Context: an optimization exercise on an open-source flow, tuned for small area. The choices shown serve that exercise and are no tape-out recipe. In this exercise RTL edits were held to simulation tests only and were not proved equivalent to the original. Not every run is shown, and edits may drop behaviour that the tests do not exercise. Power is estimated from default activity; no workload was simulated.

`design/flow/constraint.sdc`:
```
create_clock -name core_clock -period 5.0 [get_ports {I_ahb_clk}]
set_input_delay 1.0000 -clock core_clock [delete_from_list [all_inputs] [get_ports {I_ahb_clk}]]
set_output_delay 1.0000 -clock core_clock [all_outputs]
set_load 0.01 [all_outputs]
```
`design/flow/design.v`:
```
module ahb_pwm(
    input              I_ahb_clk,
    input              I_rst,
    input   [1:0]      I_ahb_htrans,
    input              I_ahb_hwrite,
    input   [31:0]     I_ahb_haddr,
    input   [2:0]      I_ahb_hsize,
    input   [2:0]      I_ahb_hburst,
    input   [3:0]      I_ahb_hprot,
    input              I_ahb_hmastlock,
    input   [31:0]     I_ahb_hwdata,
    output  reg [31:0] O_ahb_hrdata,
    output  wire[1:0]  O_ahb_hresp,
    output  wire       O_ahb_hready,
    output  [7:0]      pwmo
);
reg s1, s2;
always @(posedge I_ahb_clk or posedge I_rst) begin
    if (I_rst) begin
        s1 <= 1'b0;
        s2 <= 1'b0;
    end else begin
        s1 <= (I_ahb_htrans == 2'b10);
        s2 <= s1;
    end
end
assign O_ahb_hready = ~(s1 | s2);
assign O_ahb_hresp  = 2'b00;
wire [7:0] a    = I_ahb_haddr[7:0];
wire       a_ok = (a[1:0] == 2'b00) && (a[7:2] < 6'd18);
wire       wen  = s1 & I_ahb_hwrite & a_ok;
wire [31:0] wdn = ~(I_ahb_hwdata & {32{~I_rst}});
reg  [7:0]   enn;
reg  [31:0]  divn;
reg  [127:0] pern;
reg  [127:0] dutn;
wire [7:0]   enn_d;
wire [31:0]  divn_d;
wire [127:0] pern_d;
wire [127:0] dutn_d;
wire [17:0] sel;
genvar g, b;
generate
for (g = 0; g < 18; g = g + 1) begin : wsel
    assign sel[g] = I_rst | (wen & (a[6:2] == g));
end
for (b = 0; b < 8; b = b + 1) begin : wen_b
    c_a22o m (.a1(sel[0]), .a2(wdn[b]), .b1(~sel[0]), .b2(enn[b]), .y(enn_d[b]));
end
for (b = 0; b < 32; b = b + 1) begin : wdiv_b
    c_a22o m (.a1(sel[1]), .a2(wdn[b]), .b1(~sel[1]), .b2(divn[b]), .y(divn_d[b]));
end
for (g = 0; g < 8; g = g + 1) begin : wch
    for (b = 0; b < 16; b = b + 1) begin : bt
        c_a22o mp (.a1(sel[g+2]),  .a2(wdn[b]), .b1(~sel[g+2]),  .b2(pern[16*g+b]), .y(pern_d[16*g+b]));
        c_a22o md (.a1(sel[g+10]), .a2(wdn[b]), .b1(~sel[g+10]), .b2(dutn[16*g+b]), .y(dutn_d[16*g+b]));
    end
end
endgenerate
always @(posedge I_ahb_clk) begin
    enn  <= enn_d;
    divn <= divn_d;
    pern <= pern_d;
    dutn <= dutn_d;
end
reg       rv;
reg [4:0] ra;
always @(posedge I_ahb_clk) begin
    rv <= s1 & ~I_ahb_hwrite & a_ok;
    ra <= a[6:2];
end
reg [31:0] rmux;
integer k;
always @(*) begin
    rmux = 32'd0;
    if (ra == 5'd0) rmux = rmux | {24'd0, ~enn};
    if (ra == 5'd1) rmux = rmux | ~divn;
    for (k = 0; k < 8; k = k + 1) begin
        if (ra == k + 2)  rmux = rmux | {16'd0, ~pern[16*k +: 16]};
        if (ra == k + 10) rmux = rmux | {16'd0, ~dutn[16*k +: 16]};
    end
end
always @(posedge I_ahb_clk or posedge I_rst) begin
    if (I_rst)
        O_ahb_hrdata <= 32'd0;
    else if (rv)
        O_ahb_hrdata <= rmux;
end
generate
for (g = 0; g < 8; g = g + 1) begin : ch
    pwm_ch u (
        .clk(I_ahb_clk), .rst(I_rst), .enn(enn[g]),
        .divn(divn[4*g +: 4]), .pern(pern[16*g +: 16]),
        .dutn(dutn[16*g +: 16]), .pwm(pwmo[g]));
end
endgenerate
endmodule
module pwm_ch(
    input         clk,
    input         rst,
    input         enn,
    input  [3:0]  divn,
    input  [15:0] pern,
    input  [15:0] dutn,
    output reg    pwm
);
reg [4:0]  cc;
reg [16:0] cp;
reg        st;
wire en   = ~enn;
wire tick = ((cc[3:0] ^ divn) == 4'hf) & ~cc[4];
wire t    = en & tick;
wire [4:0] ccs;
wire [4:0] ccc;
c_ha hcc0 (.a(cc[0]), .b(en), .s(ccs[0]), .co(ccc[0]));
genvar i;
generate
for (i = 1; i < 4; i = i + 1) begin : hcc
    c_ha h (.a(cc[i]), .b(ccc[i-1]), .s(ccs[i]), .co(ccc[i]));
end
endgenerate
assign ccs[4] = cc[4] ^ ccc[3];
assign ccc[4] = 1'b0;
wire [16:0] inc;
wire [16:0] cpc;
c_ha hcp0 (.a(cp[0]), .b(t), .s(inc[0]), .co(cpc[0]));
generate
for (i = 1; i < 16; i = i + 1) begin : hcp
    c_ha h (.a(cp[i]), .b(cpc[i-1]), .s(inc[i]), .co(cpc[i]));
end
endgenerate
assign inc[16] = cp[16] ^ cpc[15];
assign cpc[16] = 1'b0;
wire [15:0] bp;
wire [15:0] bd;
assign bp[0] = inc[0] | pern[0];
assign bd[0] = cp[0] | dutn[0];
generate
for (i = 1; i < 16; i = i + 1) begin : cmp
    c_maj mp (.a(inc[i]), .b(pern[i]), .c(bp[i-1]), .y(bp[i]));
    c_maj md (.a(cp[i]),  .b(dutn[i]), .c(bd[i-1]), .y(bd[i]));
end
endgenerate
wire pz   = &pern;
wire dz   = &dutn;
wire keep = pz | ~(inc[16] | bp[15]);
wire nst  = dz | ~(cp[16] | bd[15]);
wire zc = rst | t;
wire zp = rst | (t & ~keep);
always @(posedge clk) begin
    cc <= ccs & {5{~zc}};
    cp <= inc & {17{~zp}};
    st <= ~rst & (t ? nst : st);
end
always @(posedge clk or posedge rst) begin
    if (rst)
        pwm <= 1'b0;
    else
        pwm <= st;
end
endmodule
module c_ha(input a, input b, output s, output co);
    assign s  = a ^ b;
    assign co = a & b;
endmodule
module c_maj(input a, input b, input c, output y);
    assign y = (a & b) | (a & c) | (b & c);
endmodule
module c_a22o(input a1, input a2, input b1, input b2, output y);
    assign y = (a1 & a2) | (b1 & b2);
endmodule
```
`design/flow/config.mk`:
```
export PLATFORM = sky130hd
export DESIGN_NAME = ahb_pwm
export DESIGN_NICKNAME = ahb_pwm
export VERILOG_FILES = /design/flow/design.v
export SDC_FILE = /design/flow/constraint.sdc
export NUM_CORES = 4
export LEC_CHECK = 0
export CAP_MARGIN = 20
export CORE_MARGIN = 2
export CORE_UTILIZATION = 40
export PLACE_DENSITY = 0.6
export SLEW_MARGIN = 20
export SYNTH_HIERARCHICAL = 1
```
`design/flow/run.sh`:
```
#!/bin/bash
# synth_recipe.tcl (not shown) runs the flow's synth.tcl, then flattens the netlist and writes it again
# the make line also repeats each setting of config.mk as NAME=value (left out here)
make -C /OpenROAD-flow-scripts/flow DESIGN_CONFIG=/design/flow/config.mk WORK_HOME=/design/flow/orfs CLKGATE_MAP_FILE= SYNTH_SCRIPT=/design/flow/synth_recipe.tcl finish
```
==> impl_results.md, run 1 <==
- DPL Wire Length: 60.86 mm
- Final Worst Setup Slack: -1.742 ns
- Vias: just under 20k
- Tcrit/Tclk final: 1.348
- WP depth: 24
- Worst-Margin Slew: a little over 1 ns
- Total gr overflow: 0
- Maxcap violations: 0
- Fillers: 5,369
- Final hold vios: 0
- Highest metal used: met5
- Worst Reg-to-Reg Cells: 24
- Clock transition at path regs: 0.06 ns
- Worst slack, placed: -1.710 ns
- Distinct cells, synth: between 50 and 60
- Clock skew: 0.01815 ns
- Worst Hold Class: reg -> reg
- Number of I/O port buffers: 85
- Crit path required time: 5.57 ns
- Final RePlAce weighted congestion: 1.014
- Sw Share: 0.2737
- Initial antenna violation count: 3
- Cell count after synthesis: 2,125
- Reg-to-reg critical path startpoint: divn[1]
- Post-synth top flop: dfxtp_1
- Largest net degree at the start of global routing: 49
- DR DRC count: 0
- Largest fanout on the critical path: 16
- Max-slew violation count: 0
- Run status: finished with violations
- CP max stage cell: a211o_1
- Area Overhead vs Synth: 25.00%
- Layout Check Fails: setup timing
- Hold buffer count at cts: 0
- First-pass iteration count of the detailed router: 6
- Worst Setup EP: ch[0].u.cp[5]
- CTS tree: done
- WP data arrival: 7.31 ns
- Unrepaired setup endpoints after global routing: yes
- R2r setup slk: -1.74 ns
- Post-Syn Area per Cell: approximately 11 um2
- Die ar.: between 60,000 and 70,000 um2
- Critical R2R Capture: ch[0].u.cp[5]
- Max VDD drop: 243.6 uV
- Antenna-violating nets left: 0
- Clock network power share: 0.408
- WL met3: 7.231 mm
- Layout cells sized above 1: 0.3599
- Worst path bufs/invs: 1
- Worst Setup End Kind: flop
- Top Family by Delay on Critical Path: adder cells
- GR Util All Layers: 0.2599
- Via/cell ratio: 5.879
- H-tree levels: 2
- Sequential share of the synthesized area: 0.4431
- Placed insts: 3,216
- Fin crit period: a little under 7 ns
- Overall power: 10.56 mW
- FF+latch count, synth: 528
- Die Ht: 250.6 um
- Setup violators final: 136
- First-pass GRT wire length: 123.8 mm
- Top-area cell type share of the netlist area: 0.3999
- EDFF count, synth: 0
- Mean routed wirelength per cell: 24.88 um
- Root Driver: clkbuf_16
- Maximum clock path buffer count: 3
- LEAKAGE: 13.54 nW
- WL met1: 34.79 mm
- Yosys warning count: 8
- WS Path Type: reg -> reg
- Sink Count: roughly 530
- Slew margin rel.: 0.3107
- Met2 WL: 37.34 mm
- Worst path most repeated cell: maj3_2
- Final-stage net count: 2,742
- Clk latency of the worst-skew pair: 0.62 ns
- FMAX: 148.3 MHz
- IO Pins: between 100 and 150
- Vias in the first global route: about 20k
- Async SR Flop Fraction: 0.07955
- CP Launch Type: flop
- Part of the power in combinational logic: 0.126
- Sequential share of power: 0.466
## run 1: Yosys stat by module, one instance, submodules excluded
module | cells inside | copies in the design
pwm_ch | 77 | 8
c_a22o | 1 | 296
c_maj | 1 | 240
c_ha | 1 | 160
ahb_pwm | 813 | 1
## run 1: routing by layer
| metal | GRT usage | vias up |
|---|---|---|
| li1 | - | 8943 |
| met1 | 0.3439 | 9573 |
| met2 | 0.4132 | 907 |
| met3 | 0.04946 | 176 |
| met4 | 0.1138 | 2 |
| met5 | 0 | - |
## run 1: registers in the layout, summed over array words and instances (netlist names)
| signal | cells |
|---|---|
| ch.u.cp | 136 |
| ch.u.pwm | 8 |
| O_ahb_hrdata | 32 |
| pern | 128 |
| divn | 32 |
| enn | 8 |
| ra | 5 |
| ch.u.cc | 40 |
| dutn | 128 |
| ch.u.st | 8 |
| s2 | 1 |
| rv | 1 |
| s1 | 1 |
## run 1: kinds of logic after synthesis
| family | synth area share |
|---|---|
| other | 0.0001541 |
| flip-flops | 0.4431 |
| adder cells (fa/ha/maj) | 0.1934 |
| AO/OA/AOI/OAI | 0.1807 |
| multiplexers | 0.03420 |
| AND/OR/NAND/NOR | 0.1243 |
| XOR/XNOR | 0.008641 |
| buffers and inverters | 0.01548 |
## run 1: through the flow
step | instance area (um2) | hold slack [ns] | util | TNS (ns)
after detailed placement | 28260 | 0.3392 | 0.4691 | -215.26
after floorplan | 24560 | 0.3319 | - | -200.40
final | 30410 | 0.3475 | 0.5048 | -212.82
after global routing | 30410 | 0.3612 | 0.5047 | -239.37
after CTS | 30350 | 0.3517 | 0.5038 | -219.59
after global placement | 28230 | 0.3394 | 0.4686 | -211.13
## run 1: layout make-up
type / instances / area (um2) / area share
multi-input combinational: 1518 / 13470 / 0.4431
timing repair buffer: 366 / 3109 / 0.1022
sequential: 528 / 10820 / 0.3557
clock buffer: 77 / 1665 / 0.05476
tap: 782 / 978.4 / 0.03218
antenna: 1 / 2.502 / 0.00008229
clock inverter: 31 / 247.7 / 0.008147
inverter: 31 / 116.4 / 0.003827
## run 1: synth_stat cells, types with 9 or more instances
library cell,n
and2_4,80
dfxtp_1,486
xnor2_1,24
nand2b_1,11
o21ai_0,11
mux2i_1,19
dfrtp_1,42
and2_2,56
nor2_1,80
a211oi_1,24
nor3_1,20
a22o_1,296
o22ai_1,85
mux2_2,57
and2_1,33
maj3_2,240
nor4_1,19
ha_1,160
a2111oi_4,9
nand4_1,64
a21oi_1,59
nand2_1,69
or2_2,16
clkbuf_1,30
inv_1,31
## run 1: layout by cell type (no fill, tap or decap), drive strengths merged, types with 9 or more instances in the layout
cell / instances
nand2: 69
clkinv: 23
nor3: 20
dfxtp: 486
inv: 34
a2111oi: 14
a21oi: 59
a41oi: 9
nand4: 64
nor4: 19
and2: 169
buf: 281
nor2: 80
clkdlybuf4s50: 84
clkbuf: 78
nand2b: 11
mux2i: 19
xnor2: 24
o22ai: 85
maj3: 240
a22o: 296
a211oi: 24
or2: 17
ha: 160
dfrtp: 42
mux2: 57
o21ai: 11
## run 1: what timing repair did
action	in CTS	in global routing
pin swaps	28	25
gates cloned	3	1
setup buffers	4	3
endpoints found under the setup margin	136	136
gates resized for setup	46	19
## run 1: power by group through the flow
stage	Clock (mW)	Combinational (mW)	Sequential, mW
final	4.31	1.33	4.92
after global routing	4.52	1.40	4.94
after CTS	4.36	1.31	4.91
after detailed placement	0	1.28	4.99
after global placement	0	1.26	4.99
after floorplan	0	0.664	4.84
## run 1: worst min-delay path by stage
stage,from,endpoint,depth (start not counted),slack (ns)
after global routing,ch[2].u.st,ch[2].u.pwm,0,0.36
final,ch[1].u.st,ch[1].u.pwm,0,0.35
after detailed placement,ch[7].u.st,ch[7].u.pwm,0,0.34
after floorplan,ch[0].u.st,ch[0].u.pwm,0,0.33
after CTS,ch[7].u.st,ch[7].u.pwm,0,0.35
after global placement,ch[7].u.st,ch[7].u.pwm,0,0.34
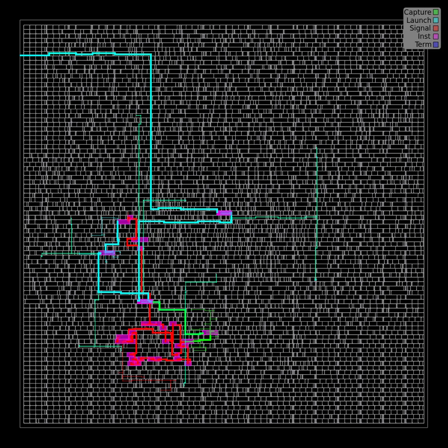
(run_1/final_worst_path.png)
Util after Layout: 0.5048
Cell Count, Final, Fillers Out: 3,334
total negative slack: -212.82 ns

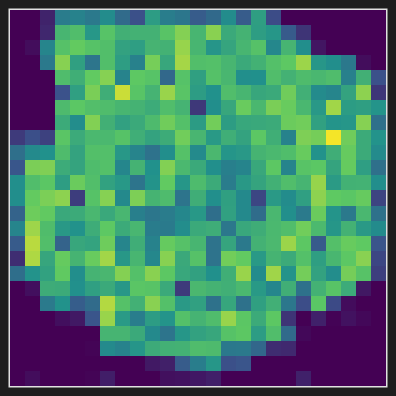
(run_1/density.png)
Scale: 1.5 px per um. The die is cut into 25 by 25 equal tiles; dark purple is low, yellow is high, 0 to 100% covered.
12% of the tiles are over 75% full. The mean over all tiles is 47%. 17% of the tiles are nearly empty. The fullest tile reaches 99%.
starting density of the core: 0.4038
core area: 60,250 um2

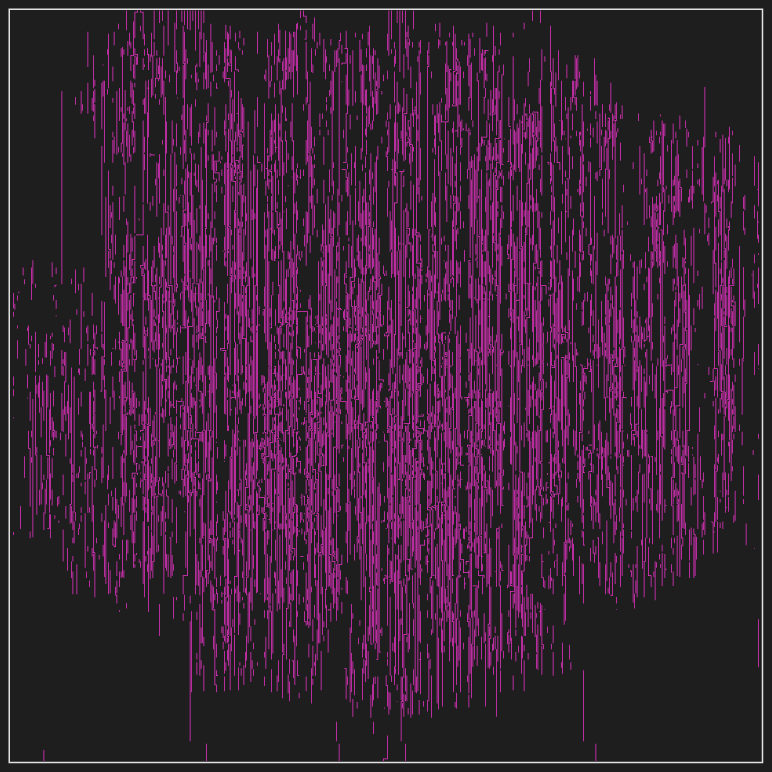
(run_1/met2.png)
Scale: 3 px per um.
2,381 nets have wire on it. The layer carries 37.3 mm of wire. The wires run mostly vertical. The layer holds 45% of the routed length. The longest straight run is 87.5 um.

==> run_1/drive_strength.png <==
Scale: 2 px per um.
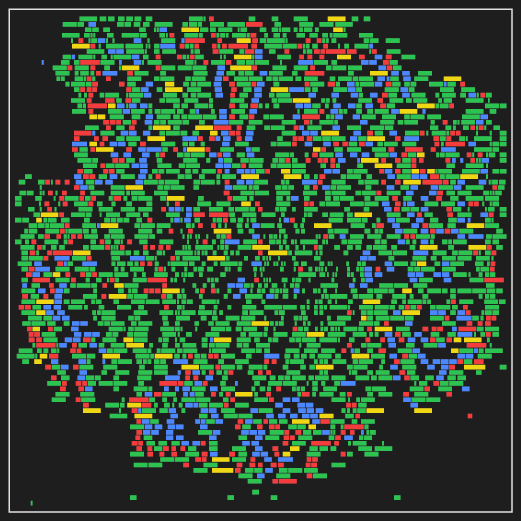

==> run 2: a larger rewrite; changed files in full <==
==> design/flow/design.v <==
module ahb_pwm(
    input              I_ahb_clk,
    input              I_rst,
    input   [1:0]      I_ahb_htrans,
    input              I_ahb_hwrite,
    input   [31:0]     I_ahb_haddr,
    input   [2:0]      I_ahb_hsize,
    input   [2:0]      I_ahb_hburst,
    input   [3:0]      I_ahb_hprot,
    input              I_ahb_hmastlock,
    input   [31:0]     I_ahb_hwdata,
    output  reg [31:0] O_ahb_hrdata,
    output  wire[1:0]  O_ahb_hresp,
    output  wire       O_ahb_hready,
    output  [7:0]      pwmo
);
localparam [31:0] POL = 32'hffff_5554;
reg s1, s2;
always @(posedge I_ahb_clk or posedge I_rst) begin
    if (I_rst) begin
        s1 <= 1'b0;
        s2 <= 1'b0;
    end else begin
        s1 <= (I_ahb_htrans == 2'b10);
        s2 <= s1;
    end
end
assign O_ahb_hready = ~(s1 | s2);
assign O_ahb_hresp  = 2'b00;
wire [7:0] a    = I_ahb_haddr[7:0];
wire       a_ok = (a[1:0] == 2'b00) && (a[7:2] < 6'd18);
wire       wen  = s1 & I_ahb_hwrite & a_ok;
wire        rstn = ~I_rst;
wire [31:0] ws;
genvar g, b;
generate
for (b = 0; b < 32; b = b + 1) begin : wd
    if (POL[b])
        c_and2  n (.a(I_ahb_hwdata[b]), .b(rstn), .y(ws[b]));
    else
        c_nand2 n (.a(I_ahb_hwdata[b]), .b(rstn), .y(ws[b]));
end
endgenerate
wire [3:0] wj;
wire [4:0] wm;
assign wj[0] = wen & (a[3:2] == 2'd0);
assign wj[1] = wen & (a[3:2] == 2'd1);
assign wj[2] = wen & (a[3:2] == 2'd2);
assign wj[3] = wen & (a[3:2] == 2'd3);
assign wm[0] = (a[6:4] == 3'd0);
assign wm[1] = (a[6:4] == 3'd1);
assign wm[2] = (a[6:4] == 3'd2);
assign wm[3] = (a[6:4] == 3'd3);
assign wm[4] = (a[6:4] == 3'd4);
wire [17:0] sel, seln;
generate
for (g = 0; g < 18; g = g + 1) begin : wsl
    c_a21o  s (.a1(wj[g % 4]), .a2(wm[g / 4]), .b1(I_rst), .y(sel[g]));
    c_a21oi n (.a1(wj[g % 4]), .a2(wm[g / 4]), .b1(I_rst), .y(seln[g]));
end
endgenerate
reg  [7:0]   ens;
reg  [31:0]  divs;
reg  [127:0] pers;
reg  [127:0] duts;
wire [7:0]   ens_d;
wire [31:0]  divs_d;
wire [127:0] pers_d;
wire [127:0] duts_d;
generate
for (b = 0; b < 8; b = b + 1) begin : wen_b
    c_a22o m (.a1(sel[0]), .a2(ws[b]), .b1(seln[0]), .b2(ens[b]), .y(ens_d[b]));
end
for (b = 0; b < 32; b = b + 1) begin : wdiv_b
    c_a22o m (.a1(sel[1]), .a2(ws[b]), .b1(seln[1]), .b2(divs[b]), .y(divs_d[b]));
end
for (g = 0; g < 8; g = g + 1) begin : wch
    for (b = 0; b < 16; b = b + 1) begin : bt
        c_a22o mp (.a1(sel[g+2]),  .a2(ws[b]), .b1(seln[g+2]),  .b2(pers[16*g+b]), .y(pers_d[16*g+b]));
        c_a22o md (.a1(sel[g+10]), .a2(ws[b]), .b1(seln[g+10]), .b2(duts[16*g+b]), .y(duts_d[16*g+b]));
    end
end
endgenerate
always @(posedge I_ahb_clk) begin
    ens  <= ens_d;
    divs <= divs_d;
    pers <= pers_d;
    duts <= duts_d;
end
reg       rv;
reg [4:0] ra;
always @(posedge I_ahb_clk) begin
    rv <= s1 & ~I_ahb_hwrite & a_ok;
    ra <= a[6:2];
end
wire [3:0] rj;
wire [4:0] rm;
assign rj[0] = rv & (ra[1:0] == 2'd0);
assign rj[1] = rv & (ra[1:0] == 2'd1);
assign rj[2] = rv & (ra[1:0] == 2'd2);
assign rj[3] = rv & (ra[1:0] == 2'd3);
assign rm[0] = (ra[4:2] == 3'd0);
assign rm[1] = (ra[4:2] == 3'd1);
assign rm[2] = (ra[4:2] == 3'd2);
assign rm[3] = (ra[4:2] == 3'd3);
assign rm[4] = (ra[4:2] == 3'd4);
wire rvn = ~rv;
wire [17:0] rsel, rseln;
generate
for (g = 0; g < 18; g = g + 1) begin : rsl
    c_nand2 n (.a(rj[g % 4]), .b(rm[g / 4]), .y(rseln[g]));
    c_and2  p (.a(rj[g % 4]), .b(rm[g / 4]), .y(rsel[g]));
end
endgenerate
wire [31:0] hr_d;
generate
for (b = 0; b < 16; b = b + 1) begin : rlo
    wire [17:0] src;
    assign src[0] = (b < 8) ? ens[b % 8] : ~POL[b];
    assign src[1] = divs[b];
    for (g = 0; g < 8; g = g + 1) begin : s
        assign src[g+2]  = pers[16*g+b];
        assign src[g+10] = duts[16*g+b];
    end
    wire [8:0] p;
    wire n1, n2, n3, h;
    c_nand2 r4 (.a(rvn), .b(O_ahb_hrdata[b]), .y(h));
    if (POL[b]) begin : t
        for (g = 0; g < 9; g = g + 1) begin : o
            if (b >= 8 && g == 0)
                c_nand2 q (.a(rsel[1]), .b(src[1]), .y(p[g]));
            else
                c_a22oi q (.a1(rsel[2*g]), .a2(src[2*g]), .b1(rsel[2*g+1]), .b2(src[2*g+1]), .y(p[g]));
        end
        c_nand3 r1 (.a(p[0]), .b(p[1]), .c(p[2]), .y(n1));
        c_nand3 r2 (.a(p[3]), .b(p[4]), .c(p[5]), .y(n2));
        c_nand3 r3 (.a(p[6]), .b(p[7]), .c(p[8]), .y(n3));
        wire m;
        c_nor3  r5 (.a(n1), .b(n2), .c(n3), .y(m));
        c_nand2 r6 (.a(m), .b(h), .y(hr_d[b]));
    end else begin : n
        for (g = 0; g < 9; g = g + 1) begin : o
            if (b >= 8 && g == 0)
                c_nor2 q (.a(rseln[1]), .b(src[1]), .y(p[g]));
            else
                c_o22ai q (.a1(rseln[2*g]), .a2(src[2*g]), .b1(rseln[2*g+1]), .b2(src[2*g+1]), .y(p[g]));
        end
        c_nor3  r1 (.a(p[0]), .b(p[1]), .c(p[2]), .y(n1));
        c_nor3  r2 (.a(p[3]), .b(p[4]), .c(p[5]), .y(n2));
        c_nor3  r3 (.a(p[6]), .b(p[7]), .c(p[8]), .y(n3));
        c_nand4 r5 (.a(n1), .b(n2), .c(n3), .d(h), .y(hr_d[b]));
    end
end
for (b = 16; b < 32; b = b + 1) begin : rhi
    c_a22o q (.a1(rsel[1]), .a2(divs[b]), .b1(rvn), .b2(O_ahb_hrdata[b]), .y(hr_d[b]));
end
endgenerate
always @(posedge I_ahb_clk or posedge I_rst) begin
    if (I_rst)
        O_ahb_hrdata <= 32'd0;
    else
        O_ahb_hrdata <= hr_d;
end
generate
for (g = 0; g < 8; g = g + 1) begin : ch
    wire en = POL[g] ? ens[g] : ~ens[g];
    pwm_ch #(.DPOL(POL[4*g +: 4])) u (
        .clk(I_ahb_clk), .rst(I_rst), .en(en),
        .divs(divs[4*g +: 4]), .pers(pers[16*g +: 16]),
        .duts(duts[16*g +: 16]), .pwm(pwmo[g]));
end
endgenerate
endmodule
module pwm_ch #(
    parameter [3:0] DPOL = 4'b0100    
) (
    input         clk,
    input         rst,
    input         en,
    input  [3:0]  divs,
    input  [15:0] pers,
    input  [15:0] duts,
    output reg    pwm
);
reg [4:0]  cc;
reg [16:0] cpp;      
reg        st;
genvar i;
wire [3:0] eq;
generate
for (i = 0; i < 4; i = i + 1) begin : e
    if (DPOL[i])
        c_xnor2 x (.a(cc[i]), .b(divs[i]), .y(eq[i]));
    else
        c_xor2  x (.a(cc[i]), .b(divs[i]), .y(eq[i]));
end
endgenerate
wire t = en & ~cc[4] & (&eq);
wire [4:0] ccs, ccd;
wire [3:0] ccc;
c_ha  hcc0 (.a(cc[0]), .b(en), .s(ccs[0]), .co(ccc[0]));
generate
for (i = 1; i < 4; i = i + 1) begin : hcc
    c_ha h (.a(cc[i]), .b(ccc[i-1]), .s(ccs[i]), .co(ccc[i]));
end
endgenerate
c_xor2 xcc4 (.a(cc[4]), .b(ccc[3]), .y(ccs[4]));
wire zcn = ~(rst | t);
generate
for (i = 0; i < 5; i = i + 1) begin : mcc
    c_and2 m (.a(ccs[i]), .b(zcn), .y(ccd[i]));
end
endgenerate
wire [16:0] inc, cpd;
wire [15:0] cpc;
c_ha hcp0 (.a(cpp[0]), .b(t), .s(inc[0]), .co(cpc[0]));
generate
for (i = 1; i < 16; i = i + 1) begin : hcp
    c_ha h (.a(cpp[i]), .b(cpc[i-1]), .s(inc[i]), .co(cpc[i]));
end
endgenerate
c_xor2 xcp16 (.a(cpp[16]), .b(cpc[15]), .y(inc[16]));
wire [16:1] kp, kd;
wire [15:0] an;
c_nor2  kp0 (.a(cpp[0]), .b(pers[0]), .y(kp[1]));
c_nand2 kd0 (.a(cpp[0]), .b(duts[0]), .y(kd[1]));
generate
for (i = 1; i < 16; i = i + 1) begin : cmp
    if (i % 2 == 1) begin : a
        c_cmpa sp (.a(cpp[i]), .bn(pers[i]), .c(kp[i]), .y(kp[i+1]));
        c_cmpa sd (.a(cpp[i]), .bn(duts[i]), .c(kd[i]), .y(kd[i+1]));
    end else begin : b
        c_inv  ia (.a(cpp[i]), .y(an[i]));
        c_cmpb sp (.an(an[i]), .b(pers[i]), .cn(kp[i]), .y(kp[i+1]));
        c_cmpb sd (.an(an[i]), .b(duts[i]), .cn(kd[i]), .y(kd[i+1]));
    end
end
endgenerate
wire ltp, led;
c_nor2 ultp (.a(cpp[16]), .b(kp[16]), .y(ltp));
c_nor2 uled (.a(cpp[16]), .b(kd[16]), .y(led));
localparam [15:0] P = 16'h5554;
wire pz = ((pers ^ ~P) == 16'd0);
wire dz = ((duts ^ ~P) == 16'd0);
wire nz = |cpp;
wire z   = rst | (t & ~(pz | ltp));
wire zn  = ~z;
c_or2 mcp0 (.a(inc[0]), .b(z), .y(cpd[0]));
generate
for (i = 1; i < 17; i = i + 1) begin : mcp
    c_and2 m (.a(inc[i]), .b(zn), .y(cpd[i]));
end
endgenerate
wire nst = dz | (nz & led);
wire std = ~rst & (t ? nst : st);
always @(posedge clk) begin
    cc  <= ccd;
    cpp <= cpd;
    st  <= std;
end
always @(posedge clk or posedge rst) begin
    if (rst)
        pwm <= 1'b0;
    else
        pwm <= st;
end
endmodule
module c_cmpa(input a, input bn, input c, output y);
    wire g, p;
    c_nor2  ug (.a(a), .b(bn), .y(g));
    c_nand2 up (.a(a), .b(bn), .y(p));
    c_a21oi uy (.a1(p), .a2(c), .b1(g), .y(y));
endmodule
module c_cmpb(input an, input b, input cn, output y);
    wire gn, pn;
    c_nand2 ug (.a(an), .b(b), .y(gn));
    c_nor2  up (.a(an), .b(b), .y(pn));
    c_a21oi uy (.a1(gn), .a2(cn), .b1(pn), .y(y));
endmodule
module c_inv(input a, output y);
    assign y = ~a;
endmodule
module c_and2(input a, input b, output y);
    assign y = a & b;
endmodule
module c_or2(input a, input b, output y);
    assign y = a | b;
endmodule
module c_nand2(input a, input b, output y);
    assign y = ~(a & b);
endmodule
module c_nor2(input a, input b, output y);
    assign y = ~(a | b);
endmodule
module c_nand3(input a, input b, input c, output y);
    assign y = ~(a & b & c);
endmodule
module c_nor3(input a, input b, input c, output y);
    assign y = ~(a | b | c);
endmodule
module c_nand4(input a, input b, input c, input d, output y);
    assign y = ~(a & b & c & d);
endmodule
module c_xor2(input a, input b, output y);
    assign y = a ^ b;
endmodule
module c_xnor2(input a, input b, output y);
    assign y = ~(a ^ b);
endmodule
module c_ha(input a, input b, output s, output co);
    assign s  = a ^ b;
    assign co = a & b;
endmodule
module c_a21o(input a1, input a2, input b1, output y);
    assign y = (a1 & a2) | b1;
endmodule
module c_a21oi(input a1, input a2, input b1, output y);
    assign y = ~((a1 & a2) | b1);
endmodule
module c_a22o(input a1, input a2, input b1, input b2, output y);
    assign y = (a1 & a2) | (b1 & b2);
endmodule
module c_a22oi(input a1, input a2, input b1, input b2, output y);
    assign y = ~((a1 & a2) | (b1 & b2));
endmodule
module c_o22ai(input a1, input a2, input b1, input b2, output y);
    assign y = ~((a1 | a2) & (b1 | b2));
endmodule
==> design/flow/config.mk <==
export PLATFORM = sky130hd
export DESIGN_NAME = ahb_pwm
export DESIGN_NICKNAME = ahb_pwm
export VERILOG_FILES = /design/flow/design.v
export SDC_FILE = /design/flow/constraint.sdc
export NUM_CORES = 4
export LEC_CHECK = 0
export CAP_MARGIN = 20
export CORE_MARGIN = 2
export CORE_UTILIZATION = 60
export CTS_BUF_LIST = sky130_fd_sc_hd__clkbuf_4
export PLACE_DENSITY = 0.7
export SLEW_MARGIN = 20
export SYNTH_HIERARCHICAL = 1
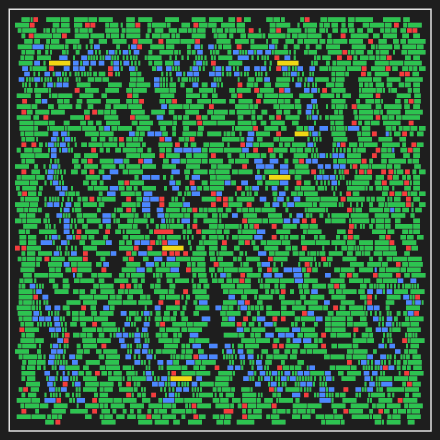
(run_2/drive_strength.png)
Scale: 2 px per um.
Key: drive 6 and up = yellow [cells 6, share 0.20%]; drive 2 = blue [cells 375, share 13%]; drive 3 to 4 = red [cells 241, share 8.1%]; drive 1 or less = green [cells 2,337, share 79%]
Buffers, non-clock: 118
Final Worst Setup Slack: 0.7609 ns
fin area: 29,090 um2
Area Overhead vs Synth: 14.06%

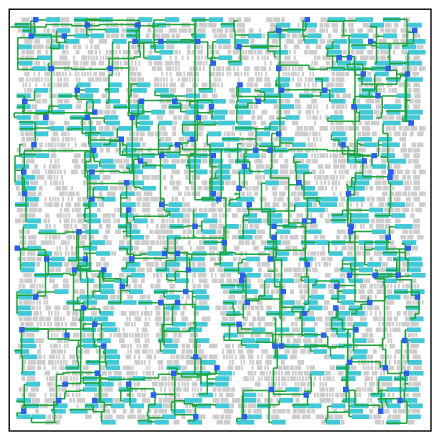
(run_2/clock_map.png)
Scale: 2 px per um.
Key: clock wires = green [length 7,170 um]; flip-flops = cyan [count 528]; cells driving clock nets = blue [count 139]
Position of the flops: spread over the die. There are 140 routed clock nets.
clock skew: 0.04999 ns
Power Clock: 3.87 mW

==> run 2 against run 1 <==
Against the previous run:
- the run now finishes clean
- global-route usage is 11 points higher
- register-to-register slack better by 2.5 ns
- final area is 4.3% lower
- first-iteration DRC count is 13% higher
- largest cell class unchanged
==> impl_results.md, run 2 <==
- Die ar.: 44,170 um2
- First-pass iteration count of the detailed router: 6
- Tcrit/Tclk final: 0.8478
- GR Util All Layers: 0.3667
- Initial antenna violation count: 2
- Die Wd: 210.2 um
- Post-Syn Area per Cell: 9.756 um2
- Yosys warning count: 10
- Placed insts: 3,270
- Vias in the first global route: 21.05k
- Clk latency of the worst-skew pair: 1.01 ns
- Cell Count, Final, Fillers Out: 3,503
- Row cnt: 75
- Post_cts resized: 0
- Mean routed wirelength per cell: roughly 23 um
- Area leader, netlist: dfxtp_1
- Total gr overflow: 0
- Adder-cell share of the synthesized area: 0.07850
- Run status: complete, no violations
- Worst Hold Class: in -> async
- First-pass GRT wire length: 122.3 mm
- IO Pins: roughly 120
- Final hold vios: 0
- Post-CTS setup buffers: 0
- Top-area cell type share of the netlist area: 0.3815
- CP Launch Type: flop
- LEAKAGE: 12.68 nW
- Crit path required time: 5.87 ns
- Final-stage net count: around 3.1k
- Cell count after synthesis: 2,614
- Maximum clock path buffer count: 3
- Final RePlAce weighted congestion: about 0.96
- Total CTS buffers: 139
- DR DRC count: 0
- Most frequent cells in the layout: dfxtp_1, a22o_1, nand2_1, nor2_1, a21oi_2
- Reg-to-reg critical path startpoint: ens[5]
- Setup violators final: 0
- Vias: 22.19k
- Worst-Margin Slew: 1.203 ns
- DPL Wire Length: 57.94 mm
- Worst Setup End Kind: flop
- Max-slew violation count: 0
- Max VDD drop: 222.0 uV
- CP max stage cell: dfxtp_1
- Distinct cells, synth: 38
- Mapped Area: 25,500 um2
- Multiplexer share of the synthesized area: 0
- Via/cell ratio: 6.335
- Slew margin rel.: 0.1963
- Final hold slack: between 0.1 and 0.15 ns
- H-tree levels: 4
- FF+latch count, synth: 528
- Fin crit period: 4.239 ns
- Worst Reg-to-Reg Cells: 21
- Largest stage delay, worst path: 0.51 ns
- Largest net degree at the start of global routing: 38
- Sequential share of the synthesized area: 0.4227
- Die Ht: 210.2 um
- Worst path most repeated cell: ha_1
- FMAX: 235.9 MHz
- Maxcap violations: 0
- Max reg flops: 136
- Most flops, register: ch.u.cpp
- WL final: slightly above 80 mm
- Iteration-0 DRC count of the detailed router: 2,324
- Largest family of logic cells by synthesized area: compound AO/OA/AOI/OAI gates
- Total negative slack: 0 ns
- WP data arrival: 5.11 ns
- EDFF count, synth: 0
- Antenna-violating nets left: 0
- Sink Count: ~530
- Most common cell after layout, fill and taps aside: dfxtp_1
- Worst-path cell chain: inv_1 -> nand4b_1 -> nor2_1 -> ha_1 -> ha_1 -> ha_1 -> ha_1 -> ha_1 -> ha_1 -> ha_1 -> ha_1 -> ha_1 -> ha_1 -> ha_1 -> ha_1 -> ha_1 -> ha_1 -> ha_1 -> ha_1 -> xor2_1 -> and2_1
- Largest fanout on the critical path: 3
- Unrepaired setup endpoints after global routing: no
- Async SR Flop Fraction: 0.07955
- Post-synthesis xor/xnor area fraction: 0.01648
- Synth top area cells: dfxtp_1, a22o_1, a21oi_2
- Post-synth top flop: dfxtp_1
- Clock transition at path regs: 0.07 ns
- Starting density of the core: 0.6080
- Count leader, synth: dfxtp_1
- Layout cells sized above 1: 0.2102
- Top Registers: ch.u.cpp x136, duts x128, pers x128
- Core area: 41,950 um2
- Most frequent cells after synthesis: dfxtp_1, a22o_1, nand2_1, nor2_1, a21oi_2
- Synth Area in Compound Gates: 0.2615
- Number of I/O port buffers: 85
- CTS tree: done
- Hold buffer count at cts: 0
- WS Path Type: reg -> reg
- Simple-Gate Fraction of Synth Area: 0.2071
- Root Driver: clkbuf_4
==> run 2: cell count changes after synthesis, moves of 31 or more <==
cell      before  now
a21oi_2        0  258
nand2_1       69  312
maj3_2       240    0
nor2_1        80  296
and2_1        33  209
and2_4        80    0
a21oi_1       59    0
a22oi_2        0   59
inv_1         31   88
mux2_2        57    0
and2_2        56    0
nor4bb_1       0   48
nor3_2         0   34
nand4_1       64   33
==> run 2: worst max-delay path: cells and delay by family (launching register included) <==
kind | cells | cell delay, ns
flops | 1 | 0.51
fa+ha+maj | 16 | 2.96
buf+inv | 1 | 0.11
xor+xnor | 1 | 0.15
simple gates | 3 | 0.38
==> run 2: worst paths after layout <==
check / to / slack, ns
hold reg to reg: ch[4].u.pwm / 0.34
max in group asynchronous: O_ahb_hrdata[24] / 4.11
hold / removal: ch[7].u.pwm / 0.11
min in group core_clock: ch[4].u.pwm / 0.34
setup reg to reg: ch[5].u.cpp[16] / 0.76
setup / recovery: ch[5].u.cpp[16] / 0.76
==> run 2: metrics by stage <==
step / total power, mW / worst slack [ns] / area (um2) / util
after floorplan: 5.490 / 1.223 / 25510 / -
after global placement: 5.914 / 0.9214 / 27270 / 0.6502
after detailed placement: 5.962 / 0.8581 / 27270 / 0.6502
after CTS: 9.807 / 0.7867 / 29040 / 0.6923
after global routing: 10.19 / 0.5395 / 29090 / 0.6935
final: 9.787 / 0.7609 / 29090 / 0.6935
==> run 2: routing by layer <==
metal  vias to the layer above  routed length (um)  track usage
li1                      10230                   -            -
met1                     10480               33420       0.4875
met2                      1255               34730       0.5475
met3                       226                9130       0.1018
met4                         0                3559       0.1856
met5                         -                   0            0
==> run 2: cell type report <==
type	instances	area, um2
fillers	3362	12860
flip-flops and latches	528	10780
repair buffers	118	1109
multi-input cells	1997	14420
diodes	5	12.51
clock buffers	203	1524
inverters	88	330.3
clock inverters	25	239.0
well taps	539	674.4
==> run 2: report_power, final <==
group          total [mW]  internal (mW)  switching, mW
clock                3.87           2.10           1.78
combinational       0.992          0.470          0.521
sequential           4.92           4.49          0.434
==> run 2: per-module statistics from Yosys (local to each module, per instance), excerpt <==
| module | cell area (um2) | cells inside |
|---|---|---|
| c_nand4 | 6.256 | 1 |
| c_xor2 | 8.758 | 1 |
| c_xnor2 | 8.758 | 1 |
| c_inv | 3.754 | 1 |
| ahb_pwm | 7149 | 375 |
| c_a22oi | 12.51 | 1 |
| c_ha | 12.51 | 1 |
==> run 2: logic make-up (layout without fill, tap and decap cells) <==
logic type | count (synthesis) | in the layout
AO/OA/AOI/OAI | 759 | 759
XOR/XNOR | 48 | 48
adder cells (fa/ha/maj) | 160 | 160
buffers and inverters | 90 | 434
flip-flops | 528 | 528
other | 1 | 7
AND/OR/NAND/NOR | 1028 | 1028
==> run_2/met2.png <==
Scale: 3 px per um.
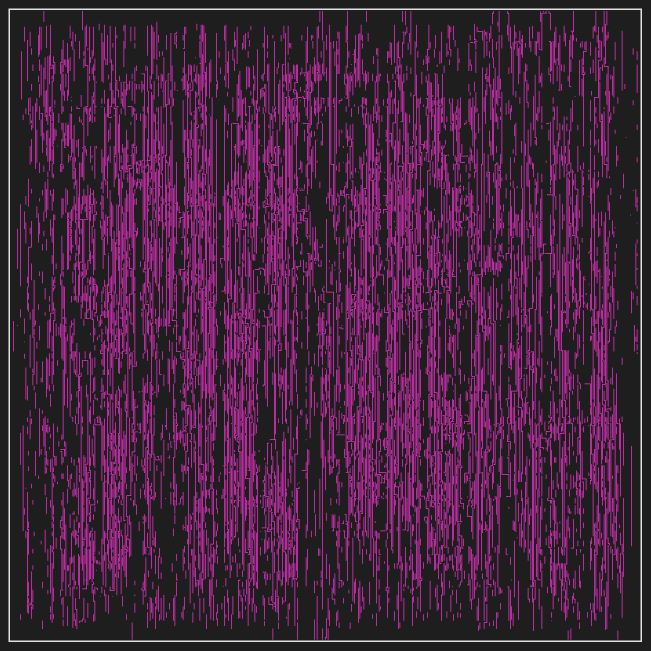

--- run 3 (diff from run 2) ---
--- a/design/flow/config.mk
+++ b/design/flow/config.mk
@@ -9,5 +9,4 @@
 export CORE_MARGIN = 2
-export CORE_UTILIZATION = 60
-export CTS_BUF_LIST = sky130_fd_sc_hd__clkbuf_4
-export PLACE_DENSITY = 0.7
+export CORE_UTILIZATION = 40
+export PLACE_DENSITY = 0.6
 export SLEW_MARGIN = 20
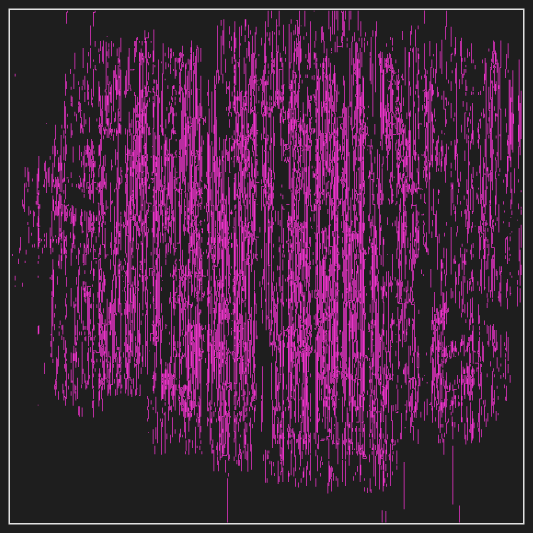
(run_3/met2.png)
Scale: 2 px per um.
The wires run mostly vertical. 2,512 nets have wire on it. The layer carries 36.7 mm of wire. The longest straight run is 92.6 um.
WL final: 84.35 mm
Vias: 21.47k

==> run 3 against run 2 <==
Against the previous run:
- synthesized cell count stayed put
- fmax is 1.0% lower
- clock skew is 0.025 ns lower
- worst hold slack better by 0.23 ns
- global-route usage is 12 points lower
- final area is 2.3% higher
- power is 7.7% higher
==> impl_results.md, run 3 <==
- Row cnt: 92
- FMAX: 233.5 MHz
- Post-synth top flop: dfxtp_1
- Fillers: 5,982
- Run status: complete, no violations
- Clock transition at path regs: 0.06 ns
- Synth top area cells: dfxtp_1, a22o_1, a21oi_2
- Top Family by Delay on Critical Path: adder cells
- Max-slew violation count: 0
- Internal power: 7.751 mW
- Total CTS buffers: 58
- # diodes: 0
- Die Ht: 256.5 um
- First-pass iteration count of the detailed router: 5
- IO Pins: 123
- Post-Syn Area per Cell: 9.756 um2
- CTS tree: done
- Multiplexer share of the synthesized area: 0
- Starting density of the core: 0.4043
- Layout cells sized above 1: 0.1774
- Sw Share: 0.2646
- Sequential share of power: 0.467
- Number of I/O port buffers: between 80 and 90
- Core area: 63,080 um2
- Final-stage net count: between 3k and 4k
- Overall power: 10.54 mW
- Mapped Area: around 26,000 um2
- Area Overhead vs Synth: 16.71%
- H-tree levels: 2
- Crit path required time: 5.52 ns
- Synth Area in Compound Gates: 0.2615
- Vias in the first global route: between 20k and 25k
- Sequential share of the synthesized area: 0.4227
- Iteration-0 DRC count of the detailed router: 1,892
- Initial antenna violation count: 1
- Final hold vios: 0
- Maxcap violations: 0
- CP Launch Type: flop
- Distinct cells, synth: 38
- Part of the power in combinational logic: 0.094
- Worst path bufs/invs: 2
- DPL Wire Length: 61.68 mm
- Antenna-violating nets left: 0
- Worst Hold Class: reg -> reg
- Cell count after synthesis: 2,614
- Post-synthesis xor/xnor area fraction: 0.01648
- Final RePlAce weighted congestion: 0.9688
- Largest stage delay, worst path: 0.45 ns
- FF+latch count, synth: 528
- Total negative slack: 0 ns
- WP data arrival: 4.80 ns
- GR Util All Layers: 0.2508
- EDFF count, synth: 0
- Post-CTS setup buffers: 0
- LEAKAGE: 12.66 nW
- Most frequent cells in the layout: dfxtp_1, a22o_1, nand2_1, nor2_1, a21oi_2
- Tcrit/Tclk final: 0.8567
- Setup violators final: 0
- Maximum clock path buffer count: 3
- Count leader, synth: dfxtp_1
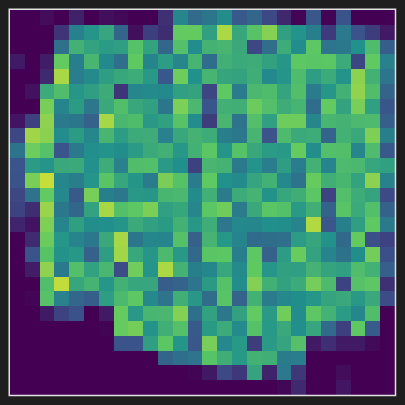
(run_3/density.png)
Scale: 1.5 px per um. The die is cut into 26 by 26 equal tiles; dark purple is low, yellow is high, 0 to 100% covered.
The mean over all tiles is 44%. 9.0% of the tiles are over 75% full. The fullest tile reaches 91%. The emptiest ninth of the die: south-west. 16% of the tiles are nearly empty.

-- run 3: layout make-up --
cell class / instances / area [um2] / area share
Sequential cell: 528 / 10780 / 0.3622
Multi-Input combinational cell: 1997 / 14430 / 0.4847
Tap cell: 846 / 1059 / 0.03556
Inverter: 88 / 330.3 / 0.01110
Clock inverter: 26 / 385.4 / 0.01295
Timing Repair Buffer: 120 / 1111 / 0.03733
Clock buffer: 82 / 1673 / 0.05620
-- run 3: stage by stage --
| stage | utilization | hold WS, ns | instances | setup WS, ns |
|---|---|---|---|---|
| finish | 0.4719 | 0.3401 | 3687 | 0.7167 |
| global route | 0.4719 | 0.3446 | 3687 | 0.5084 |
| CTS | 0.4711 | 0.3405 | 3687 | 0.7173 |
| detailed placement | 0.4385 | 0.3338 | 3579 | 0.7549 |
| global placement | 0.4385 | 0.3334 | 3579 | 0.7880 |
| floorplan | - | 0.3291 | 2615 | 1.223 |
-- run 3: per-layer routing --
metal / track usage / part of all wire
met5: 0 / 0.00015
met1: 0.3444 / 0.44
met2: 0.3884 / 0.44
met3: 0.04448 / 0.079
met4: 0.1037 / 0.043
-- run 3: cells by family after synthesis --
| logic type | count (synthesis) |
|---|---|
| AND/OR/NAND/NOR | 1028 |
| XOR/XNOR | 48 |
| flip-flops | 528 |
| buffers and inverters | 90 |
| other | 1 |
| adder cells (fa/ha/maj) | 160 |
| AO/OA/AOI/OAI | 759 |
-- run 3: worst reg2reg max path, delay by kind of cell (launching register included) --
kind,cells,cell delay (ns)
flops,1,0.45
simple gates,3,0.32
xor+xnor,1,0.15
fa+ha+maj,16,2.96
buf+inv,2,0.31
-- run 3: per-module statistics from Yosys (local to each module, per instance), excerpt --
| module | cell area (um2) | times used | flops+latches |
|---|---|---|---|
| c_nand4 | 6.256 | 9 | 0 |
| c_a22oi | 12.51 | 59 | 0 |
| c_inv | 3.754 | 56 | 0 |
| c_nor3 | 10.01 | 34 | 0 |
| c_nor2 | 3.754 | 268 | 0 |
| c_ha | 12.51 | 160 | 0 |
| c_nand2 | 3.754 | 302 | 0 |
| c_xor2 | 8.758 | 25 | 0 |
| c_a22o | 8.758 | 312 | 0 |
-- run 3: path summary, 6_finish.rpt --
| check | startpoint | to | slack (ns) | cells after the start |
|---|---|---|---|---|
| worst max-delay path | ens[5] | ch[5].u.cpp[16] | 0.72 | 22 |
| worst min-delay path | ch[7].u.st | ch[7].u.pwm | 0.34 | 0 |
| worst max register to register | ens[5] | ch[5].u.cpp[16] | 0.72 | 22 |
| worst min register to register | ch[7].u.st | ch[7].u.pwm | 0.34 | 0 |
| max in group asynchronous | I_rst | O_ahb_hrdata[29] | 3.75 | 3 |
| min in group asynchronous | I_rst | ch[5].u.pwm | 0.39 | 2 |
-- run 3: power by group through the flow --
stage               clock, mW  combinational (mW)  sequential [mW]
CTS                      4.68               0.982             4.91
global placement            0               0.946             4.99
detailed placement          0               0.979             5.00
global route             4.86                1.08             4.95
floorplan                   0               0.674             4.82
finish                   4.62               0.994             4.92
==> run_3/clock_map.png <==
Scale: 2 px per um.
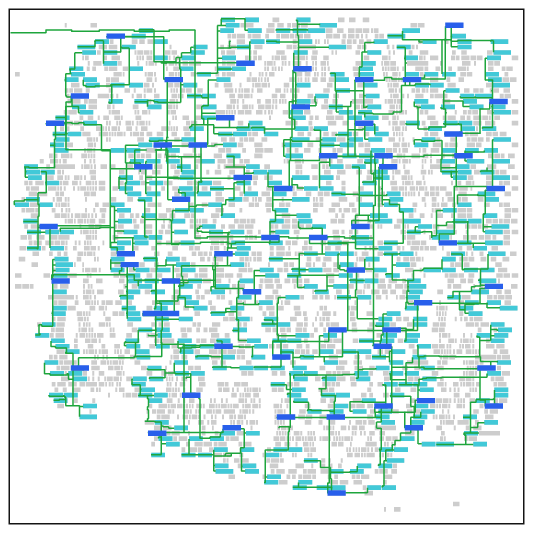

--- run 4 (diff from run 3) ---
--- a/design/flow/design.v
+++ b/design/flow/design.v
@@ -58,3 +58,3 @@
     c_a21o  s (.a1(wj[g % 4]), .a2(wm[g / 4]), .b1(I_rst), .y(sel[g]));
-    c_a21oi n (.a1(wj[g % 4]), .a2(wm[g / 4]), .b1(I_rst), .y(seln[g]));
+    c_inv   n (.a(sel[g]), .y(seln[g]));
 end
@@ -125,21 +125,11 @@
     wire [8:0] p;
-    wire n1, n2, n3, h;
-    c_nand2 r4 (.a(rvn), .b(O_ahb_hrdata[b]), .y(h));
-    if (POL[b]) begin : t
-        for (g = 0; g < 9; g = g + 1) begin : o
-            if (b >= 8 && g == 0)
-                c_nand2 q (.a(rsel[1]), .b(src[1]), .y(p[g]));
+    for (g = 0; g < 9; g = g + 1) begin : o
+        if (b >= 8 && g == 0) begin : d
+            if (POL[b])
+                c_and2 q (.a(rsel[1]), .b(src[1]), .y(p[g]));
             else
-                c_a22oi q (.a1(rsel[2*g]), .a2(src[2*g]), .b1(rsel[2*g+1]), .b2(src[2*g+1]), .y(p[g]));
-        end
-        c_nand3 r1 (.a(p[0]), .b(p[1]), .c(p[2]), .y(n1));
-        c_nand3 r2 (.a(p[3]), .b(p[4]), .c(p[5]), .y(n2));
-        c_nand3 r3 (.a(p[6]), .b(p[7]), .c(p[8]), .y(n3));
-        wire m;
-        c_nor3  r5 (.a(n1), .b(n2), .c(n3), .y(m));
-        c_nand2 r6 (.a(m), .b(h), .y(hr_d[b]));
-    end else begin : n
-        for (g = 0; g < 9; g = g + 1) begin : o
-            if (b >= 8 && g == 0)
                 c_nor2 q (.a(rseln[1]), .b(src[1]), .y(p[g]));
+        end else begin : d
+            if (POL[b])
+                c_a22o  q (.a1(rsel[2*g]), .a2(src[2*g]), .b1(rsel[2*g+1]), .b2(src[2*g+1]), .y(p[g]));
             else
@@ -147,7 +137,12 @@
         end
-        c_nor3  r1 (.a(p[0]), .b(p[1]), .c(p[2]), .y(n1));
-        c_nor3  r2 (.a(p[3]), .b(p[4]), .c(p[5]), .y(n2));
-        c_nor3  r3 (.a(p[6]), .b(p[7]), .c(p[8]), .y(n3));
-        c_nand4 r5 (.a(n1), .b(n2), .c(n3), .d(h), .y(hr_d[b]));
     end
+    wire [3:0] q;
+    wire r, h;
+    c_nor2  r0 (.a(p[0]), .b(p[1]), .y(q[0]));
+    c_nor2  r1 (.a(p[2]), .b(p[3]), .y(q[1]));
+    c_nor2  r2 (.a(p[4]), .b(p[5]), .y(q[2]));
+    c_nor2  r3 (.a(p[6]), .b(p[7]), .y(q[3]));
+    c_nand4 r4 (.a(q[0]), .b(q[1]), .c(q[2]), .d(q[3]), .y(r));
+    c_and2  r5 (.a(rvn), .b(O_ahb_hrdata[b]), .y(h));
+    c_or3   r6 (.a(r), .b(p[8]), .c(h), .y(hr_d[b]));
 end
@@ -271,3 +266,3 @@
     c_nand2 up (.a(a), .b(bn), .y(p));
-    c_a21oi uy (.a1(p), .a2(c), .b1(g), .y(y));
+    c_o21ai uy (.a1(g), .a2(c), .b1(p), .y(y));
 endmodule
@@ -277,3 +272,3 @@
     c_nor2  up (.a(an), .b(b), .y(pn));
-    c_a21oi uy (.a1(gn), .a2(cn), .b1(pn), .y(y));
+    c_o21ai uy (.a1(pn), .a2(cn), .b1(gn), .y(y));
 endmodule
@@ -294,8 +289,2 @@
 endmodule
-module c_nand3(input a, input b, input c, output y);
-    assign y = ~(a & b & c);
-endmodule
-module c_nor3(input a, input b, input c, output y);
-    assign y = ~(a | b | c);
-endmodule
 module c_nand4(input a, input b, input c, input d, output y);
@@ -316,4 +305,4 @@
 endmodule
-module c_a21oi(input a1, input a2, input b1, output y);
-    assign y = ~((a1 & a2) | b1);
+module c_o21ai(input a1, input a2, input b1, output y);
+    assign y = ~((a1 | a2) & b1);
 endmodule
@@ -322,4 +311,4 @@
 endmodule
-module c_a22oi(input a1, input a2, input b1, input b2, output y);
-    assign y = ~((a1 & a2) | (b1 & b2));
+module c_or3(input a, input b, input c, output y);
+    assign y = a | b | c;
 endmodule
--- a/design/flow/config.mk
+++ b/design/flow/config.mk
@@ -9,4 +9,7 @@
 export CORE_MARGIN = 2
-export CORE_UTILIZATION = 40
-export PLACE_DENSITY = 0.6
+export CORE_UTILIZATION = 60
+export CTS_BUF_LIST = sky130_fd_sc_hd__clkbuf_16
+export CTS_CLUSTER_DIAMETER = 80
+export CTS_CLUSTER_SIZE = 24
+export PLACE_DENSITY = 0.7
 export SLEW_MARGIN = 20
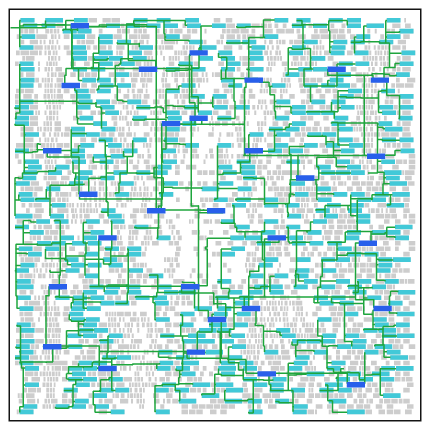
(run_4/clock_map.png)
Scale: 2 px per um.
Key: clock wires = green [length 5,500 um]; cells driving clock nets = blue [count 29]; flip-flops = cyan [count 528]
There are 30 routed clock nets.
clock network power share: 0.313
Power Clock: 2.65 mW
clk latency of the worst-skew pair: 0.63 ns

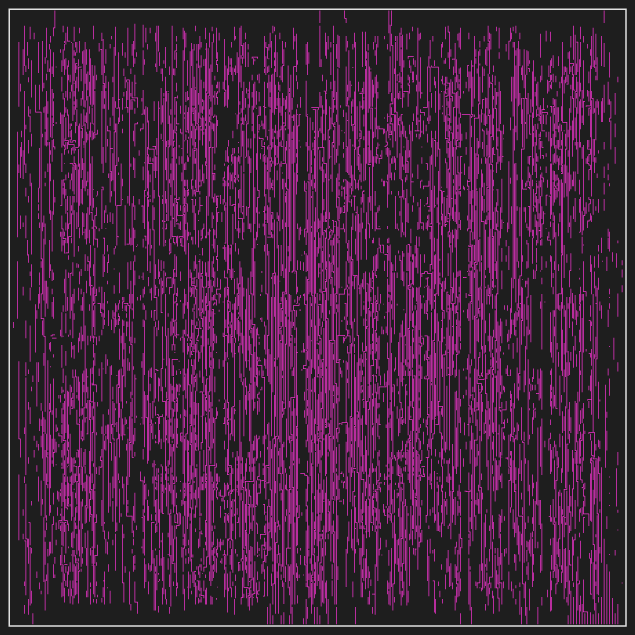
(run_4/met2.png)
Scale: 3 px per um.
The layer holds 43% of the routed length. The wires run mostly vertical. The longest straight run is 62.0 um. 2,472 nets have wire on it. The layer carries 32.8 mm of wire.
WL final: 77.06 mm
GR Util met2: 0.5542
Vias: 21.30k

==> run 4 against run 3 <==
Against the previous run:
- still clean
- synthesized cell count up 0.96%
- via count shrank 0.81%
- critical path depth decreased by 1
- non-clock buffer count is 9 higher
- area after synthesis fell by 4.9%
- core utilization grew 21 points
- fmax up 2.4%
- first-iteration DRC count up 18%
- critical path type unchanged
- largest cell class unchanged
==> impl_results.md, run 4 <==
- Run status: complete, no violations
- Sequential share of power: 0.578
- Post-Syn Area per Cell: 9.190 um2
- Reg-to-reg critical path startpoint: divs[25]
- Largest fanout on the critical path: 3
- Final-stage net count: between 3k and 4k
- Slew margin rel.: 0.2819
- Tcrit/Tclk final: 0.8363
- Worst-Margin Slew: 1.072 ns
- Total CTS buffers: 29
- Root Driver: clkbuf_16
- Worst Hold Class: reg -> reg
- Final hold vios: 0
- Initial antenna violation count: 0
- Fin area: 27,020 um2
- Row cnt: 73
- DPL Wire Length: about 56 mm
- Layout cells sized above 1: 0.03726
- WP data arrival: 4.69 ns
- # diodes: 0
- First-pass iteration count of the detailed router: 6
- Fin crit period: approximately 4.2 ns
- Area Overhead vs Synth: 11.40%
- Hold buffer count at cts: 0
- GR Util All Layers: 0.3639
- Total gr overflow: 0
- Top Registers: ch.u.cpp x136, duts x128, pers x128
- Most frequent cells after synthesis: dfxtp_1, a22o_1, nor2_1, nand2_1, o21ai_1
- Max VDD drop: between 200 and 300 uV
- Sw Share: 0.2796
- Setup violators final: 0
- Maximum clock path buffer count: 3
- Fillers: 3,281
- Largest net degree at the start of global routing: 52
- Most common cell after layout, fill and taps aside: dfxtp_1
- Cell Count, Final, Fillers Out: 3,343
- H-tree levels: 1
- Iteration-0 DRC count of the detailed router: approximately 2.2k
- Count leader, synth: dfxtp_1
- Most flops, register: ch.u.cpp
- Crit path required time: roughly 5.5 ns
- Die Ht: 205.1 um
- Part of the power in combinational logic: 0.109
- Die Wd: 205.1 um
- Via/cell ratio: 6.371
- Post-CTS setup buffers: 0
run 4: cell families (layout without fill, tap and decap cells):
| group | after synthesis | after routing | share of synthesized area |
|---|---|---|---|
| simple gates | 1053 | 1053 | 0.2163 |
| compound gates | 741 | 741 | 0.2222 |
| flops | 528 | 528 | 0.4445 |
| fa+ha+maj | 160 | 160 | 0.08254 |
| buf+inv | 108 | 286 | 0.01702 |
| xor+xnor | 48 | 48 | 0.01733 |
| other cells | 1 | 2 | 0.0001546 |
run 4: worst paths after layout:
path                                     to  slack (ns)  cells after the start
min in group asynchronous       ch[3].u.pwm        0.43                      2
min                             ch[5].u.pwm        0.34                      0
max                         ch[6].u.cpp[16]        0.82                     21
max reg2reg                 ch[6].u.cpp[16]        0.82                     21
max in group asynchronous  O_ahb_hrdata[13]        3.44                      3
min reg2reg                     ch[5].u.pwm        0.34                      0
run 4: modules after synthesis (local to each module, per instance), excerpt:
| module | area (um2) | flip-flops and latches |
|---|---|---|
| ahb_pwm | 7149 | 336 |
| c_ha | 12.51 | 0 |
| c_xnor2 | 8.758 | 0 |
| c_xor2 | 8.758 | 0 |
| c_a21o | 7.507 | 0 |
| c_or2 | 6.256 | 0 |
| c_nand2 | 3.754 | 0 |
| c_inv | 3.754 | 0 |
run 4: metal layers:
metal,part of all wire,global-route usage,up-vias,routed length (um)
met3,0.11,0.06109,175,8298
li1,-,-,9928,-
met4,0.041,0.1362,0,3136
met1,0.43,0.5172,10090,32840
met5,0,0,-,0
met2,0.43,0.5542,1110,32780
run 4: per-stage QoR:
| step | setup slack (ns) | power (mW) |
|---|---|---|
| global placement | 0.9339 | 5.818 |
| CTS | 0.8176 | 8.444 |
| finish | 0.8184 | 8.454 |
| global route | 0.6170 | 8.736 |
| floorplan | 1.223 | 5.403 |
| detailed placement | 0.8579 | 5.865 |
run 4: area by class of cell:
cell class / count / area (um2) / share of cell area
clock buffers: 29 / 725.7 / 0.02686
well taps: 525 / 656.9 / 0.02431
inverters: 106 / 397.9 / 0.01473
repair buffers: 129 / 1176 / 0.04353
clock inverters: 22 / 187.7 / 0.006947
multi-input cells: 2004 / 13090 / 0.4846
flip-flops and latches: 528 / 10780 / 0.3990
run 4: power groups by stage:
stage	Clock [mW]	Combinational (mW)	Sequential (mW)
after floorplan	0	0.600	4.80
after global placement	0	0.873	4.94
after detailed placement	0	0.902	4.96
after CTS	2.67	0.909	4.87
after global routing	2.81	1.01	4.92
final	2.65	0.922	4.89
==> run_4/density.png <==
Scale: 2 px per um. The die is cut into 21 by 21 equal tiles; dark purple is low, yellow is high, 0 to 100% covered.
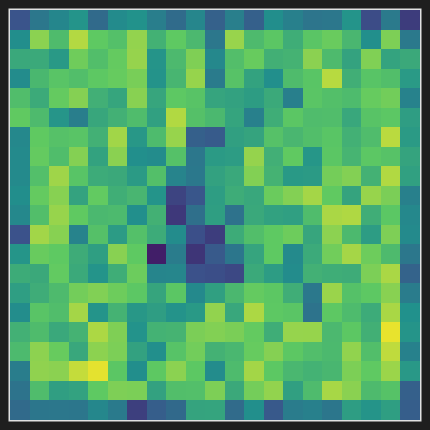

--- run 5 (diff from run 4) ---
--- a/design/flow/config.mk
+++ b/design/flow/config.mk
@@ -10,5 +10,5 @@
 export CORE_UTILIZATION = 60
-export CTS_BUF_LIST = sky130_fd_sc_hd__clkbuf_16
-export CTS_CLUSTER_DIAMETER = 80
-export CTS_CLUSTER_SIZE = 24
+export CTS_BUF_LIST = sky130_fd_sc_hd__clkbuf_8
+export CTS_CLUSTER_DIAMETER = 60
+export CTS_CLUSTER_SIZE = 16
 export PLACE_DENSITY = 0.7
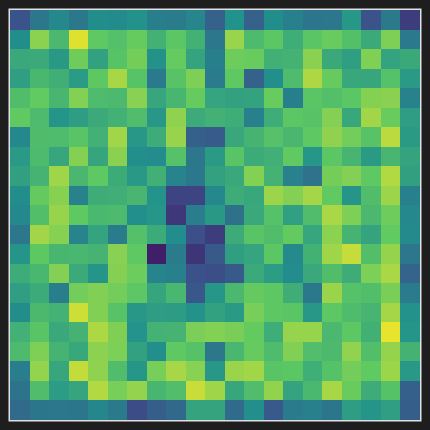
(run_5/density.png)
Scale: 2 px per um. The die is cut into 21 by 21 equal tiles; dark purple is low, yellow is high, 0 to 100% covered.
The fullest tile reaches 97%. The emptiest ninth of the die: center. 26% of the tiles are over 75% full.

==> run 5 against run 4 <==
Against the previous run:
- sequential cell count unchanged
- routed wire length increased by 0.41%
- still clean on timing, DRC and antenna
- clock power fell by 4%
==> impl_results.md, run 5 <==
- EDFF count, synth: 0
- WS Path Type: reg -> reg
- Post-CTS setup buffers: 0
- Setup violators final: 0
- DPL Wire Length: between 50 and 60 mm
- Yosys warning count: 10
- Crit path required time: between 5 and 6 ns
- Largest stage delay, worst path: 0.41 ns
- Worst path bufs/invs: 0
- Mean routed wirelength per cell: ~23 um
- Run status: complete, no violations
- Layout cells sized above 1: 0.04435
- Post-Syn Area per Cell: 9.190 um2
- FMAX: 238.3 MHz
- Top Registers: ch.u.cpp x136, duts x128, pers x128
- Final RePlAce weighted congestion: 1.043
- Largest net degree at the start of global routing: between 50 and 60
- CP Launch Type: flop
- GR Util All Layers: 0.3658
- Fillers: between 3k and 4k
- Worst slack, placed: 0.8579 ns
- Antenna-violating nets left: 0
- First-pass GRT wire length: 116.5 mm
- Distinct cells, synth: 36
- Sw Share: 0.2839
- Top Family by Delay on Critical Path: adder cells
- H-tree levels: 2
- Internal power: 5.978 mW
- Initial antenna violation count: 0
- Area leader, netlist: dfxtp_1
- Final Worst Setup Slack: about 0.80 ns
- Async SR Flop Fraction: 0.07955
- Slew margin rel.: 0.2964
- Clk latency of the worst-skew pair: 0.66 ns
- WP data arrival: ~4.7 ns
- Maximum clock path buffer count: 3
- Max reg flops: about 140
- Most flops, register: ch.u.cpp
- Part of the power in combinational logic: 0.110
- Clock transition at path regs: 0.10 ns
- Die ar.: 42,050 um2
- Worst-Margin Slew: 1.050 ns
- Root Driver: clkbuf_8
- Max VDD drop: 334.5 uV
- Vias in the first global route: 19.65k
- Core area: roughly 40,000 um2
- Count leader, synth: dfxtp_1
- Fin crit period: 4.196 ns
- Top-area cell type share of the netlist area: 0.4012
- Die Ht: 205.1 um
- Final hold vios: 0
- Most common cell after layout, fill and taps aside: dfxtp_1
- Sink Count: ~530
- Number of I/O port buffers: 85
- Overall power: approximately 8.3 mW
- Synth top area cells: dfxtp_1, a22o_1, ha_1
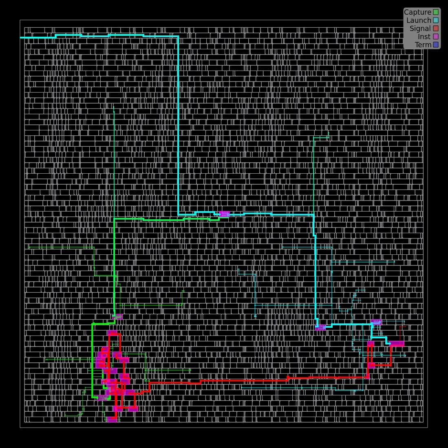
(run_5/final_worst_path.png)
Util after Layout: 0.6774
Cell Count, Final, Fillers Out: 3,367

-- run 5: cell types whose count changed in the layout (fill, tap and decap cells not counted), sizes merged --
cell    before  now
diode        0    1
clkbuf      29   46
bufinv       1    3
clkinv       5    8
inv        119  120
-- run 5: layer usage --
metal / global-route usage / vias to the layer above / wire (um)
met5: 0 / - / 92
met3: 0.07079 / 196 / 8519
met2: 0.5474 / 1129 / 32380
met4: 0.1508 / 2 / 3441
li1: - / 9954 / -
met1: 0.5166 / 10140 / 32940
-- run 5: stage by stage --
stage | area (um2) | std cells | util
after CTS | 26960 | 3366 | 0.6769
after global placement | 26090 | 3292 | 0.6550
after global routing | 26970 | 3366 | 0.6774
final | 26980 | 3367 | 0.6774
after detailed placement | 26090 | 3292 | 0.6550
after floorplan | 24260 | 2640 | -
-- run 5: area by class of cell --
class	count	area, um2	share of cell area
inverters	106	397.9	0.01475
clock inverters	28	237.7	0.008812
flip-flops and latches	528	10780	0.3996
repair buffers	129	1176	0.04360
diodes	1	2.502	0.00009276
clock buffers	46	633.1	0.02347
well taps	525	656.9	0.02435
multi-input cells	2004	13090	0.4853
-- run 5: final timing paths --
check | startpoint | endpoint | cells past startpoint | slack (ns)
hold reg to reg | ch[1].u.st | ch[1].u.pwm | 0 | 0.33
setup / recovery | divs[25] | ch[6].u.cpp[16] | 21 | 0.80
max in group asynchronous | I_rst | O_ahb_hrdata[4] | 3 | 3.49
min in group asynchronous | I_rst | ch[1].u.pwm | 2 | 0.40
hold / removal | ch[1].u.st | ch[1].u.pwm | 0 | 0.33
setup reg to reg | divs[25] | ch[6].u.cpp[16] | 21 | 0.80
-- run 5: modules after synthesis, one instance, submodules excluded, excerpt --
module / cell area (um2) / cells / times used
c_or3: 6.256 / 1 / 16
c_xor2: 8.758 / 1 / 25
c_a21o: 7.507 / 1 / 18
c_ha: 12.51 / 1 / 160
c_nand2: 3.754 / 1 / 275
c_or2: 6.256 / 1 / 8
ahb_pwm: 7149 / 375 / 1
c_a22o: 8.758 / 1 / 371
c_nor2: 3.754 / 1 / 332
c_xnor2: 8.758 / 1 / 23
c_inv: 3.754 / 1 / 74
c_o21ai: 5.005 / 1 / 240
c_nand4: 6.256 / 1 / 16
-- run 5: kinds of logic after synthesis --
logic type / Yosys count / share of synthesized area
fa+ha+maj: 160 / 0.08254
xor+xnor: 48 / 0.01733
other cells: 1 / 0.0001546
buf+inv: 108 / 0.01702
compound gates: 741 / 0.2222
simple gates: 1053 / 0.2163
flops: 528 / 0.4445
-- run 5: power groups by stage --
stage	logic (mW)	registers [mW]	clock network, mW
after CTS	0.907	4.87	2.57
after global routing	1.01	4.92	2.71
final	0.922	4.89	2.54
after global placement	0.873	4.94	0
after detailed placement	0.902	4.96	0
after floorplan	0.600	4.80	0
==> run_5/clock_map.png <==
Scale: 2 px per um.
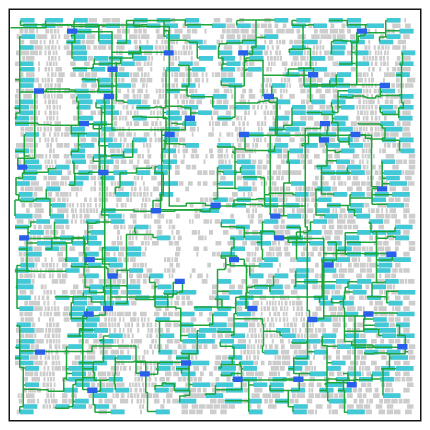

--- run 6 (diff from run 5) ---
==> design/flow/flow/run.sh (new file) <==
#!/bin/bash
# Layout flow: the standard ORFS flow (standard.sh, unchanged synthesis),
# with two changes to how the layout is made:
#  - ports are buffered with sky130_fd_sc_hd__buf_1 instead of the default
#    port buffer cell;
#  - clock tree synthesis uses clkbuf_8 leaf clusters and no dummy loads.
# All tool output goes to flow.log in this folder; ORFS keeps each step's
# log under orfs/logs/.
set -euo pipefail
bash standard.sh \
  "BUFFER_PORTS_ARGS=-buffer_cell sky130_fd_sc_hd__buf_1" \
  "CTS_ARGS=-sink_clustering_enable -repair_clock_nets -dont_use_dummy_load -buf_list sky130_fd_sc_hd__clkbuf_8 -sink_clustering_size 16 -sink_clustering_max_diameter 60" \
  finish > flow.log 2>&1
==> design/flow/standard.sh (new file) <==
#!/bin/bash
# synth_recipe.tcl (not shown) runs the flow's synth.tcl, then flattens the netlist and writes it again
# the make line also repeats each setting of config.mk as NAME=value (left out here)
make -C /OpenROAD-flow-scripts/flow DESIGN_CONFIG=/design/flow/config.mk WORK_HOME=/design/flow/orfs CLKGATE_MAP_FILE= SYNTH_SCRIPT=/design/flow/synth_recipe.tcl "${@:-finish}"
removed: design/flow/run.sh
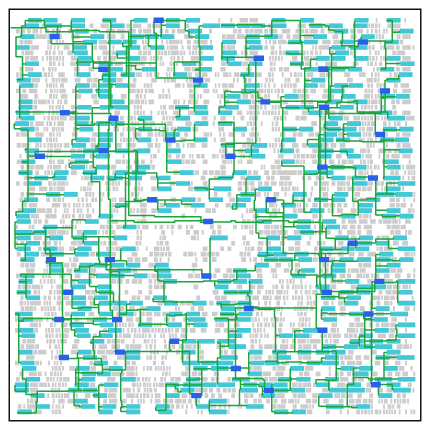
(run_6/clock_map.png)
Scale: 2 px per um.
Key: flip-flops = cyan [count 528]; cells driving clock nets = blue [count 42]; clock wires = green [length 5,830 um]
There are 43 routed clock nets.

==> run 6 against run 5 <==
Against the previous run:
- highest routed layer unchanged
- power is 5.7% lower
- non-clock buffer count decreased by 7
- count of clock-buffer cells in the layout is 4 lower
- fmax up 0.62%
- first-iteration DRC count rose by 2.5%
- core utilization shrank 2.2 points
- clock skew is 0.018 ns higher
- synthesized cell count unchanged
- final area decreased by 3.2%
- still clean
==> impl_results.md, run 6 <==
- Top Registers: ch.u.cpp x136, duts x128, pers x128
- First-pass iteration count of the detailed router: 6
- Largest family of logic cells by synthesized area: compound AO/OA/AOI/OAI gates
- Multiplexer share of the synthesized area: 0
- FMAX: roughly 240 MHz
- Post-Syn Area per Cell: a little over 9 um2
- DR DRC count: 0
- Max-slew violation count: 0
- WP depth: 21
- Total gr overflow: 0
- Final hold vios: 0
- Tcrit/Tclk final: 0.8340
- Area of all sequential standard cells: 10,780 um2
- Post-synthesis xor/xnor area fraction: 0.01733
- WS Path Type: reg -> reg
- Largest net degree at the start of global routing: 41
- Max reg flops: 136
- Post-CTS setup buffers: 0
- EDFF count, synth: 0
- Sw power: around 2.2 mW
- Placed inst area: 25,510 um2
- Fin crit period: 4.170 ns
- Clock skew: 0.04717 ns
- Highest metal used: met5
- Worst-path cell chain: inv_1 -> nand4b_1 -> nor2_1 -> ha_1 -> ha_1 -> ha_1 -> ha_1 -> ha_1 -> ha_1 -> ha_1 -> ha_1 -> ha_1 -> ha_1 -> ha_1 -> ha_1 -> ha_1 -> ha_1 -> ha_1 -> ha_1 -> xor2_1 -> and2_1
- IO Pins: 123
- Sw Share: 0.2825
- Sink Count: around 530
- Fillers: 3,355
- Iteration-0 DRC count of the detailed router: 2,296
- Vias in the first global route: 19.34k
- Crit path required time: roughly 5.5 ns
- Die Wd: 205.1 um
- LEAKAGE: around 12 nW
- Sequential share of power: 0.621
- Worst Setup EP: ch[7].u.cpp[16]
- Starting density of the core: 0.6090
- Core area: 39,820 um2
- Maximum clock path buffer count: 3
- Cell count after synthesis: 2,639
- First-pass GRT wire length: roughly 120 mm
- Worst path most repeated cell: ha_1
- Reg-to-reg critical path startpoint: ens[7]
- Sequential share of the synthesized area: 0.4445
- Most flops, register: ch.u.cpp
- Most common cell after layout, fill and taps aside: dfxtp_1
- Area Overhead vs Synth: 7.697%
- Part of the power in combinational logic: 0.110
- Layout cells sized above 1: 0.03533
- Final-stage net count: 3,044
- Total negative slack: 0 ns
- Die Ht: around 200 um
- Row cnt: 73
- DPL Wire Length: between 50 and 60 mm
- Met2 WL: roughly 32 mm
- Run status: complete, no violations
- Multi-input logic area: 13,090 um2
- WL met1: 33.33 mm
- Synth Area in Compound Gates: 0.2222
- WL final: 76.94 mm
- Via/cell ratio: 6.378
- Simple-Gate Fraction of Synth Area: 0.2163
- Yosys warning count: 10
- Most frequent cells in the layout: dfxtp_1, a22o_1, nor2_1, nand2_1, o21ai_1
- Worst-Margin Slew: 1.083 ns
- Root Driver: clkbuf_8
- Final RePlAce weighted congestion: roughly 1
- Count leader, synth: dfxtp_1
- Number of I/O port buffers: 85
- Max VDD drop: about 220 uV
- Async SR Flop Fraction: 0.07955
- Top Family by Delay on Critical Path: adder cells
- Worst Reg-to-Reg Cells: 21
- Top-area cell type share of the netlist area: 0.4012
- Clock network power share: 0.268
- Worst Setup End Kind: flop
- Clock transition at path regs: around 0.1 ns
- CP max stage cell: dfxtp_1
- Worst path bufs/invs: 1
- FF+latch count, synth: ~530
- Hold buffer count at cts: 0
- Clk latency of the worst-skew pair: 0.65 ns
- CP Launch Point: ens[7]
- Critical R2R Capture: ch[7].u.cpp[16]
- Distinct cells, synth: 36
- Most frequent cells after synthesis: dfxtp_1, a22o_1, nor2_1, nand2_1, o21ai_1
- Setup violators final: 0
- Total CTS buffers: 42
- Fin area: between 20,000 and 30,000 um2
- Mean routed wirelength per cell: 23.11 um
- Vias: between 20k and 25k
- H-tree levels: 2
- Post-synth top flop: dfxtp_1
- R2r setup slk: 0.83 ns
- Slew margin rel.: 0.2768
- Initial antenna violation count: 3
- Largest stage delay, worst path: roughly 0.43 ns
- Die ar.: 42,050 um2
- Area leader, netlist: dfxtp_1
- CP Launch Type: flop
- CTS tree: done
- WL met3: 8.426 mm
- GR Util All Layers: 0.3653
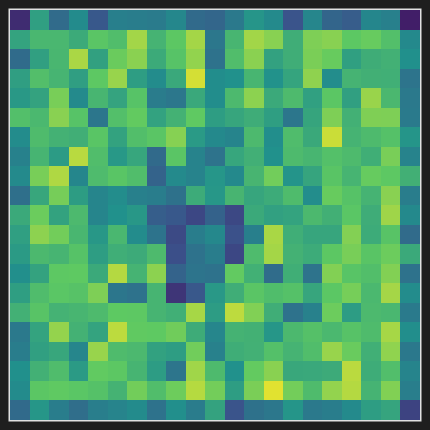
(run_6/density.png)
Scale: 2 px per um. The die is cut into 21 by 21 equal tiles; dark purple is low, yellow is high, 0 to 100% covered.
The fullest tile reaches 96%. The emptiest ninth of the die: center. 19% of the tiles are over 75% full.

## run 6: cell types whose count changed in the layout (fill, tap and decap cells not counted), moves of 2 or more
cell             before  now
buf_1                 0   84
clkdlybuf4s50_1      84    0
inv_1               115  104
buf_4                44   35
clkinv_2              6    0
clkbuf_8             46   42
bufinv_16             3    0
clkinvlp_4            3    0
inv_6                 3    0
clkbuf_2              0    2
## run 6: worst reg2reg max path: stages, from the launching register on
cell and delay [ns]:
dfxtp_1 0.43, inv_1 0.09, nand4b_1 0.11, nor2_1 0.13
ha_1 0.23, ha_1 0.19, ha_1 0.18, ha_1 0.18
ha_1 0.18, ha_1 0.19, ha_1 0.19, ha_1 0.18
ha_1 0.18, ha_1 0.18, ha_1 0.18, ha_1 0.19
ha_1 0.19, ha_1 0.18, ha_1 0.18, ha_1 0.19
xor2_1 0.15, and2_1 0.16
## run 6: kinds of logic after synthesis
| kind of cell | after synthesis |
|---|---|
| AOI/OAI and AO/OA | 741 |
| xor gates and xnor gates | 48 |
| adders and majority gates | 160 |
| buffers and inverters | 108 |
| DFF | 528 |
| other | 1 |
| and+or+nand+nor | 1053 |
## run 6: cell type report
class                           count  share of cell area
Inverter                          106             0.01523
Multi-Input combinational cell   2004              0.5013
Clock buffer                       42             0.02213
Timing Repair Buffer              122             0.02328
Tap cell                          525             0.02515
Antenna cell                        2           0.0001916
Sequential cell                   528              0.4127
## run 6: modules after synthesis, one instance, submodules excluded, excerpt
module	area, um2	times used
c_o21ai	5.005	240
c_or3	6.256	16
c_ha	12.51	160
c_o22ai	6.256	77
c_a22o	8.758	371
c_nor2	3.754	332
c_or2	6.256	8
ahb_pwm	7149	1
c_nand2	3.754	275
c_nand4	6.256	16
c_xor2	8.758	25
c_and2	6.256	229
c_inv	3.754	74
c_a21o	7.507	18
c_xnor2	8.758	23
## run 6: through the flow
step / worst slack [ns] / util / hold WS [ns] / cells / total power [mW]
4_1_cts: 0.8240 / 0.6552 / 0.3481 / 3326 / 7.861
3_3_place_gp: 0.9316 / 0.6407 / 0.3312 / 3284 / 5.772
5_1_grt: 0.6476 / 0.6559 / 0.3535 / 3329 / 8.149
6_report: 0.8302 / 0.6559 / 0.3483 / 3329 / 7.869
2_1_floorplan: 1.223 / - / 0.3291 / 2640 / 5.403
3_5_place_dp: 0.8656 / 0.6407 / 0.3350 / 3284 / 5.816
## run 6: worst min path at each step
stage / cells past startpoint / to / from / slack, ns
6_report: 0 / ch[6].u.pwm / ch[6].u.st / 0.35
4_1_cts: 0 / ch[6].u.pwm / ch[6].u.st / 0.35
2_1_floorplan: 0 / ch[0].u.pwm / ch[0].u.st / 0.33
3_3_place_gp: 0 / ch[6].u.pwm / ch[6].u.st / 0.33
5_1_grt: 0 / ch[6].u.pwm / ch[6].u.st / 0.35
3_5_place_dp: 0 / ch[1].u.pwm / ch[1].u.st / 0.34
## run 6: per-layer routing
metal  global-route usage  vias up
met5                    0        -
met1               0.5238    10030
met4               0.1590        2
met3              0.06825      198
met2               0.5352     1091
li1                     -     9912
## run 6: power by group through the flow
stage,clock network [mW],logic (mW),registers (mW)
floorplan,0,0.600,4.80
global placement,0,0.822,4.95
detailed placement,0,0.851,4.97
CTS,2.14,0.853,4.87
global route,2.28,0.954,4.92
finish,2.11,0.869,4.89
==> run_6/final_worst_path.png <==
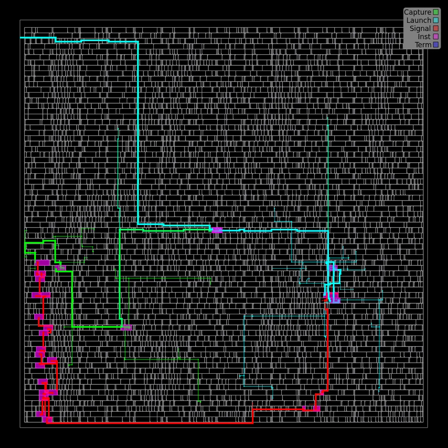

--- run 7 (diff from run 6) ---
--- a/design/flow/config.mk
+++ b/design/flow/config.mk
@@ -9,3 +9,3 @@
 export CORE_MARGIN = 2
-export CORE_UTILIZATION = 60
+export CORE_UTILIZATION = 70
 export CTS_BUF_LIST = sky130_fd_sc_hd__clkbuf_8
@@ -13,3 +13,4 @@
 export CTS_CLUSTER_SIZE = 16
-export PLACE_DENSITY = 0.7
+export GPL_TIMING_DRIVEN = 0
+export PLACE_DENSITY = 0.8
 export SLEW_MARGIN = 20
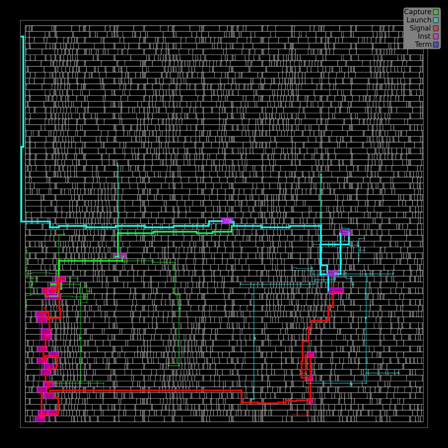
(run_7/final_worst_path.png)
Final Worst Setup Slack: 0.7044 ns
fin crit period: 4.296 ns
Cell Count, Final, Fillers Out: 3,224

==> run 7 against run 6 <==
Against the previous run:
- power decreased by 1.4%
- first-iteration DRC count decreased by 4.9%
- core utilization up 9.5 points
- worst hold slack got worse by 0.0031 ns
- area after synthesis is the same
- critical path depth did not move
- clock power decreased by 4%
- critical path type unchanged
- critical endpoint unchanged
- largest power group unchanged
==> impl_results.md, run 7 <==
- Most frequent cells in the layout: dfxtp_1, a22o_1, nor2_1, nand2_1, o21ai_1
- H-tree levels: 2
- Most flops, register: ch.u.cpp
- Initial antenna violation count: 0
- Final hold vios: 0
- Top-area cell type share of the netlist area: 0.4012
- Yosys warning count: 10
- Count leader, synth: dfxtp_1
- Final hold slack: ~0.35 ns
- Post_cts resized: 0
- CP Launch Type: flop
- Distinct cells, synth: 36
- Worst Hold Class: reg -> reg
- Worst hold path depth: 0
- Sequential share of the synthesized area: 0.4445
- Slew margin rel.: 0.1823
- Run status: complete, no violations
- LEAKAGE: between 10 and 15 nW
- Critical R2R Capture: ch[7].u.cpp[16]
- Number of I/O port buffers: between 80 and 90
- Iteration-0 DRC count of the detailed router: roughly 2.2k
- Hold buffer count at cts: 0
- Total CTS buffers: 40
- Antenna-violating nets left: 0
- Die Ht: 190.1 um
- First-pass iteration count of the detailed router: 7
- Maxcap violations: 0
- Unrepaired setup endpoints after global routing: no
- Mapped Area: approximately 24,000 um2
- Clk latency of the worst-skew pair: 0.60 ns
- FMAX: 232.8 MHz
- Cell count after synthesis: 2,639
- Largest net degree at the start of global routing: 67
- Placed insts: ~3.2k
- GR Util All Layers: 0.4039
- Most frequent cells after synthesis: dfxtp_1, a22o_1, nor2_1, nand2_1, o21ai_1
- Async SR Flop Fraction: 0.07955
- Most common cell after layout, fill and taps aside: dfxtp_1
- Setup violators final: 0
- Post-synth top flop: dfxtp_1
- Layout cells sized above 1: 0.02925
- Core area: 34,370 um2
- Util after Layout: 0.7513
- WS Path Type: reg -> reg
- Synth top area cells: dfxtp_1, a22o_1, ha_1
- EDFF count, synth: 0
- Die ar.: around 36,000 um2
- # diodes: 0
- Maximum clock path buffer count: 3
- First-pass GRT wire length: 111.9 mm
- Clock transition at path regs: ~0.090 ns
- Vias: 21.56k
- Vias in the first global route: 19.70k
- Starting density of the core: 0.7056
- Row cnt: 68
- FF+latch count, synth: 528
- Worst Setup End Kind: flop
- Area leader, netlist: dfxtp_1
- Die Wd: around 190 um
- WL final: 74.26 mm
- CTS tree: done
- Max VDD drop: 255.5 uV
- Via/cell ratio: 6.688
- Min-Delay Endpoint: ch[5].u.pwm
- Area Overhead vs Synth: 6.480%
- Overall power: 7.761 mW
- Sink Count: 528
- Tcrit/Tclk final: 0.8591
- IO Pins: approximately 120
- Final-stage net count: 3,011
- Origin of the worst min-delay path: ch[5].u.st
- Max reg flops: approximately 140
- Max-slew violation count: 0
- Clock skew: between 0.03 and 0.04 ns
- Post-CTS setup buffers: 0
- Worst-Margin Slew: 1.224 ns
- R2r setup slk: 0.70 ns
- Worst Reg-to-Reg Cells: 21
- DPL Wire Length: 53.82 mm
- Root Driver: clkbuf_8
- Total gr overflow: 0
- Largest fanout on the critical path: 5
- DR DRC count: 0
- Reg-to-reg critical path startpoint: ens[7]
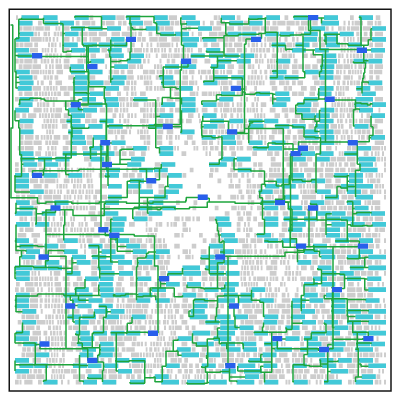
(run_7/clock_map.png)
Scale: 2 px per um.
Key: cells driving clock nets = blue [count 40]; flip-flops = cyan [count 528]; clock wires = green [length 5,250 um]
Position of the flops: spread over the die. There are 41 routed clock nets.

-- run 7: changes by cell type in the layout (fill, tap and decap cells not counted), moves of 2 or more --
cell      delta
buf_4       -32
and2_1       -6
clkbuf_2     -2
diode_2      -2
nand2_1      -8
nand2_2      +8
clkbuf_8     -2
and2_2       +6
-- run 7: cell type report --
class | instances | area, um2
Multi-Input combinational cell | 2004 | 13120
Sequential cell | 528 | 10780
Fill cell | 2528 | 8548
Tap cell | 455 | 569.3
Clock buffer | 40 | 550.5
Inverter | 106 | 400.4
Timing Repair Buffer | 89 | 386.6
Buffer | 2 | 15.01
-- run 7: modules after synthesis, one instance, submodules excluded, a selection --
module | cells inside | area (um2) | copies in the design
c_xnor2 | 1 | 8.758 | 23
c_inv | 1 | 3.754 | 74
c_and2 | 1 | 6.256 | 229
ahb_pwm | 375 | 7149 | 1
c_or2 | 1 | 6.256 | 8
c_a21o | 1 | 7.507 | 18
c_o22ai | 1 | 6.256 | 77
c_a22o | 1 | 8.758 | 371
c_ha | 1 | 12.51 | 160
c_or3 | 1 | 6.256 | 16
-- run 7: how the worst max path moves through the flow --
stage,end,slack (ns),depth (start not counted),startpoint
3_5_place_dp,divs[27],0.05,6,I_ahb_haddr[5]
5_1_grt,ch[7].u.cpp[16],0.50,21,divs[29]
3_3_place_gp,pers[63],-2.38,4,I_rst
6_report,ch[7].u.cpp[16],0.70,21,ens[7]
2_1_floorplan,ch[0].u.cpp[16],1.22,21,divs[0]
4_1_cts,divs[22],0.66,6,I_ahb_haddr[5]
-- run 7: worst max-delay path, stage by stage, from the launching register on --
cell      delay, ns
dfxtp_1        0.42
inv_1          0.11
nand4b_1       0.13
nor2_1         0.19
ha_1           0.26
ha_1           0.18
ha_1           0.18
ha_1           0.18
ha_1           0.18
ha_1           0.18
ha_1           0.18
ha_1           0.18
ha_1           0.18
ha_1           0.18
ha_1           0.18
ha_1           0.18
ha_1           0.19
ha_1           0.18
ha_1           0.20
ha_1           0.20
xor2_1         0.16
and2_1         0.15
-- run 7: routing by layer --
| metal | GRT usage | share of wire |
|---|---|---|
| met3 | 0.09482 | 0.13 |
| met5 | 0 | 0 |
| met4 | 0.1941 | 0.053 |
| met2 | 0.6001 | 0.41 |
| met1 | 0.5555 | 0.40 |
-- run 7: cell families (layout without fill, tap and decap cells) --
family	count (synthesis)	in the layout	share of synthesized area
AOI/OAI and AO/OA	741	741	0.2222
xor gates and xnor gates	48	48	0.01733
adders and majority gates	160	160	0.08254
buffers and inverters	108	237	0.01702
DFF	528	528	0.4445
other	1	2	0.0001546
and+or+nand+nor	1053	1053	0.2163
-- run 7: power breakdown --
group / switching [mW] / internal [mW]
Sequential: 0.408 / 4.48
Combinational: 0.458 / 0.395
Clock: 1.30 / 0.721
-- run 7: metrics by stage --
step                      TNS (ns)  area [um2]  setup slack [ns]
after floorplan                  0       24260             1.223
after global placement     -622.02       25150            -2.377
after detailed placement         0       25250           0.04680
after CTS                        0       25800            0.6567
after global routing             0       25820            0.5040
final                            0       25820            0.7044
==> run_7/drive_strength.png <==
Scale: 2 px per um.
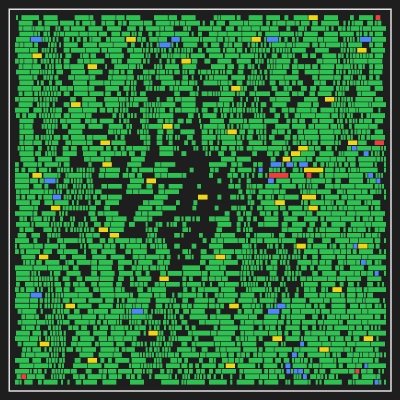

--- run 8 (diff from run 7) ---
==> design/flow/flow/run.sh (replaced) <==
#!/bin/bash
# Layout flow: the standard ORFS flow (standard.sh, unchanged synthesis),
# with three changes to how the layout is made:
#  - ports are buffered with sky130_fd_sc_hd__buf_1 instead of the default
#    port buffer cell;
#  - clock tree synthesis uses clkbuf_8 leaf clusters and no dummy loads;
#  - after global routing, cells on paths with positive slack are downsized
#    (ORFS RECOVER_POWER).
# All tool output goes to flow.log in this folder; ORFS keeps each step's
# log under orfs/logs/.
set -euo pipefail
bash standard.sh \
  "BUFFER_PORTS_ARGS=-buffer_cell sky130_fd_sc_hd__buf_1" \
  "CTS_ARGS=-sink_clustering_enable -repair_clock_nets -dont_use_dummy_load -buf_list sky130_fd_sc_hd__clkbuf_8 -sink_clustering_size 16 -sink_clustering_max_diameter 60" \
  "RECOVER_POWER=100" \
  finish > flow.log 2>&1
--- a/design/flow/config.mk
+++ b/design/flow/config.mk
@@ -9,3 +9,3 @@
 export CORE_MARGIN = 2
-export CORE_UTILIZATION = 70
+export CORE_UTILIZATION = 60
 export CTS_BUF_LIST = sky130_fd_sc_hd__clkbuf_8
@@ -13,4 +13,3 @@
 export CTS_CLUSTER_SIZE = 16
-export GPL_TIMING_DRIVEN = 0
-export PLACE_DENSITY = 0.8
+export PLACE_DENSITY = 0.7
 export SLEW_MARGIN = 20
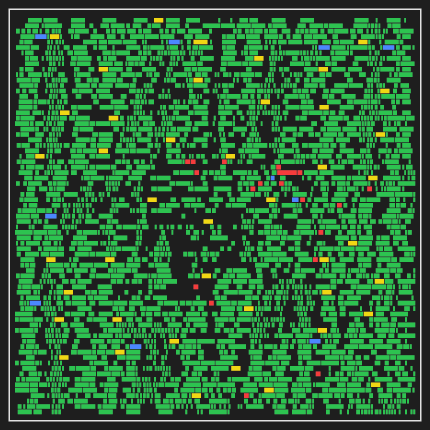
(run_8/drive_strength.png)
Scale: 2 px per um.
Key: drive 1 or less = green [cells 2,730, share 97%]; drive 3 to 4 = red [cells 19, share 0.68%]; drive 6 and up = yellow [cells 43, share 1.5%]; drive 2 = blue [cells 10, share 0.36%]
Buffers, non-clock: 122
Final Worst Setup Slack: 0.2050 ns

==> run 8 against run 7 <==
Against the previous run:
- the layout now fails its checks (capacitance limit, slew limit)
- via count decreased by 1.5%
- sequential share of layout area decreased by 0.31 points
- final area increased by 0.75%
- sequential power about the same
- clock power increased by 4%
- global-route usage decreased by 3.9 points
- die area increased by 16%
- area after synthesis unchanged
- sequential cell count unchanged
- routed wire length increased by 3.6%
- critical endpoint is now divs[24]
- largest cell class unchanged
==> impl_results.md, run 8 <==
- Top-area cell type share of the netlist area: 0.4012
- Worst-Margin Slew: ~2.4 ns
- Run status: finished with violations
- Distinct cells, synth: 36
- Area leader, netlist: dfxtp_1
- Final hold vios: 0
- Layout Check Fails: capacitance limit, slew limit
- Final hold slack: 0.3460 ns
- Row cnt: 73
- GR Util All Layers: 0.3653
- Total CTS buffers: 42
- WP data arrival: around 5.3 ns
- Iteration-0 DRC count of the detailed router: around 2.1k
- Die Wd: 205.1 um
- Maxcap violations: 19
- H-tree levels: 2
- Largest fanout on the critical path: 32
- EDFF count, synth: 0
- R2r setup slk: 0.33 ns
- Synth top area cells: dfxtp_1, a22o_1, ha_1
- Final-stage net count: 3,044
- First-pass GRT wire length: 116.0 mm
- Largest net degree at the start of global routing: 41
- Post_cts resized: 0
- Placed insts: 3,284
- Vias in the first global route: 19.34k
- Die Ht: slightly above 200 um
- Hold buffer count at cts: 0
- Cell Count, Final, Fillers Out: 3,329
- Mapped Area: 24,250 um2
- Fin crit period: between 4 and 5 ns
- Clock transition at path regs: 0.09 ns
- Worst Setup EP: divs[24]
- Max VDD drop: 216.7 uV
- Count leader, synth: dfxtp_1
- Total gr overflow: 0
- Util after Layout: 0.6534
- Cell count after synthesis: 2,639
- Area Overhead vs Synth: 7.279%
- Max-slew violation count: 354
- LEAKAGE: between 10 and 15 nW
- FMAX: 208.6 MHz
- Async SR Flop Fraction: 0.07955
- Core area: ~40,000 um2
- Antenna-violating nets left: 0
- Setup violators final: 0
- Post-Syn Area per Cell: between 9 and 10 um2
- CP Launch Point: I_ahb_haddr[1]
- Unrepaired setup endpoints after global routing: no
- Worst Setup End Kind: flop
- Mean routed wirelength per cell: 23.11 um
- Layout cells sized above 1: 0.02570
- Vias: 21.23k
- Most flops, register: ch.u.cpp
- Tcrit/Tclk final: 0.9590
- IO Pins: 123
- Top Registers: ch.u.cpp x136, duts x128, pers x128
- Initial antenna violation count: 3
- CTS tree: done
- Worst Reg-to-Reg Cells: 5
- Final RePlAce weighted congestion: 1.028
- Yosys warning count: 10
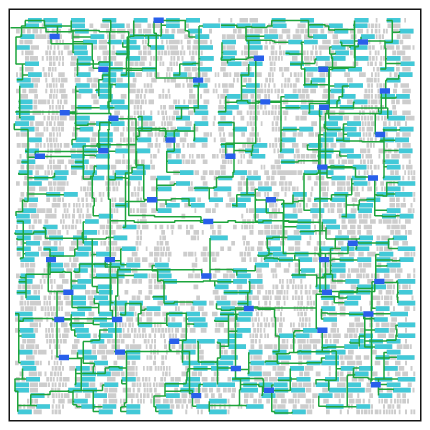
(run_8/clock_map.png)
Scale: 2 px per um.
Key: cells driving clock nets = blue [count 42]; flip-flops = cyan [count 528]; clock wires = green [length 5,830 um]
There are 43 routed clock nets. Position of the flops: spread over the die.
clock skew: 0.03971 ns
Power Clock: 2.11 mW
clk latency of the worst-skew pair: 0.65 ns

run 8: cell type report:
class                           instances  area [um2]
Fill cell                            3388       13800
Multi-Input combinational cell       2004       13060
Sequential cell                       528       10780
Tap cell                              525       656.9
Clock buffer                           42       578.1
Timing Repair Buffer                  122       541.8
Inverter                              106       397.9
Antenna cell                            2       5.005
run 8: worst min path at each step:
stage	startpoint	to	slack, ns	cells after the start
finish	ch[6].u.st	ch[6].u.pwm	0.35	0
global placement	ch[6].u.st	ch[6].u.pwm	0.33	0
global route	ch[6].u.st	ch[6].u.pwm	0.35	0
detailed placement	ch[1].u.st	ch[1].u.pwm	0.34	0
CTS	ch[6].u.st	ch[6].u.pwm	0.35	0
floorplan	ch[0].u.st	ch[0].u.pwm	0.33	0
run 8: metal layers:
metal  share of wire  vias to the layer above  routed length (um)  global-route usage
met5        0.000052                        -                   4                   0
met4           0.044                        2                3369              0.1590
met3            0.11                      199                8536             0.06825
met2            0.42                     1082               31940              0.5352
met1            0.43                    10050               33080              0.5238
li1                -                     9902                   -                   -
run 8: stage by stage:
| stage | setup slack [ns] | cell area (um2) |
|---|---|---|
| 6_report | 0.2050 | 26020 |
| 5_1_grt | 0.3392 | 26020 |
| 4_1_cts | 0.8240 | 26090 |
| 3_5_place_dp | 0.8656 | 25510 |
| 3_3_place_gp | 0.9316 | 25510 |
| 2_1_floorplan | 1.223 | 24260 |
run 8: worst max-delay path: stages:
cell and delay [ns]:
buf_1 0.06, or4b_1 0.69, a2111oi_0 1.88, a21o_1 0.34, clkinv_1 0.83, a22o_1 0.51
run 8: Yosys stat by module, one instance, submodules excluded, a selection:
module / flip-flops and latches / cell area [um2]
c_nand4: 0 / 6.256
ahb_pwm: 336 / 7149
c_or2: 0 / 6.256
c_o21ai: 0 / 5.005
c_a22o: 0 / 8.758
c_o22ai: 0 / 6.256
c_and2: 0 / 6.256
run 8: power breakdown:
group / switching (mW) / internal, mW
clock: 1.36 / 0.754
combinational: 0.457 / 0.403
sequential: 0.407 / 4.48
total: 2.22 / 5.64
run 8: logic make-up (layout without fill, tap and decap cells):
logic type                 after synthesis  after routing  synth area share
and+or+nand+nor                       1053           1053            0.2163
AOI/OAI and AO/OA                      741            741            0.2222
DFF                                    528            528            0.4445
adders and majority gates              160            160           0.08254
buffers and inverters                  108            270           0.01702
xor gates and xnor gates                48             48           0.01733
other                                    1              4         0.0001546
==> run_8/met2.png <==
Scale: 3 px per um.
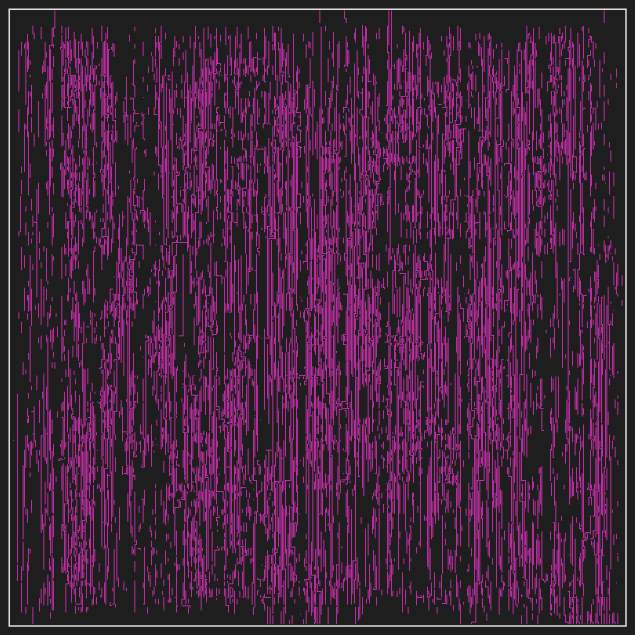

--- run 9 (diff from run 8) ---
==> design/flow/flow/run.sh (replaced) <==
#!/bin/bash
# Layout flow: the standard ORFS flow (standard.sh, unchanged synthesis),
# with two changes to how the layout is made:
#  - ports are buffered with sky130_fd_sc_hd__buf_1 instead of the default
#    port buffer cell;
#  - clock tree synthesis uses clkbuf_4 leaf clusters and no dummy loads.
# All tool output goes to flow.log in this folder; ORFS keeps each step's
# log under orfs/logs/.
set -euo pipefail
bash standard.sh \
  "BUFFER_PORTS_ARGS=-buffer_cell sky130_fd_sc_hd__buf_1" \
  "CTS_ARGS=-sink_clustering_enable -repair_clock_nets -dont_use_dummy_load -buf_list sky130_fd_sc_hd__clkbuf_4 -sink_clustering_size 10 -sink_clustering_max_diameter 40" \
  finish > flow.log 2>&1
--- a/design/flow/config.mk
+++ b/design/flow/config.mk
@@ -9,3 +9,3 @@
 export CORE_MARGIN = 2
-export CORE_UTILIZATION = 60
+export CORE_UTILIZATION = 70
 export CTS_BUF_LIST = sky130_fd_sc_hd__clkbuf_8
@@ -13,3 +13,4 @@
 export CTS_CLUSTER_SIZE = 16
-export PLACE_DENSITY = 0.7
+export GPL_TIMING_DRIVEN = 0
+export PLACE_DENSITY = 0.8
 export SLEW_MARGIN = 20
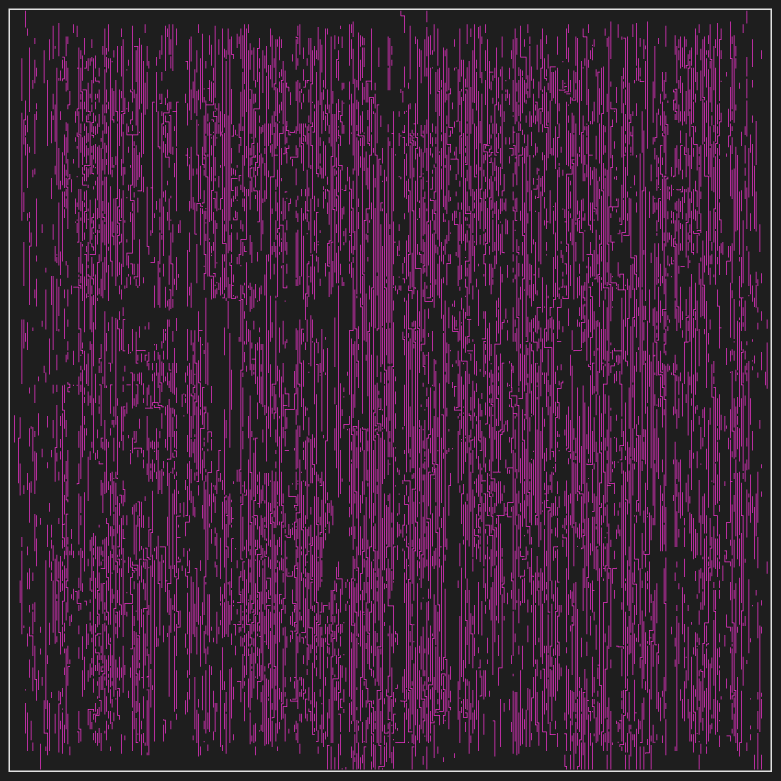
(run_9/met2.png)
Scale: 4 px per um.
2,513 nets have wire on it. The wires run mostly vertical. The layer holds 40% of the routed length. The longest straight run is 56.4 um. The layer carries 30.2 mm of wire.
GR Util met2: 0.5858
WL final: 74.68 mm
Vias: 21.73k

==> run 9 against run 8 <==
Against the previous run:
- now clean on timing, DRC and antenna
- sequential share of layout area grew 0.34 points
- first-iteration DRC count grew 1.2%
- fmax grew 11%
- global-route usage grew 4.2 points
- combinational power shrank 1%
- die area shrank 14%
- non-clock buffer count shrank 31
- largest cell class unchanged
==> impl_results.md, run 9 <==
- DR DRC count: 0
- Die Wd: about 190 um
- First-pass GRT wire length: 112.5 mm
- IO Pins: 123
- Run status: complete, no violations
- Total CTS buffers: 71
- Final hold vios: 0
- Row cnt: ~70
- Most common cell after layout, fill and taps aside: dfxtp_1
- Max-slew violation count: 0
- Slew margin rel.: 0.1665
- Area of all sequential standard cells: 10,780 um2
- H-tree levels: 3
- EDFF count, synth: 0
- Mean routed wirelength per cell: approximately 23 um
- Most frequent cells in the layout: dfxtp_1, a22o_1, nor2_1, nand2_1, o21ai_1
- LEAKAGE: 11.73 nW
- Clock network power share: 0.260
- Top Registers: ch.u.cpp x136, duts x128, pers x128
- Multi-input logic area: 13,120 um2
- Antenna-violating nets left: 0
- GR Util All Layers: 0.4073
- Final RePlAce weighted congestion: 1.035
- Synth top area cells: dfxtp_1, a22o_1, ha_1
- FF+latch count, synth: 528
- Clock transition at path regs: roughly 0.11 ns
- CP Launch Point: divs[25]
- Origin of the worst min-delay path: ch[3].u.st
- Maximum clock path buffer count: 3
- Fin area: 25,810 um2
- Max VDD drop: 218.0 uV
- Sw power: ~2.2 mW
- Unrepaired setup endpoints after global routing: no
- Initial antenna violation count: 1
- FMAX: 232.2 MHz
- Total gr overflow: 0
- Fillers: 2,530
- Crit path required time: about 5.7 ns
- Tcrit/Tclk final: 0.8612
- Final Worst Setup Slack: 0.6941 ns
- CTS tree: done
- Die Ht: 190.1 um
- Placed inst area: 25,250 um2
- Async SR Flop Fraction: 0.07955
- Via/cell ratio: 6.674
- Sw Share: 0.2874
- Critical R2R Capture: ch[6].u.cpp[16]
- Final-stage net count: 3,042
- Worst Setup EP: ch[6].u.cpp[16]
- Post-CTS setup buffers: 0
- Largest fanout on the critical path: 5
- Sequential share of power: 0.630
- Worst Setup End Kind: flop
- Mapped Area: 24,250 um2
- Reg-to-reg critical path startpoint: divs[25]
- Number of I/O port buffers: 85
- Worst Hold Class: reg -> reg
- Most frequent cells after synthesis: dfxtp_1, a22o_1, nor2_1, nand2_1, o21ai_1
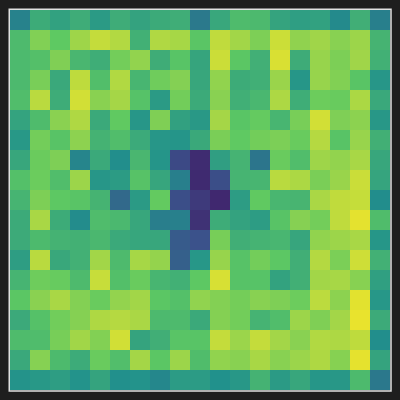
(run_9/density.png)
Scale: 2 px per um. The die is cut into 19 by 19 equal tiles; dark purple is low, yellow is high, 0 to 100% covered.
The emptiest ninth of the die: center. The fullest tile reaches 97%. The mean over all tiles is 70%.
core area: 34,370 um2
Util after Layout: 0.7509
starting density of the core: 0.7056

==> run 9: cell types whose count changed in the layout (fill, tap and decap cells not counted), sizes merged <==
cell and change:
buf -10, clkbuf +8, clkinv -1, diode -1
inv +1
==> run 9: layer usage <==
layer  wire length, um  GRT usage  up-vias
met5                 0          0        -
met4              4589     0.2209        0
met3              9763     0.1048      307
met2             30190     0.5858     1356
met1             30130     0.5605    10150
li1                  -          -     9919
==> run 9: cells by family after synthesis <==
group | after synthesis | synth area share
other cells | 1 | 0.0001546
buf+inv | 108 | 0.01702
flops | 528 | 0.4445
compound gates | 741 | 0.2222
simple gates | 1053 | 0.2163
fa+ha+maj | 160 | 0.08254
xor+xnor | 48 | 0.01733
==> run 9: how the worst min path moves through the flow <==
| stage | endpoint | cells after the start |
|---|---|---|
| finish | ch[3].u.pwm | 0 |
| global route | ch[3].u.pwm | 0 |
| CTS | ch[0].u.pwm | 2 |
| detailed placement | ch[5].u.pwm | 0 |
| global placement | ch[6].u.pwm | 0 |
| floorplan | ch[0].u.pwm | 0 |
==> run 9: cell type report <==
type                            count  area share
Timing Repair Buffer               89     0.01498
Buffer                              2   0.0005817
Multi-Input combinational cell   2004      0.5084
Clock buffer                       71     0.02065
Antenna cell                        1  0.00009696
Inverter                          106     0.01551
Sequential cell                   528      0.4177
Tap cell                          455     0.02206
==> run 9: stage by stage <==
step	util	hold slack, ns	setup TNS [ns]
after floorplan	-	0.3291	0
after global routing	0.7509	0.3390	0
after detailed placement	0.7346	0.3325	0
final	0.7509	0.3370	0
after CTS	0.7501	0.3257	0
after global placement	0.7315	0.3317	-622.02
==> run 9: worst max-delay path, stage by stage (launching register included) <==
cell	delay, ns
dfxtp_1	0.40
xnor2_1	0.09
nand4b_1	0.08
nor2_1	0.18
ha_1	0.25
ha_1	0.19
ha_1	0.19
ha_1	0.19
ha_1	0.18
ha_1	0.18
ha_1	0.18
ha_1	0.18
ha_1	0.18
ha_1	0.21
ha_1	0.21
ha_1	0.19
ha_1	0.19
ha_1	0.19
ha_1	0.18
ha_1	0.18
xor2_1	0.17
and2_1	0.17
==> run 9: power by group through the flow <==
stage | sequential (mW) | combinational [mW] | clock [mW]
2_1_floorplan | 4.80 | 0.600 | 0
3_3_place_gp | 4.94 | 0.782 | 0
3_5_place_dp | 4.96 | 0.827 | 0
4_1_cts | 4.86 | 0.830 | 2.02
5_1_grt | 4.92 | 0.929 | 2.17
6_report | 4.89 | 0.851 | 2.02
==> run 9: per-module statistics from Yosys, one instance, submodules excluded, a selection <==
module	cell area [um2]	flops+latches
c_ha	12.51	0
c_a22o	8.758	0
c_xor2	8.758	0
c_a21o	7.507	0
c_or2	6.256	0
c_o22ai	6.256	0
c_and2	6.256	0
c_or3	6.256	0
c_nand4	6.256	0
c_nor2	3.754	0
c_nand2	3.754	0
==> run_9/clock_map.png <==
Scale: 2 px per um.
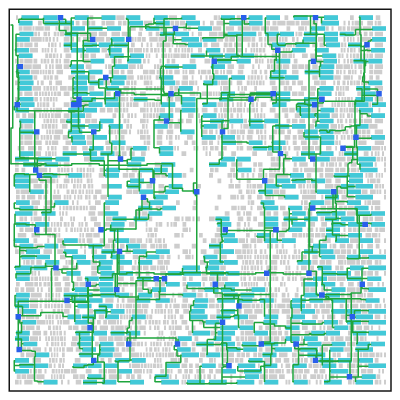

--- run 10 (diff from run 9) ---
--- a/design/flow/design.v
+++ b/design/flow/design.v
@@ -124,12 +124,31 @@
     end
-    wire [8:0] p;
-    for (g = 0; g < 9; g = g + 1) begin : o
-        if (b >= 8 && g == 0) begin : d
-            if (POL[b])
-                c_and2 q (.a(rsel[1]), .b(src[1]), .y(p[g]));
-            else
-                c_nor2 q (.a(rseln[1]), .b(src[1]), .y(p[g]));
-        end else begin : d
-            if (POL[b])
-                c_a22o  q (.a1(rsel[2*g]), .a2(src[2*g]), .b1(rsel[2*g+1]), .b2(src[2*g+1]), .y(p[g]));
+    if (POL[b] && b < 8) begin : t
+        wire [5:0] y;
+        for (g = 0; g < 6; g = g + 1) begin : o
+            c_a222oi q (.a1(rsel[3*g]), .a2(src[3*g]), .b1(rsel[3*g+1]), .b2(src[3*g+1]),
+                        .c1(rsel[3*g+2]), .c2(src[3*g+2]), .y(y[g]));
+        end
+        wire u1, u2, hn;
+        c_nand2 r0 (.a(rvn), .b(O_ahb_hrdata[b]), .y(hn));
+        c_nand4 r1 (.a(y[0]), .b(y[1]), .c(y[2]), .d(y[3]), .y(u1));
+        c_nand3 r2 (.a(y[4]), .b(y[5]), .c(hn), .y(u2));
+        c_or2   r3 (.a(u1), .b(u2), .y(hr_d[b]));
+    end else if (POL[b]) begin : th
+        wire [6:0] y;
+        for (g = 0; g < 5; g = g + 1) begin : o
+            c_a222oi q (.a1(rsel[3*g+1]), .a2(src[3*g+1]), .b1(rsel[3*g+2]), .b2(src[3*g+2]),
+                        .c1(rsel[3*g+3]), .c2(src[3*g+3]), .y(y[g]));
+        end
+        c_nand2 q5 (.a(rsel[16]), .b(src[16]), .y(y[5]));
+        c_nand2 q6 (.a(rsel[17]), .b(src[17]), .y(y[6]));
+        wire u1, u2, hn;
+        c_nand2 r0 (.a(rvn), .b(O_ahb_hrdata[b]), .y(hn));
+        c_nand4 r1 (.a(y[0]), .b(y[1]), .c(y[2]), .d(y[3]), .y(u1));
+        c_nand4 r2 (.a(y[4]), .b(y[5]), .c(y[6]), .d(hn), .y(u2));
+        c_or2   r3 (.a(u1), .b(u2), .y(hr_d[b]));
+    end else begin : n
+        wire [8:0] p;
+        for (g = 0; g < 9; g = g + 1) begin : o
+            if (b >= 8 && g == 0)
+                c_nor2  q (.a(rseln[1]), .b(src[1]), .y(p[g]));
             else
@@ -137,12 +156,8 @@
         end
+        wire o1, o2, h;
+        c_or4  r0 (.a(p[0]), .b(p[1]), .c(p[2]), .d(p[3]), .y(o1));
+        c_or4  r1 (.a(p[4]), .b(p[5]), .c(p[6]), .d(p[7]), .y(o2));
+        c_and2 r2 (.a(rvn), .b(O_ahb_hrdata[b]), .y(h));
+        c_or4  r3 (.a(o1), .b(o2), .c(p[8]), .d(h), .y(hr_d[b]));
     end
-    wire [3:0] q;
-    wire r, h;
-    c_nor2  r0 (.a(p[0]), .b(p[1]), .y(q[0]));
-    c_nor2  r1 (.a(p[2]), .b(p[3]), .y(q[1]));
-    c_nor2  r2 (.a(p[4]), .b(p[5]), .y(q[2]));
-    c_nor2  r3 (.a(p[6]), .b(p[7]), .y(q[3]));
-    c_nand4 r4 (.a(q[0]), .b(q[1]), .c(q[2]), .d(q[3]), .y(r));
-    c_and2  r5 (.a(rvn), .b(O_ahb_hrdata[b]), .y(h));
-    c_or3   r6 (.a(r), .b(p[8]), .c(h), .y(hr_d[b]));
 end
@@ -311,4 +326,10 @@
 endmodule
-module c_or3(input a, input b, input c, output y);
-    assign y = a | b | c;
+module c_nand3(input a, input b, input c, output y);
+    assign y = ~(a & b & c);
+endmodule
+module c_or4(input a, input b, input c, input d, output y);
+    assign y = a | b | c | d;
+endmodule
+module c_a222oi(input a1, input a2, input b1, input b2, input c1, input c2, output y);
+    assign y = ~((a1 & a2) | (b1 & b2) | (c1 & c2));
 endmodule
==> design/flow/flow/run.sh (replaced) <==
#!/bin/bash
# Layout flow: the standard ORFS flow (standard.sh, unchanged synthesis),
# with two changes to how the layout is made:
#  - ports are buffered with sky130_fd_sc_hd__buf_1 instead of the default
#    port buffer cell;
#  - clock tree synthesis uses clkbuf_8 leaf clusters and no dummy loads.
# All tool output goes to flow.log in this folder; ORFS keeps each step's
# log under orfs/logs/.
set -euo pipefail
bash standard.sh \
  "BUFFER_PORTS_ARGS=-buffer_cell sky130_fd_sc_hd__buf_1" \
  "CTS_ARGS=-sink_clustering_enable -repair_clock_nets -dont_use_dummy_load -buf_list sky130_fd_sc_hd__clkbuf_8 -sink_clustering_size 16 -sink_clustering_max_diameter 60" \
  finish > flow.log 2>&1
--- a/design/flow/config.mk
+++ b/design/flow/config.mk
@@ -9,8 +9,5 @@
 export CORE_MARGIN = 2
-export CORE_UTILIZATION = 70
-export CTS_BUF_LIST = sky130_fd_sc_hd__clkbuf_8
-export CTS_CLUSTER_DIAMETER = 60
-export CTS_CLUSTER_SIZE = 16
+export CORE_UTILIZATION = 75
 export GPL_TIMING_DRIVEN = 0
-export PLACE_DENSITY = 0.8
+export PLACE_DENSITY = 0.85
 export SLEW_MARGIN = 20
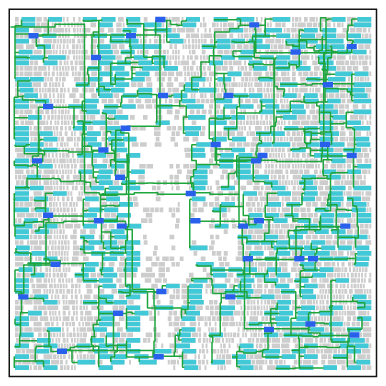
(run_10/clock_map.png)
Scale: 2 px per um.
Key: flip-flops = cyan [count 528]; clock wires = green [length 5,290 um]; cells driving clock nets = blue [count 41]
Position of the flops: spread over the die. There are 42 routed clock nets.

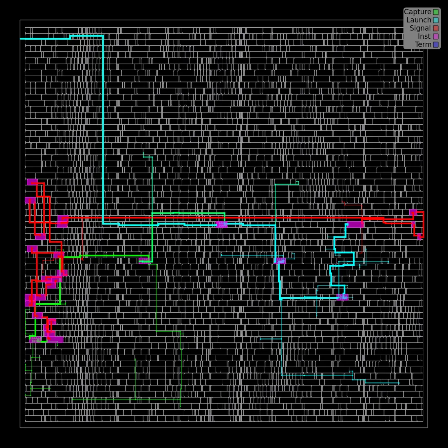
(run_10/final_worst_path.png)
Cell Count, Final, Fillers Out: 3,109
fin crit period: 4.582 ns

==> run 10 against run 9 <==
Against the previous run:
- routed wire length up 14%
- cell count fell by 4.5%
- largest power group unchanged
- still clean
- critical path depth unchanged
- sequential share of layout area increased by 0.49 points
- critical path type unchanged
- final area decreased by 1.2%
==> impl_results.md, run 10 <==
- Mapped Area: 23,990 um2
- H-tree levels: 2
- Top-area cell type share of the netlist area: 0.4055
- Worst-path cell chain: xor2_1 -> nand2_1 -> nor2_1 -> ha_1 -> ha_1 -> ha_1 -> ha_1 -> ha_1 -> ha_1 -> ha_1 -> ha_1 -> ha_1 -> ha_1 -> ha_1 -> ha_1 -> ha_1 -> ha_1 -> ha_1 -> ha_1 -> xor2_1 -> and2_1
- Layout cells sized above 1: 0.02921
- CP max stage cell: nor2_1
- Post-synth top flop: dfxtp_1
- Util after Layout: 0.8084
- Final-stage net count: 2,947
- CTS tree: done
- Most frequent cells in the layout: dfxtp_1, a22o_1, nand2_1, nor2_1, o21ai_1
- Die Ht: 182.9 um
- Antenna-violating nets left: 0
- DPL Wire Length: 59.39 mm
- Tcrit/Tclk final: 0.9165
- Vias: 22.87k
- WL final: 85.20 mm
- Worst path bufs/invs: 0
- Initial antenna violation count: 2
- EDFF count, synth: 0
- Largest fanout on the critical path: 5
- Largest net degree at the start of global routing: 67
- Area Overhead vs Synth: 6.310%
- Root Driver: clkbuf_8
- Worst slack, placed: 0.1640 ns
- Maxcap violations: 0
- Largest stage delay, worst path: 0.80 ns
- Mean routed wirelength per cell: approximately 27 um
- Final hold vios: 0
- Fillers: between 1.5k and 2k
- Distinct cells, synth: 38
- Most flops, register: ch.u.cpp
- Setup violators final: 0
- Total gr overflow: 0
- Yosys warning count: 10
- Most common cell after layout, fill and taps aside: dfxtp_1
- Via/cell ratio: 7.356
- WP data arrival: 5.05 ns
- Post-CTS setup buffers: 0
- Max VDD drop: 260.9 uV
- Worst-Margin Slew: 1.338 ns
- Worst Setup End Kind: flop
- Sequential share of the synthesized area: 0.4493
- Clock skew: 0.06394 ns
- IO Pins: about 120
- Starting density of the core: 0.7604
- Sink Count: 528
- Run status: complete, no violations
-- run 10: where the power goes --
part / leakage [nW] / switching [mW] / internal (mW)
clock network: 0.295 / 1.35 / 0.738
registers: 4.59 / 0.479 / 4.48
logic: 6.69 / 0.490 / 0.402
-- run 10: routing by layer --
metal	routed length [um]	track usage
met1	30510	0.6288
met2	35850	0.7486
met3	12300	0.1535
met4	6541	0.3146
met5	0	0
-- run 10: layout make-up --
cell class	count	share of cell area
Timing Repair Buffer	89	0.01452
Clock buffer	41	0.02212
Sequential cell	528	0.4226
Inverter	106	0.01570
Multi-Input combinational cell	1939	0.5045
Antenna cell	2	0.0001962
Tap cell	402	0.01972
Buffer	2	0.0005886
-- run 10: worst reg2reg max path, delay by kind of cell, from the launching register on --
| family | cells | cell delay, ns |
|---|---|---|
| xor+xnor | 2 | 0.25 |
| fa+ha+maj | 16 | 2.72 |
| flops | 1 | 0.44 |
| simple gates | 3 | 1.03 |
-- run 10: per-stage QoR --
stage	instances	total power, mW	hold slack (ns)	cell area, um2
after floorplan	2575	5.404	0.3291	24000
after global placement	3062	5.753	0.3314	24820
after detailed placement	3065	5.838	0.3320	24890
after CTS	3106	7.795	0.3516	25460
after global routing	3107	8.104	0.3582	25500
final	3109	7.938	0.3525	25510
-- run 10: path summary, 6_finish.rpt --
path / depth (start not counted) / to / slack (ns) / startpoint
worst max-delay path: 21 / ch[1].u.cpp[16] / 0.42 / divs[7]
max in group asynchronous: 3 / O_ahb_hrdata[9] / 3.22 / I_rst
min in group asynchronous: 2 / ch[6].u.pwm / 0.59 / I_rst
worst min register to register: 0 / ch[3].u.pwm / 0.35 / ch[3].u.st
worst min-delay path: 0 / ch[3].u.pwm / 0.35 / ch[3].u.st
worst max register to register: 21 / ch[1].u.cpp[16] / 0.42 / divs[7]
-- run 10: cell families (layout without fill, tap and decap cells) --
family | count (synthesis) | count (layout) | synth area share
and+or+nand+nor | 1009 | 1009 | 0.2135
AOI/OAI and AO/OA | 720 | 720 | 0.2189
DFF | 528 | 528 | 0.4493
adders and majority gates | 160 | 160 | 0.08343
buffers and inverters | 108 | 238 | 0.01721
xor gates and xnor gates | 48 | 48 | 0.01752
other | 1 | 4 | 0.0001563
-- run 10: per-module statistics from Yosys, one instance, submodules excluded, a selection --
| module | times used | cells |
|---|---|---|
| c_ha | 160 | 1 |
| c_a22o | 312 | 1 |
| c_xnor2 | 23 | 1 |
| c_or4 | 27 | 1 |
| c_and2 | 218 | 1 |
| c_nand4 | 11 | 1 |
| c_o22ai | 77 | 1 |
| c_o21ai | 240 | 1 |
| c_nand3 | 3 | 1 |
| c_nand2 | 290 | 1 |
| c_nor2 | 268 | 1 |

==> notes/layouts.md <==
Pictures saved along the way, in no particular order.

Path with the least slack.
Plate I
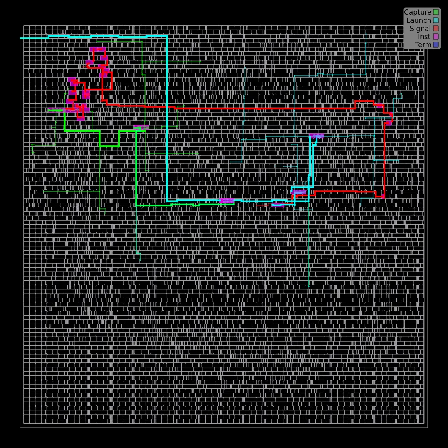
Plate II
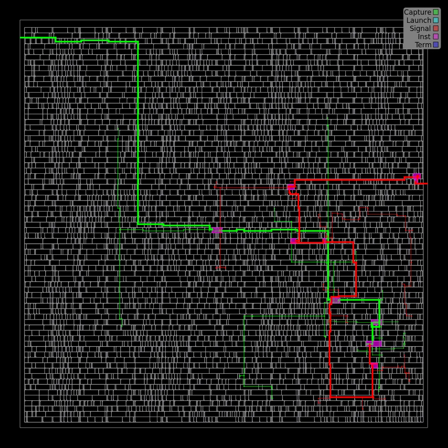
Run 8 is Plate II.
Run 3 is Plate I.
- highest utilization: Plate II

[static timing again, ports no longer ideal]
The flow's constraints put no driver on any port. The routed layouts listed below were extracted and timed again, unchanged, in two steps.
Step 1: set_driving_cell puts a clkbuf_16 on I_ahb_clk and a buf_2 on each other input, an assumption about the parent block.
Step 2 adds t to the input delays and takes it off the output delays; t is the mean of the earliest and latest rising clock arrival at the registers after step 1. Input paths then give back, and output paths get back, about the clock's delay inside the block.
Slacks: ideal ports / drivers / drivers and shift; pairs: ideal ports / drivers.
| run | t (ns) | setup slack, ns | clock arrival spread, ns | slew at the worst register clock pin (ns) |
|---|---|---|---|---|
| run 1 | 0.674 | -1.742 / -1.742 / -1.742 | 0.022 / 0.022 | 0.07 / 0.07 |
| run 2 | 1.035 | 0.761 / 0.761 / 0.761 | 0.059 / 0.058 | 0.08 / 0.08 |
| run 3 | 0.689 | 0.717 / 0.717 / 0.717 | 0.026 / 0.026 | 0.07 / 0.07 |
| run 4 | 0.671 | 0.818 / 0.818 / 0.817 | 0.031 / 0.031 | 0.10 / 0.10 |
| run 5 | 0.702 | 0.804 / 0.804 / 0.804 | 0.032 / 0.032 | 0.11 / 0.11 |
| run 6 | 0.683 | 0.830 / 0.830 / 0.795 | 0.048 / 0.048 | 0.10 / 0.10 |
| run 7 | 0.635 | 0.704 / 0.704 / 0.401 | 0.044 / 0.043 | 0.11 / 0.11 |
| run 8 | 0.686 | 0.205 / 0.237 / -0.450 | 0.041 / 0.041 | 0.10 / 0.10 |
| run 9 | 0.807 | 0.694 / 0.694 / 0.375 | 0.094 / 0.094 | 0.12 / 0.12 |
| run 10 | 0.627 | 0.418 / 0.418 / 0.418 | 0.069 / 0.069 | 0.12 / 0.12 |
For run 8, which loses most, drivers alone change the setup slack by +0.032 ns; drivers and shift together by -0.655 ns.
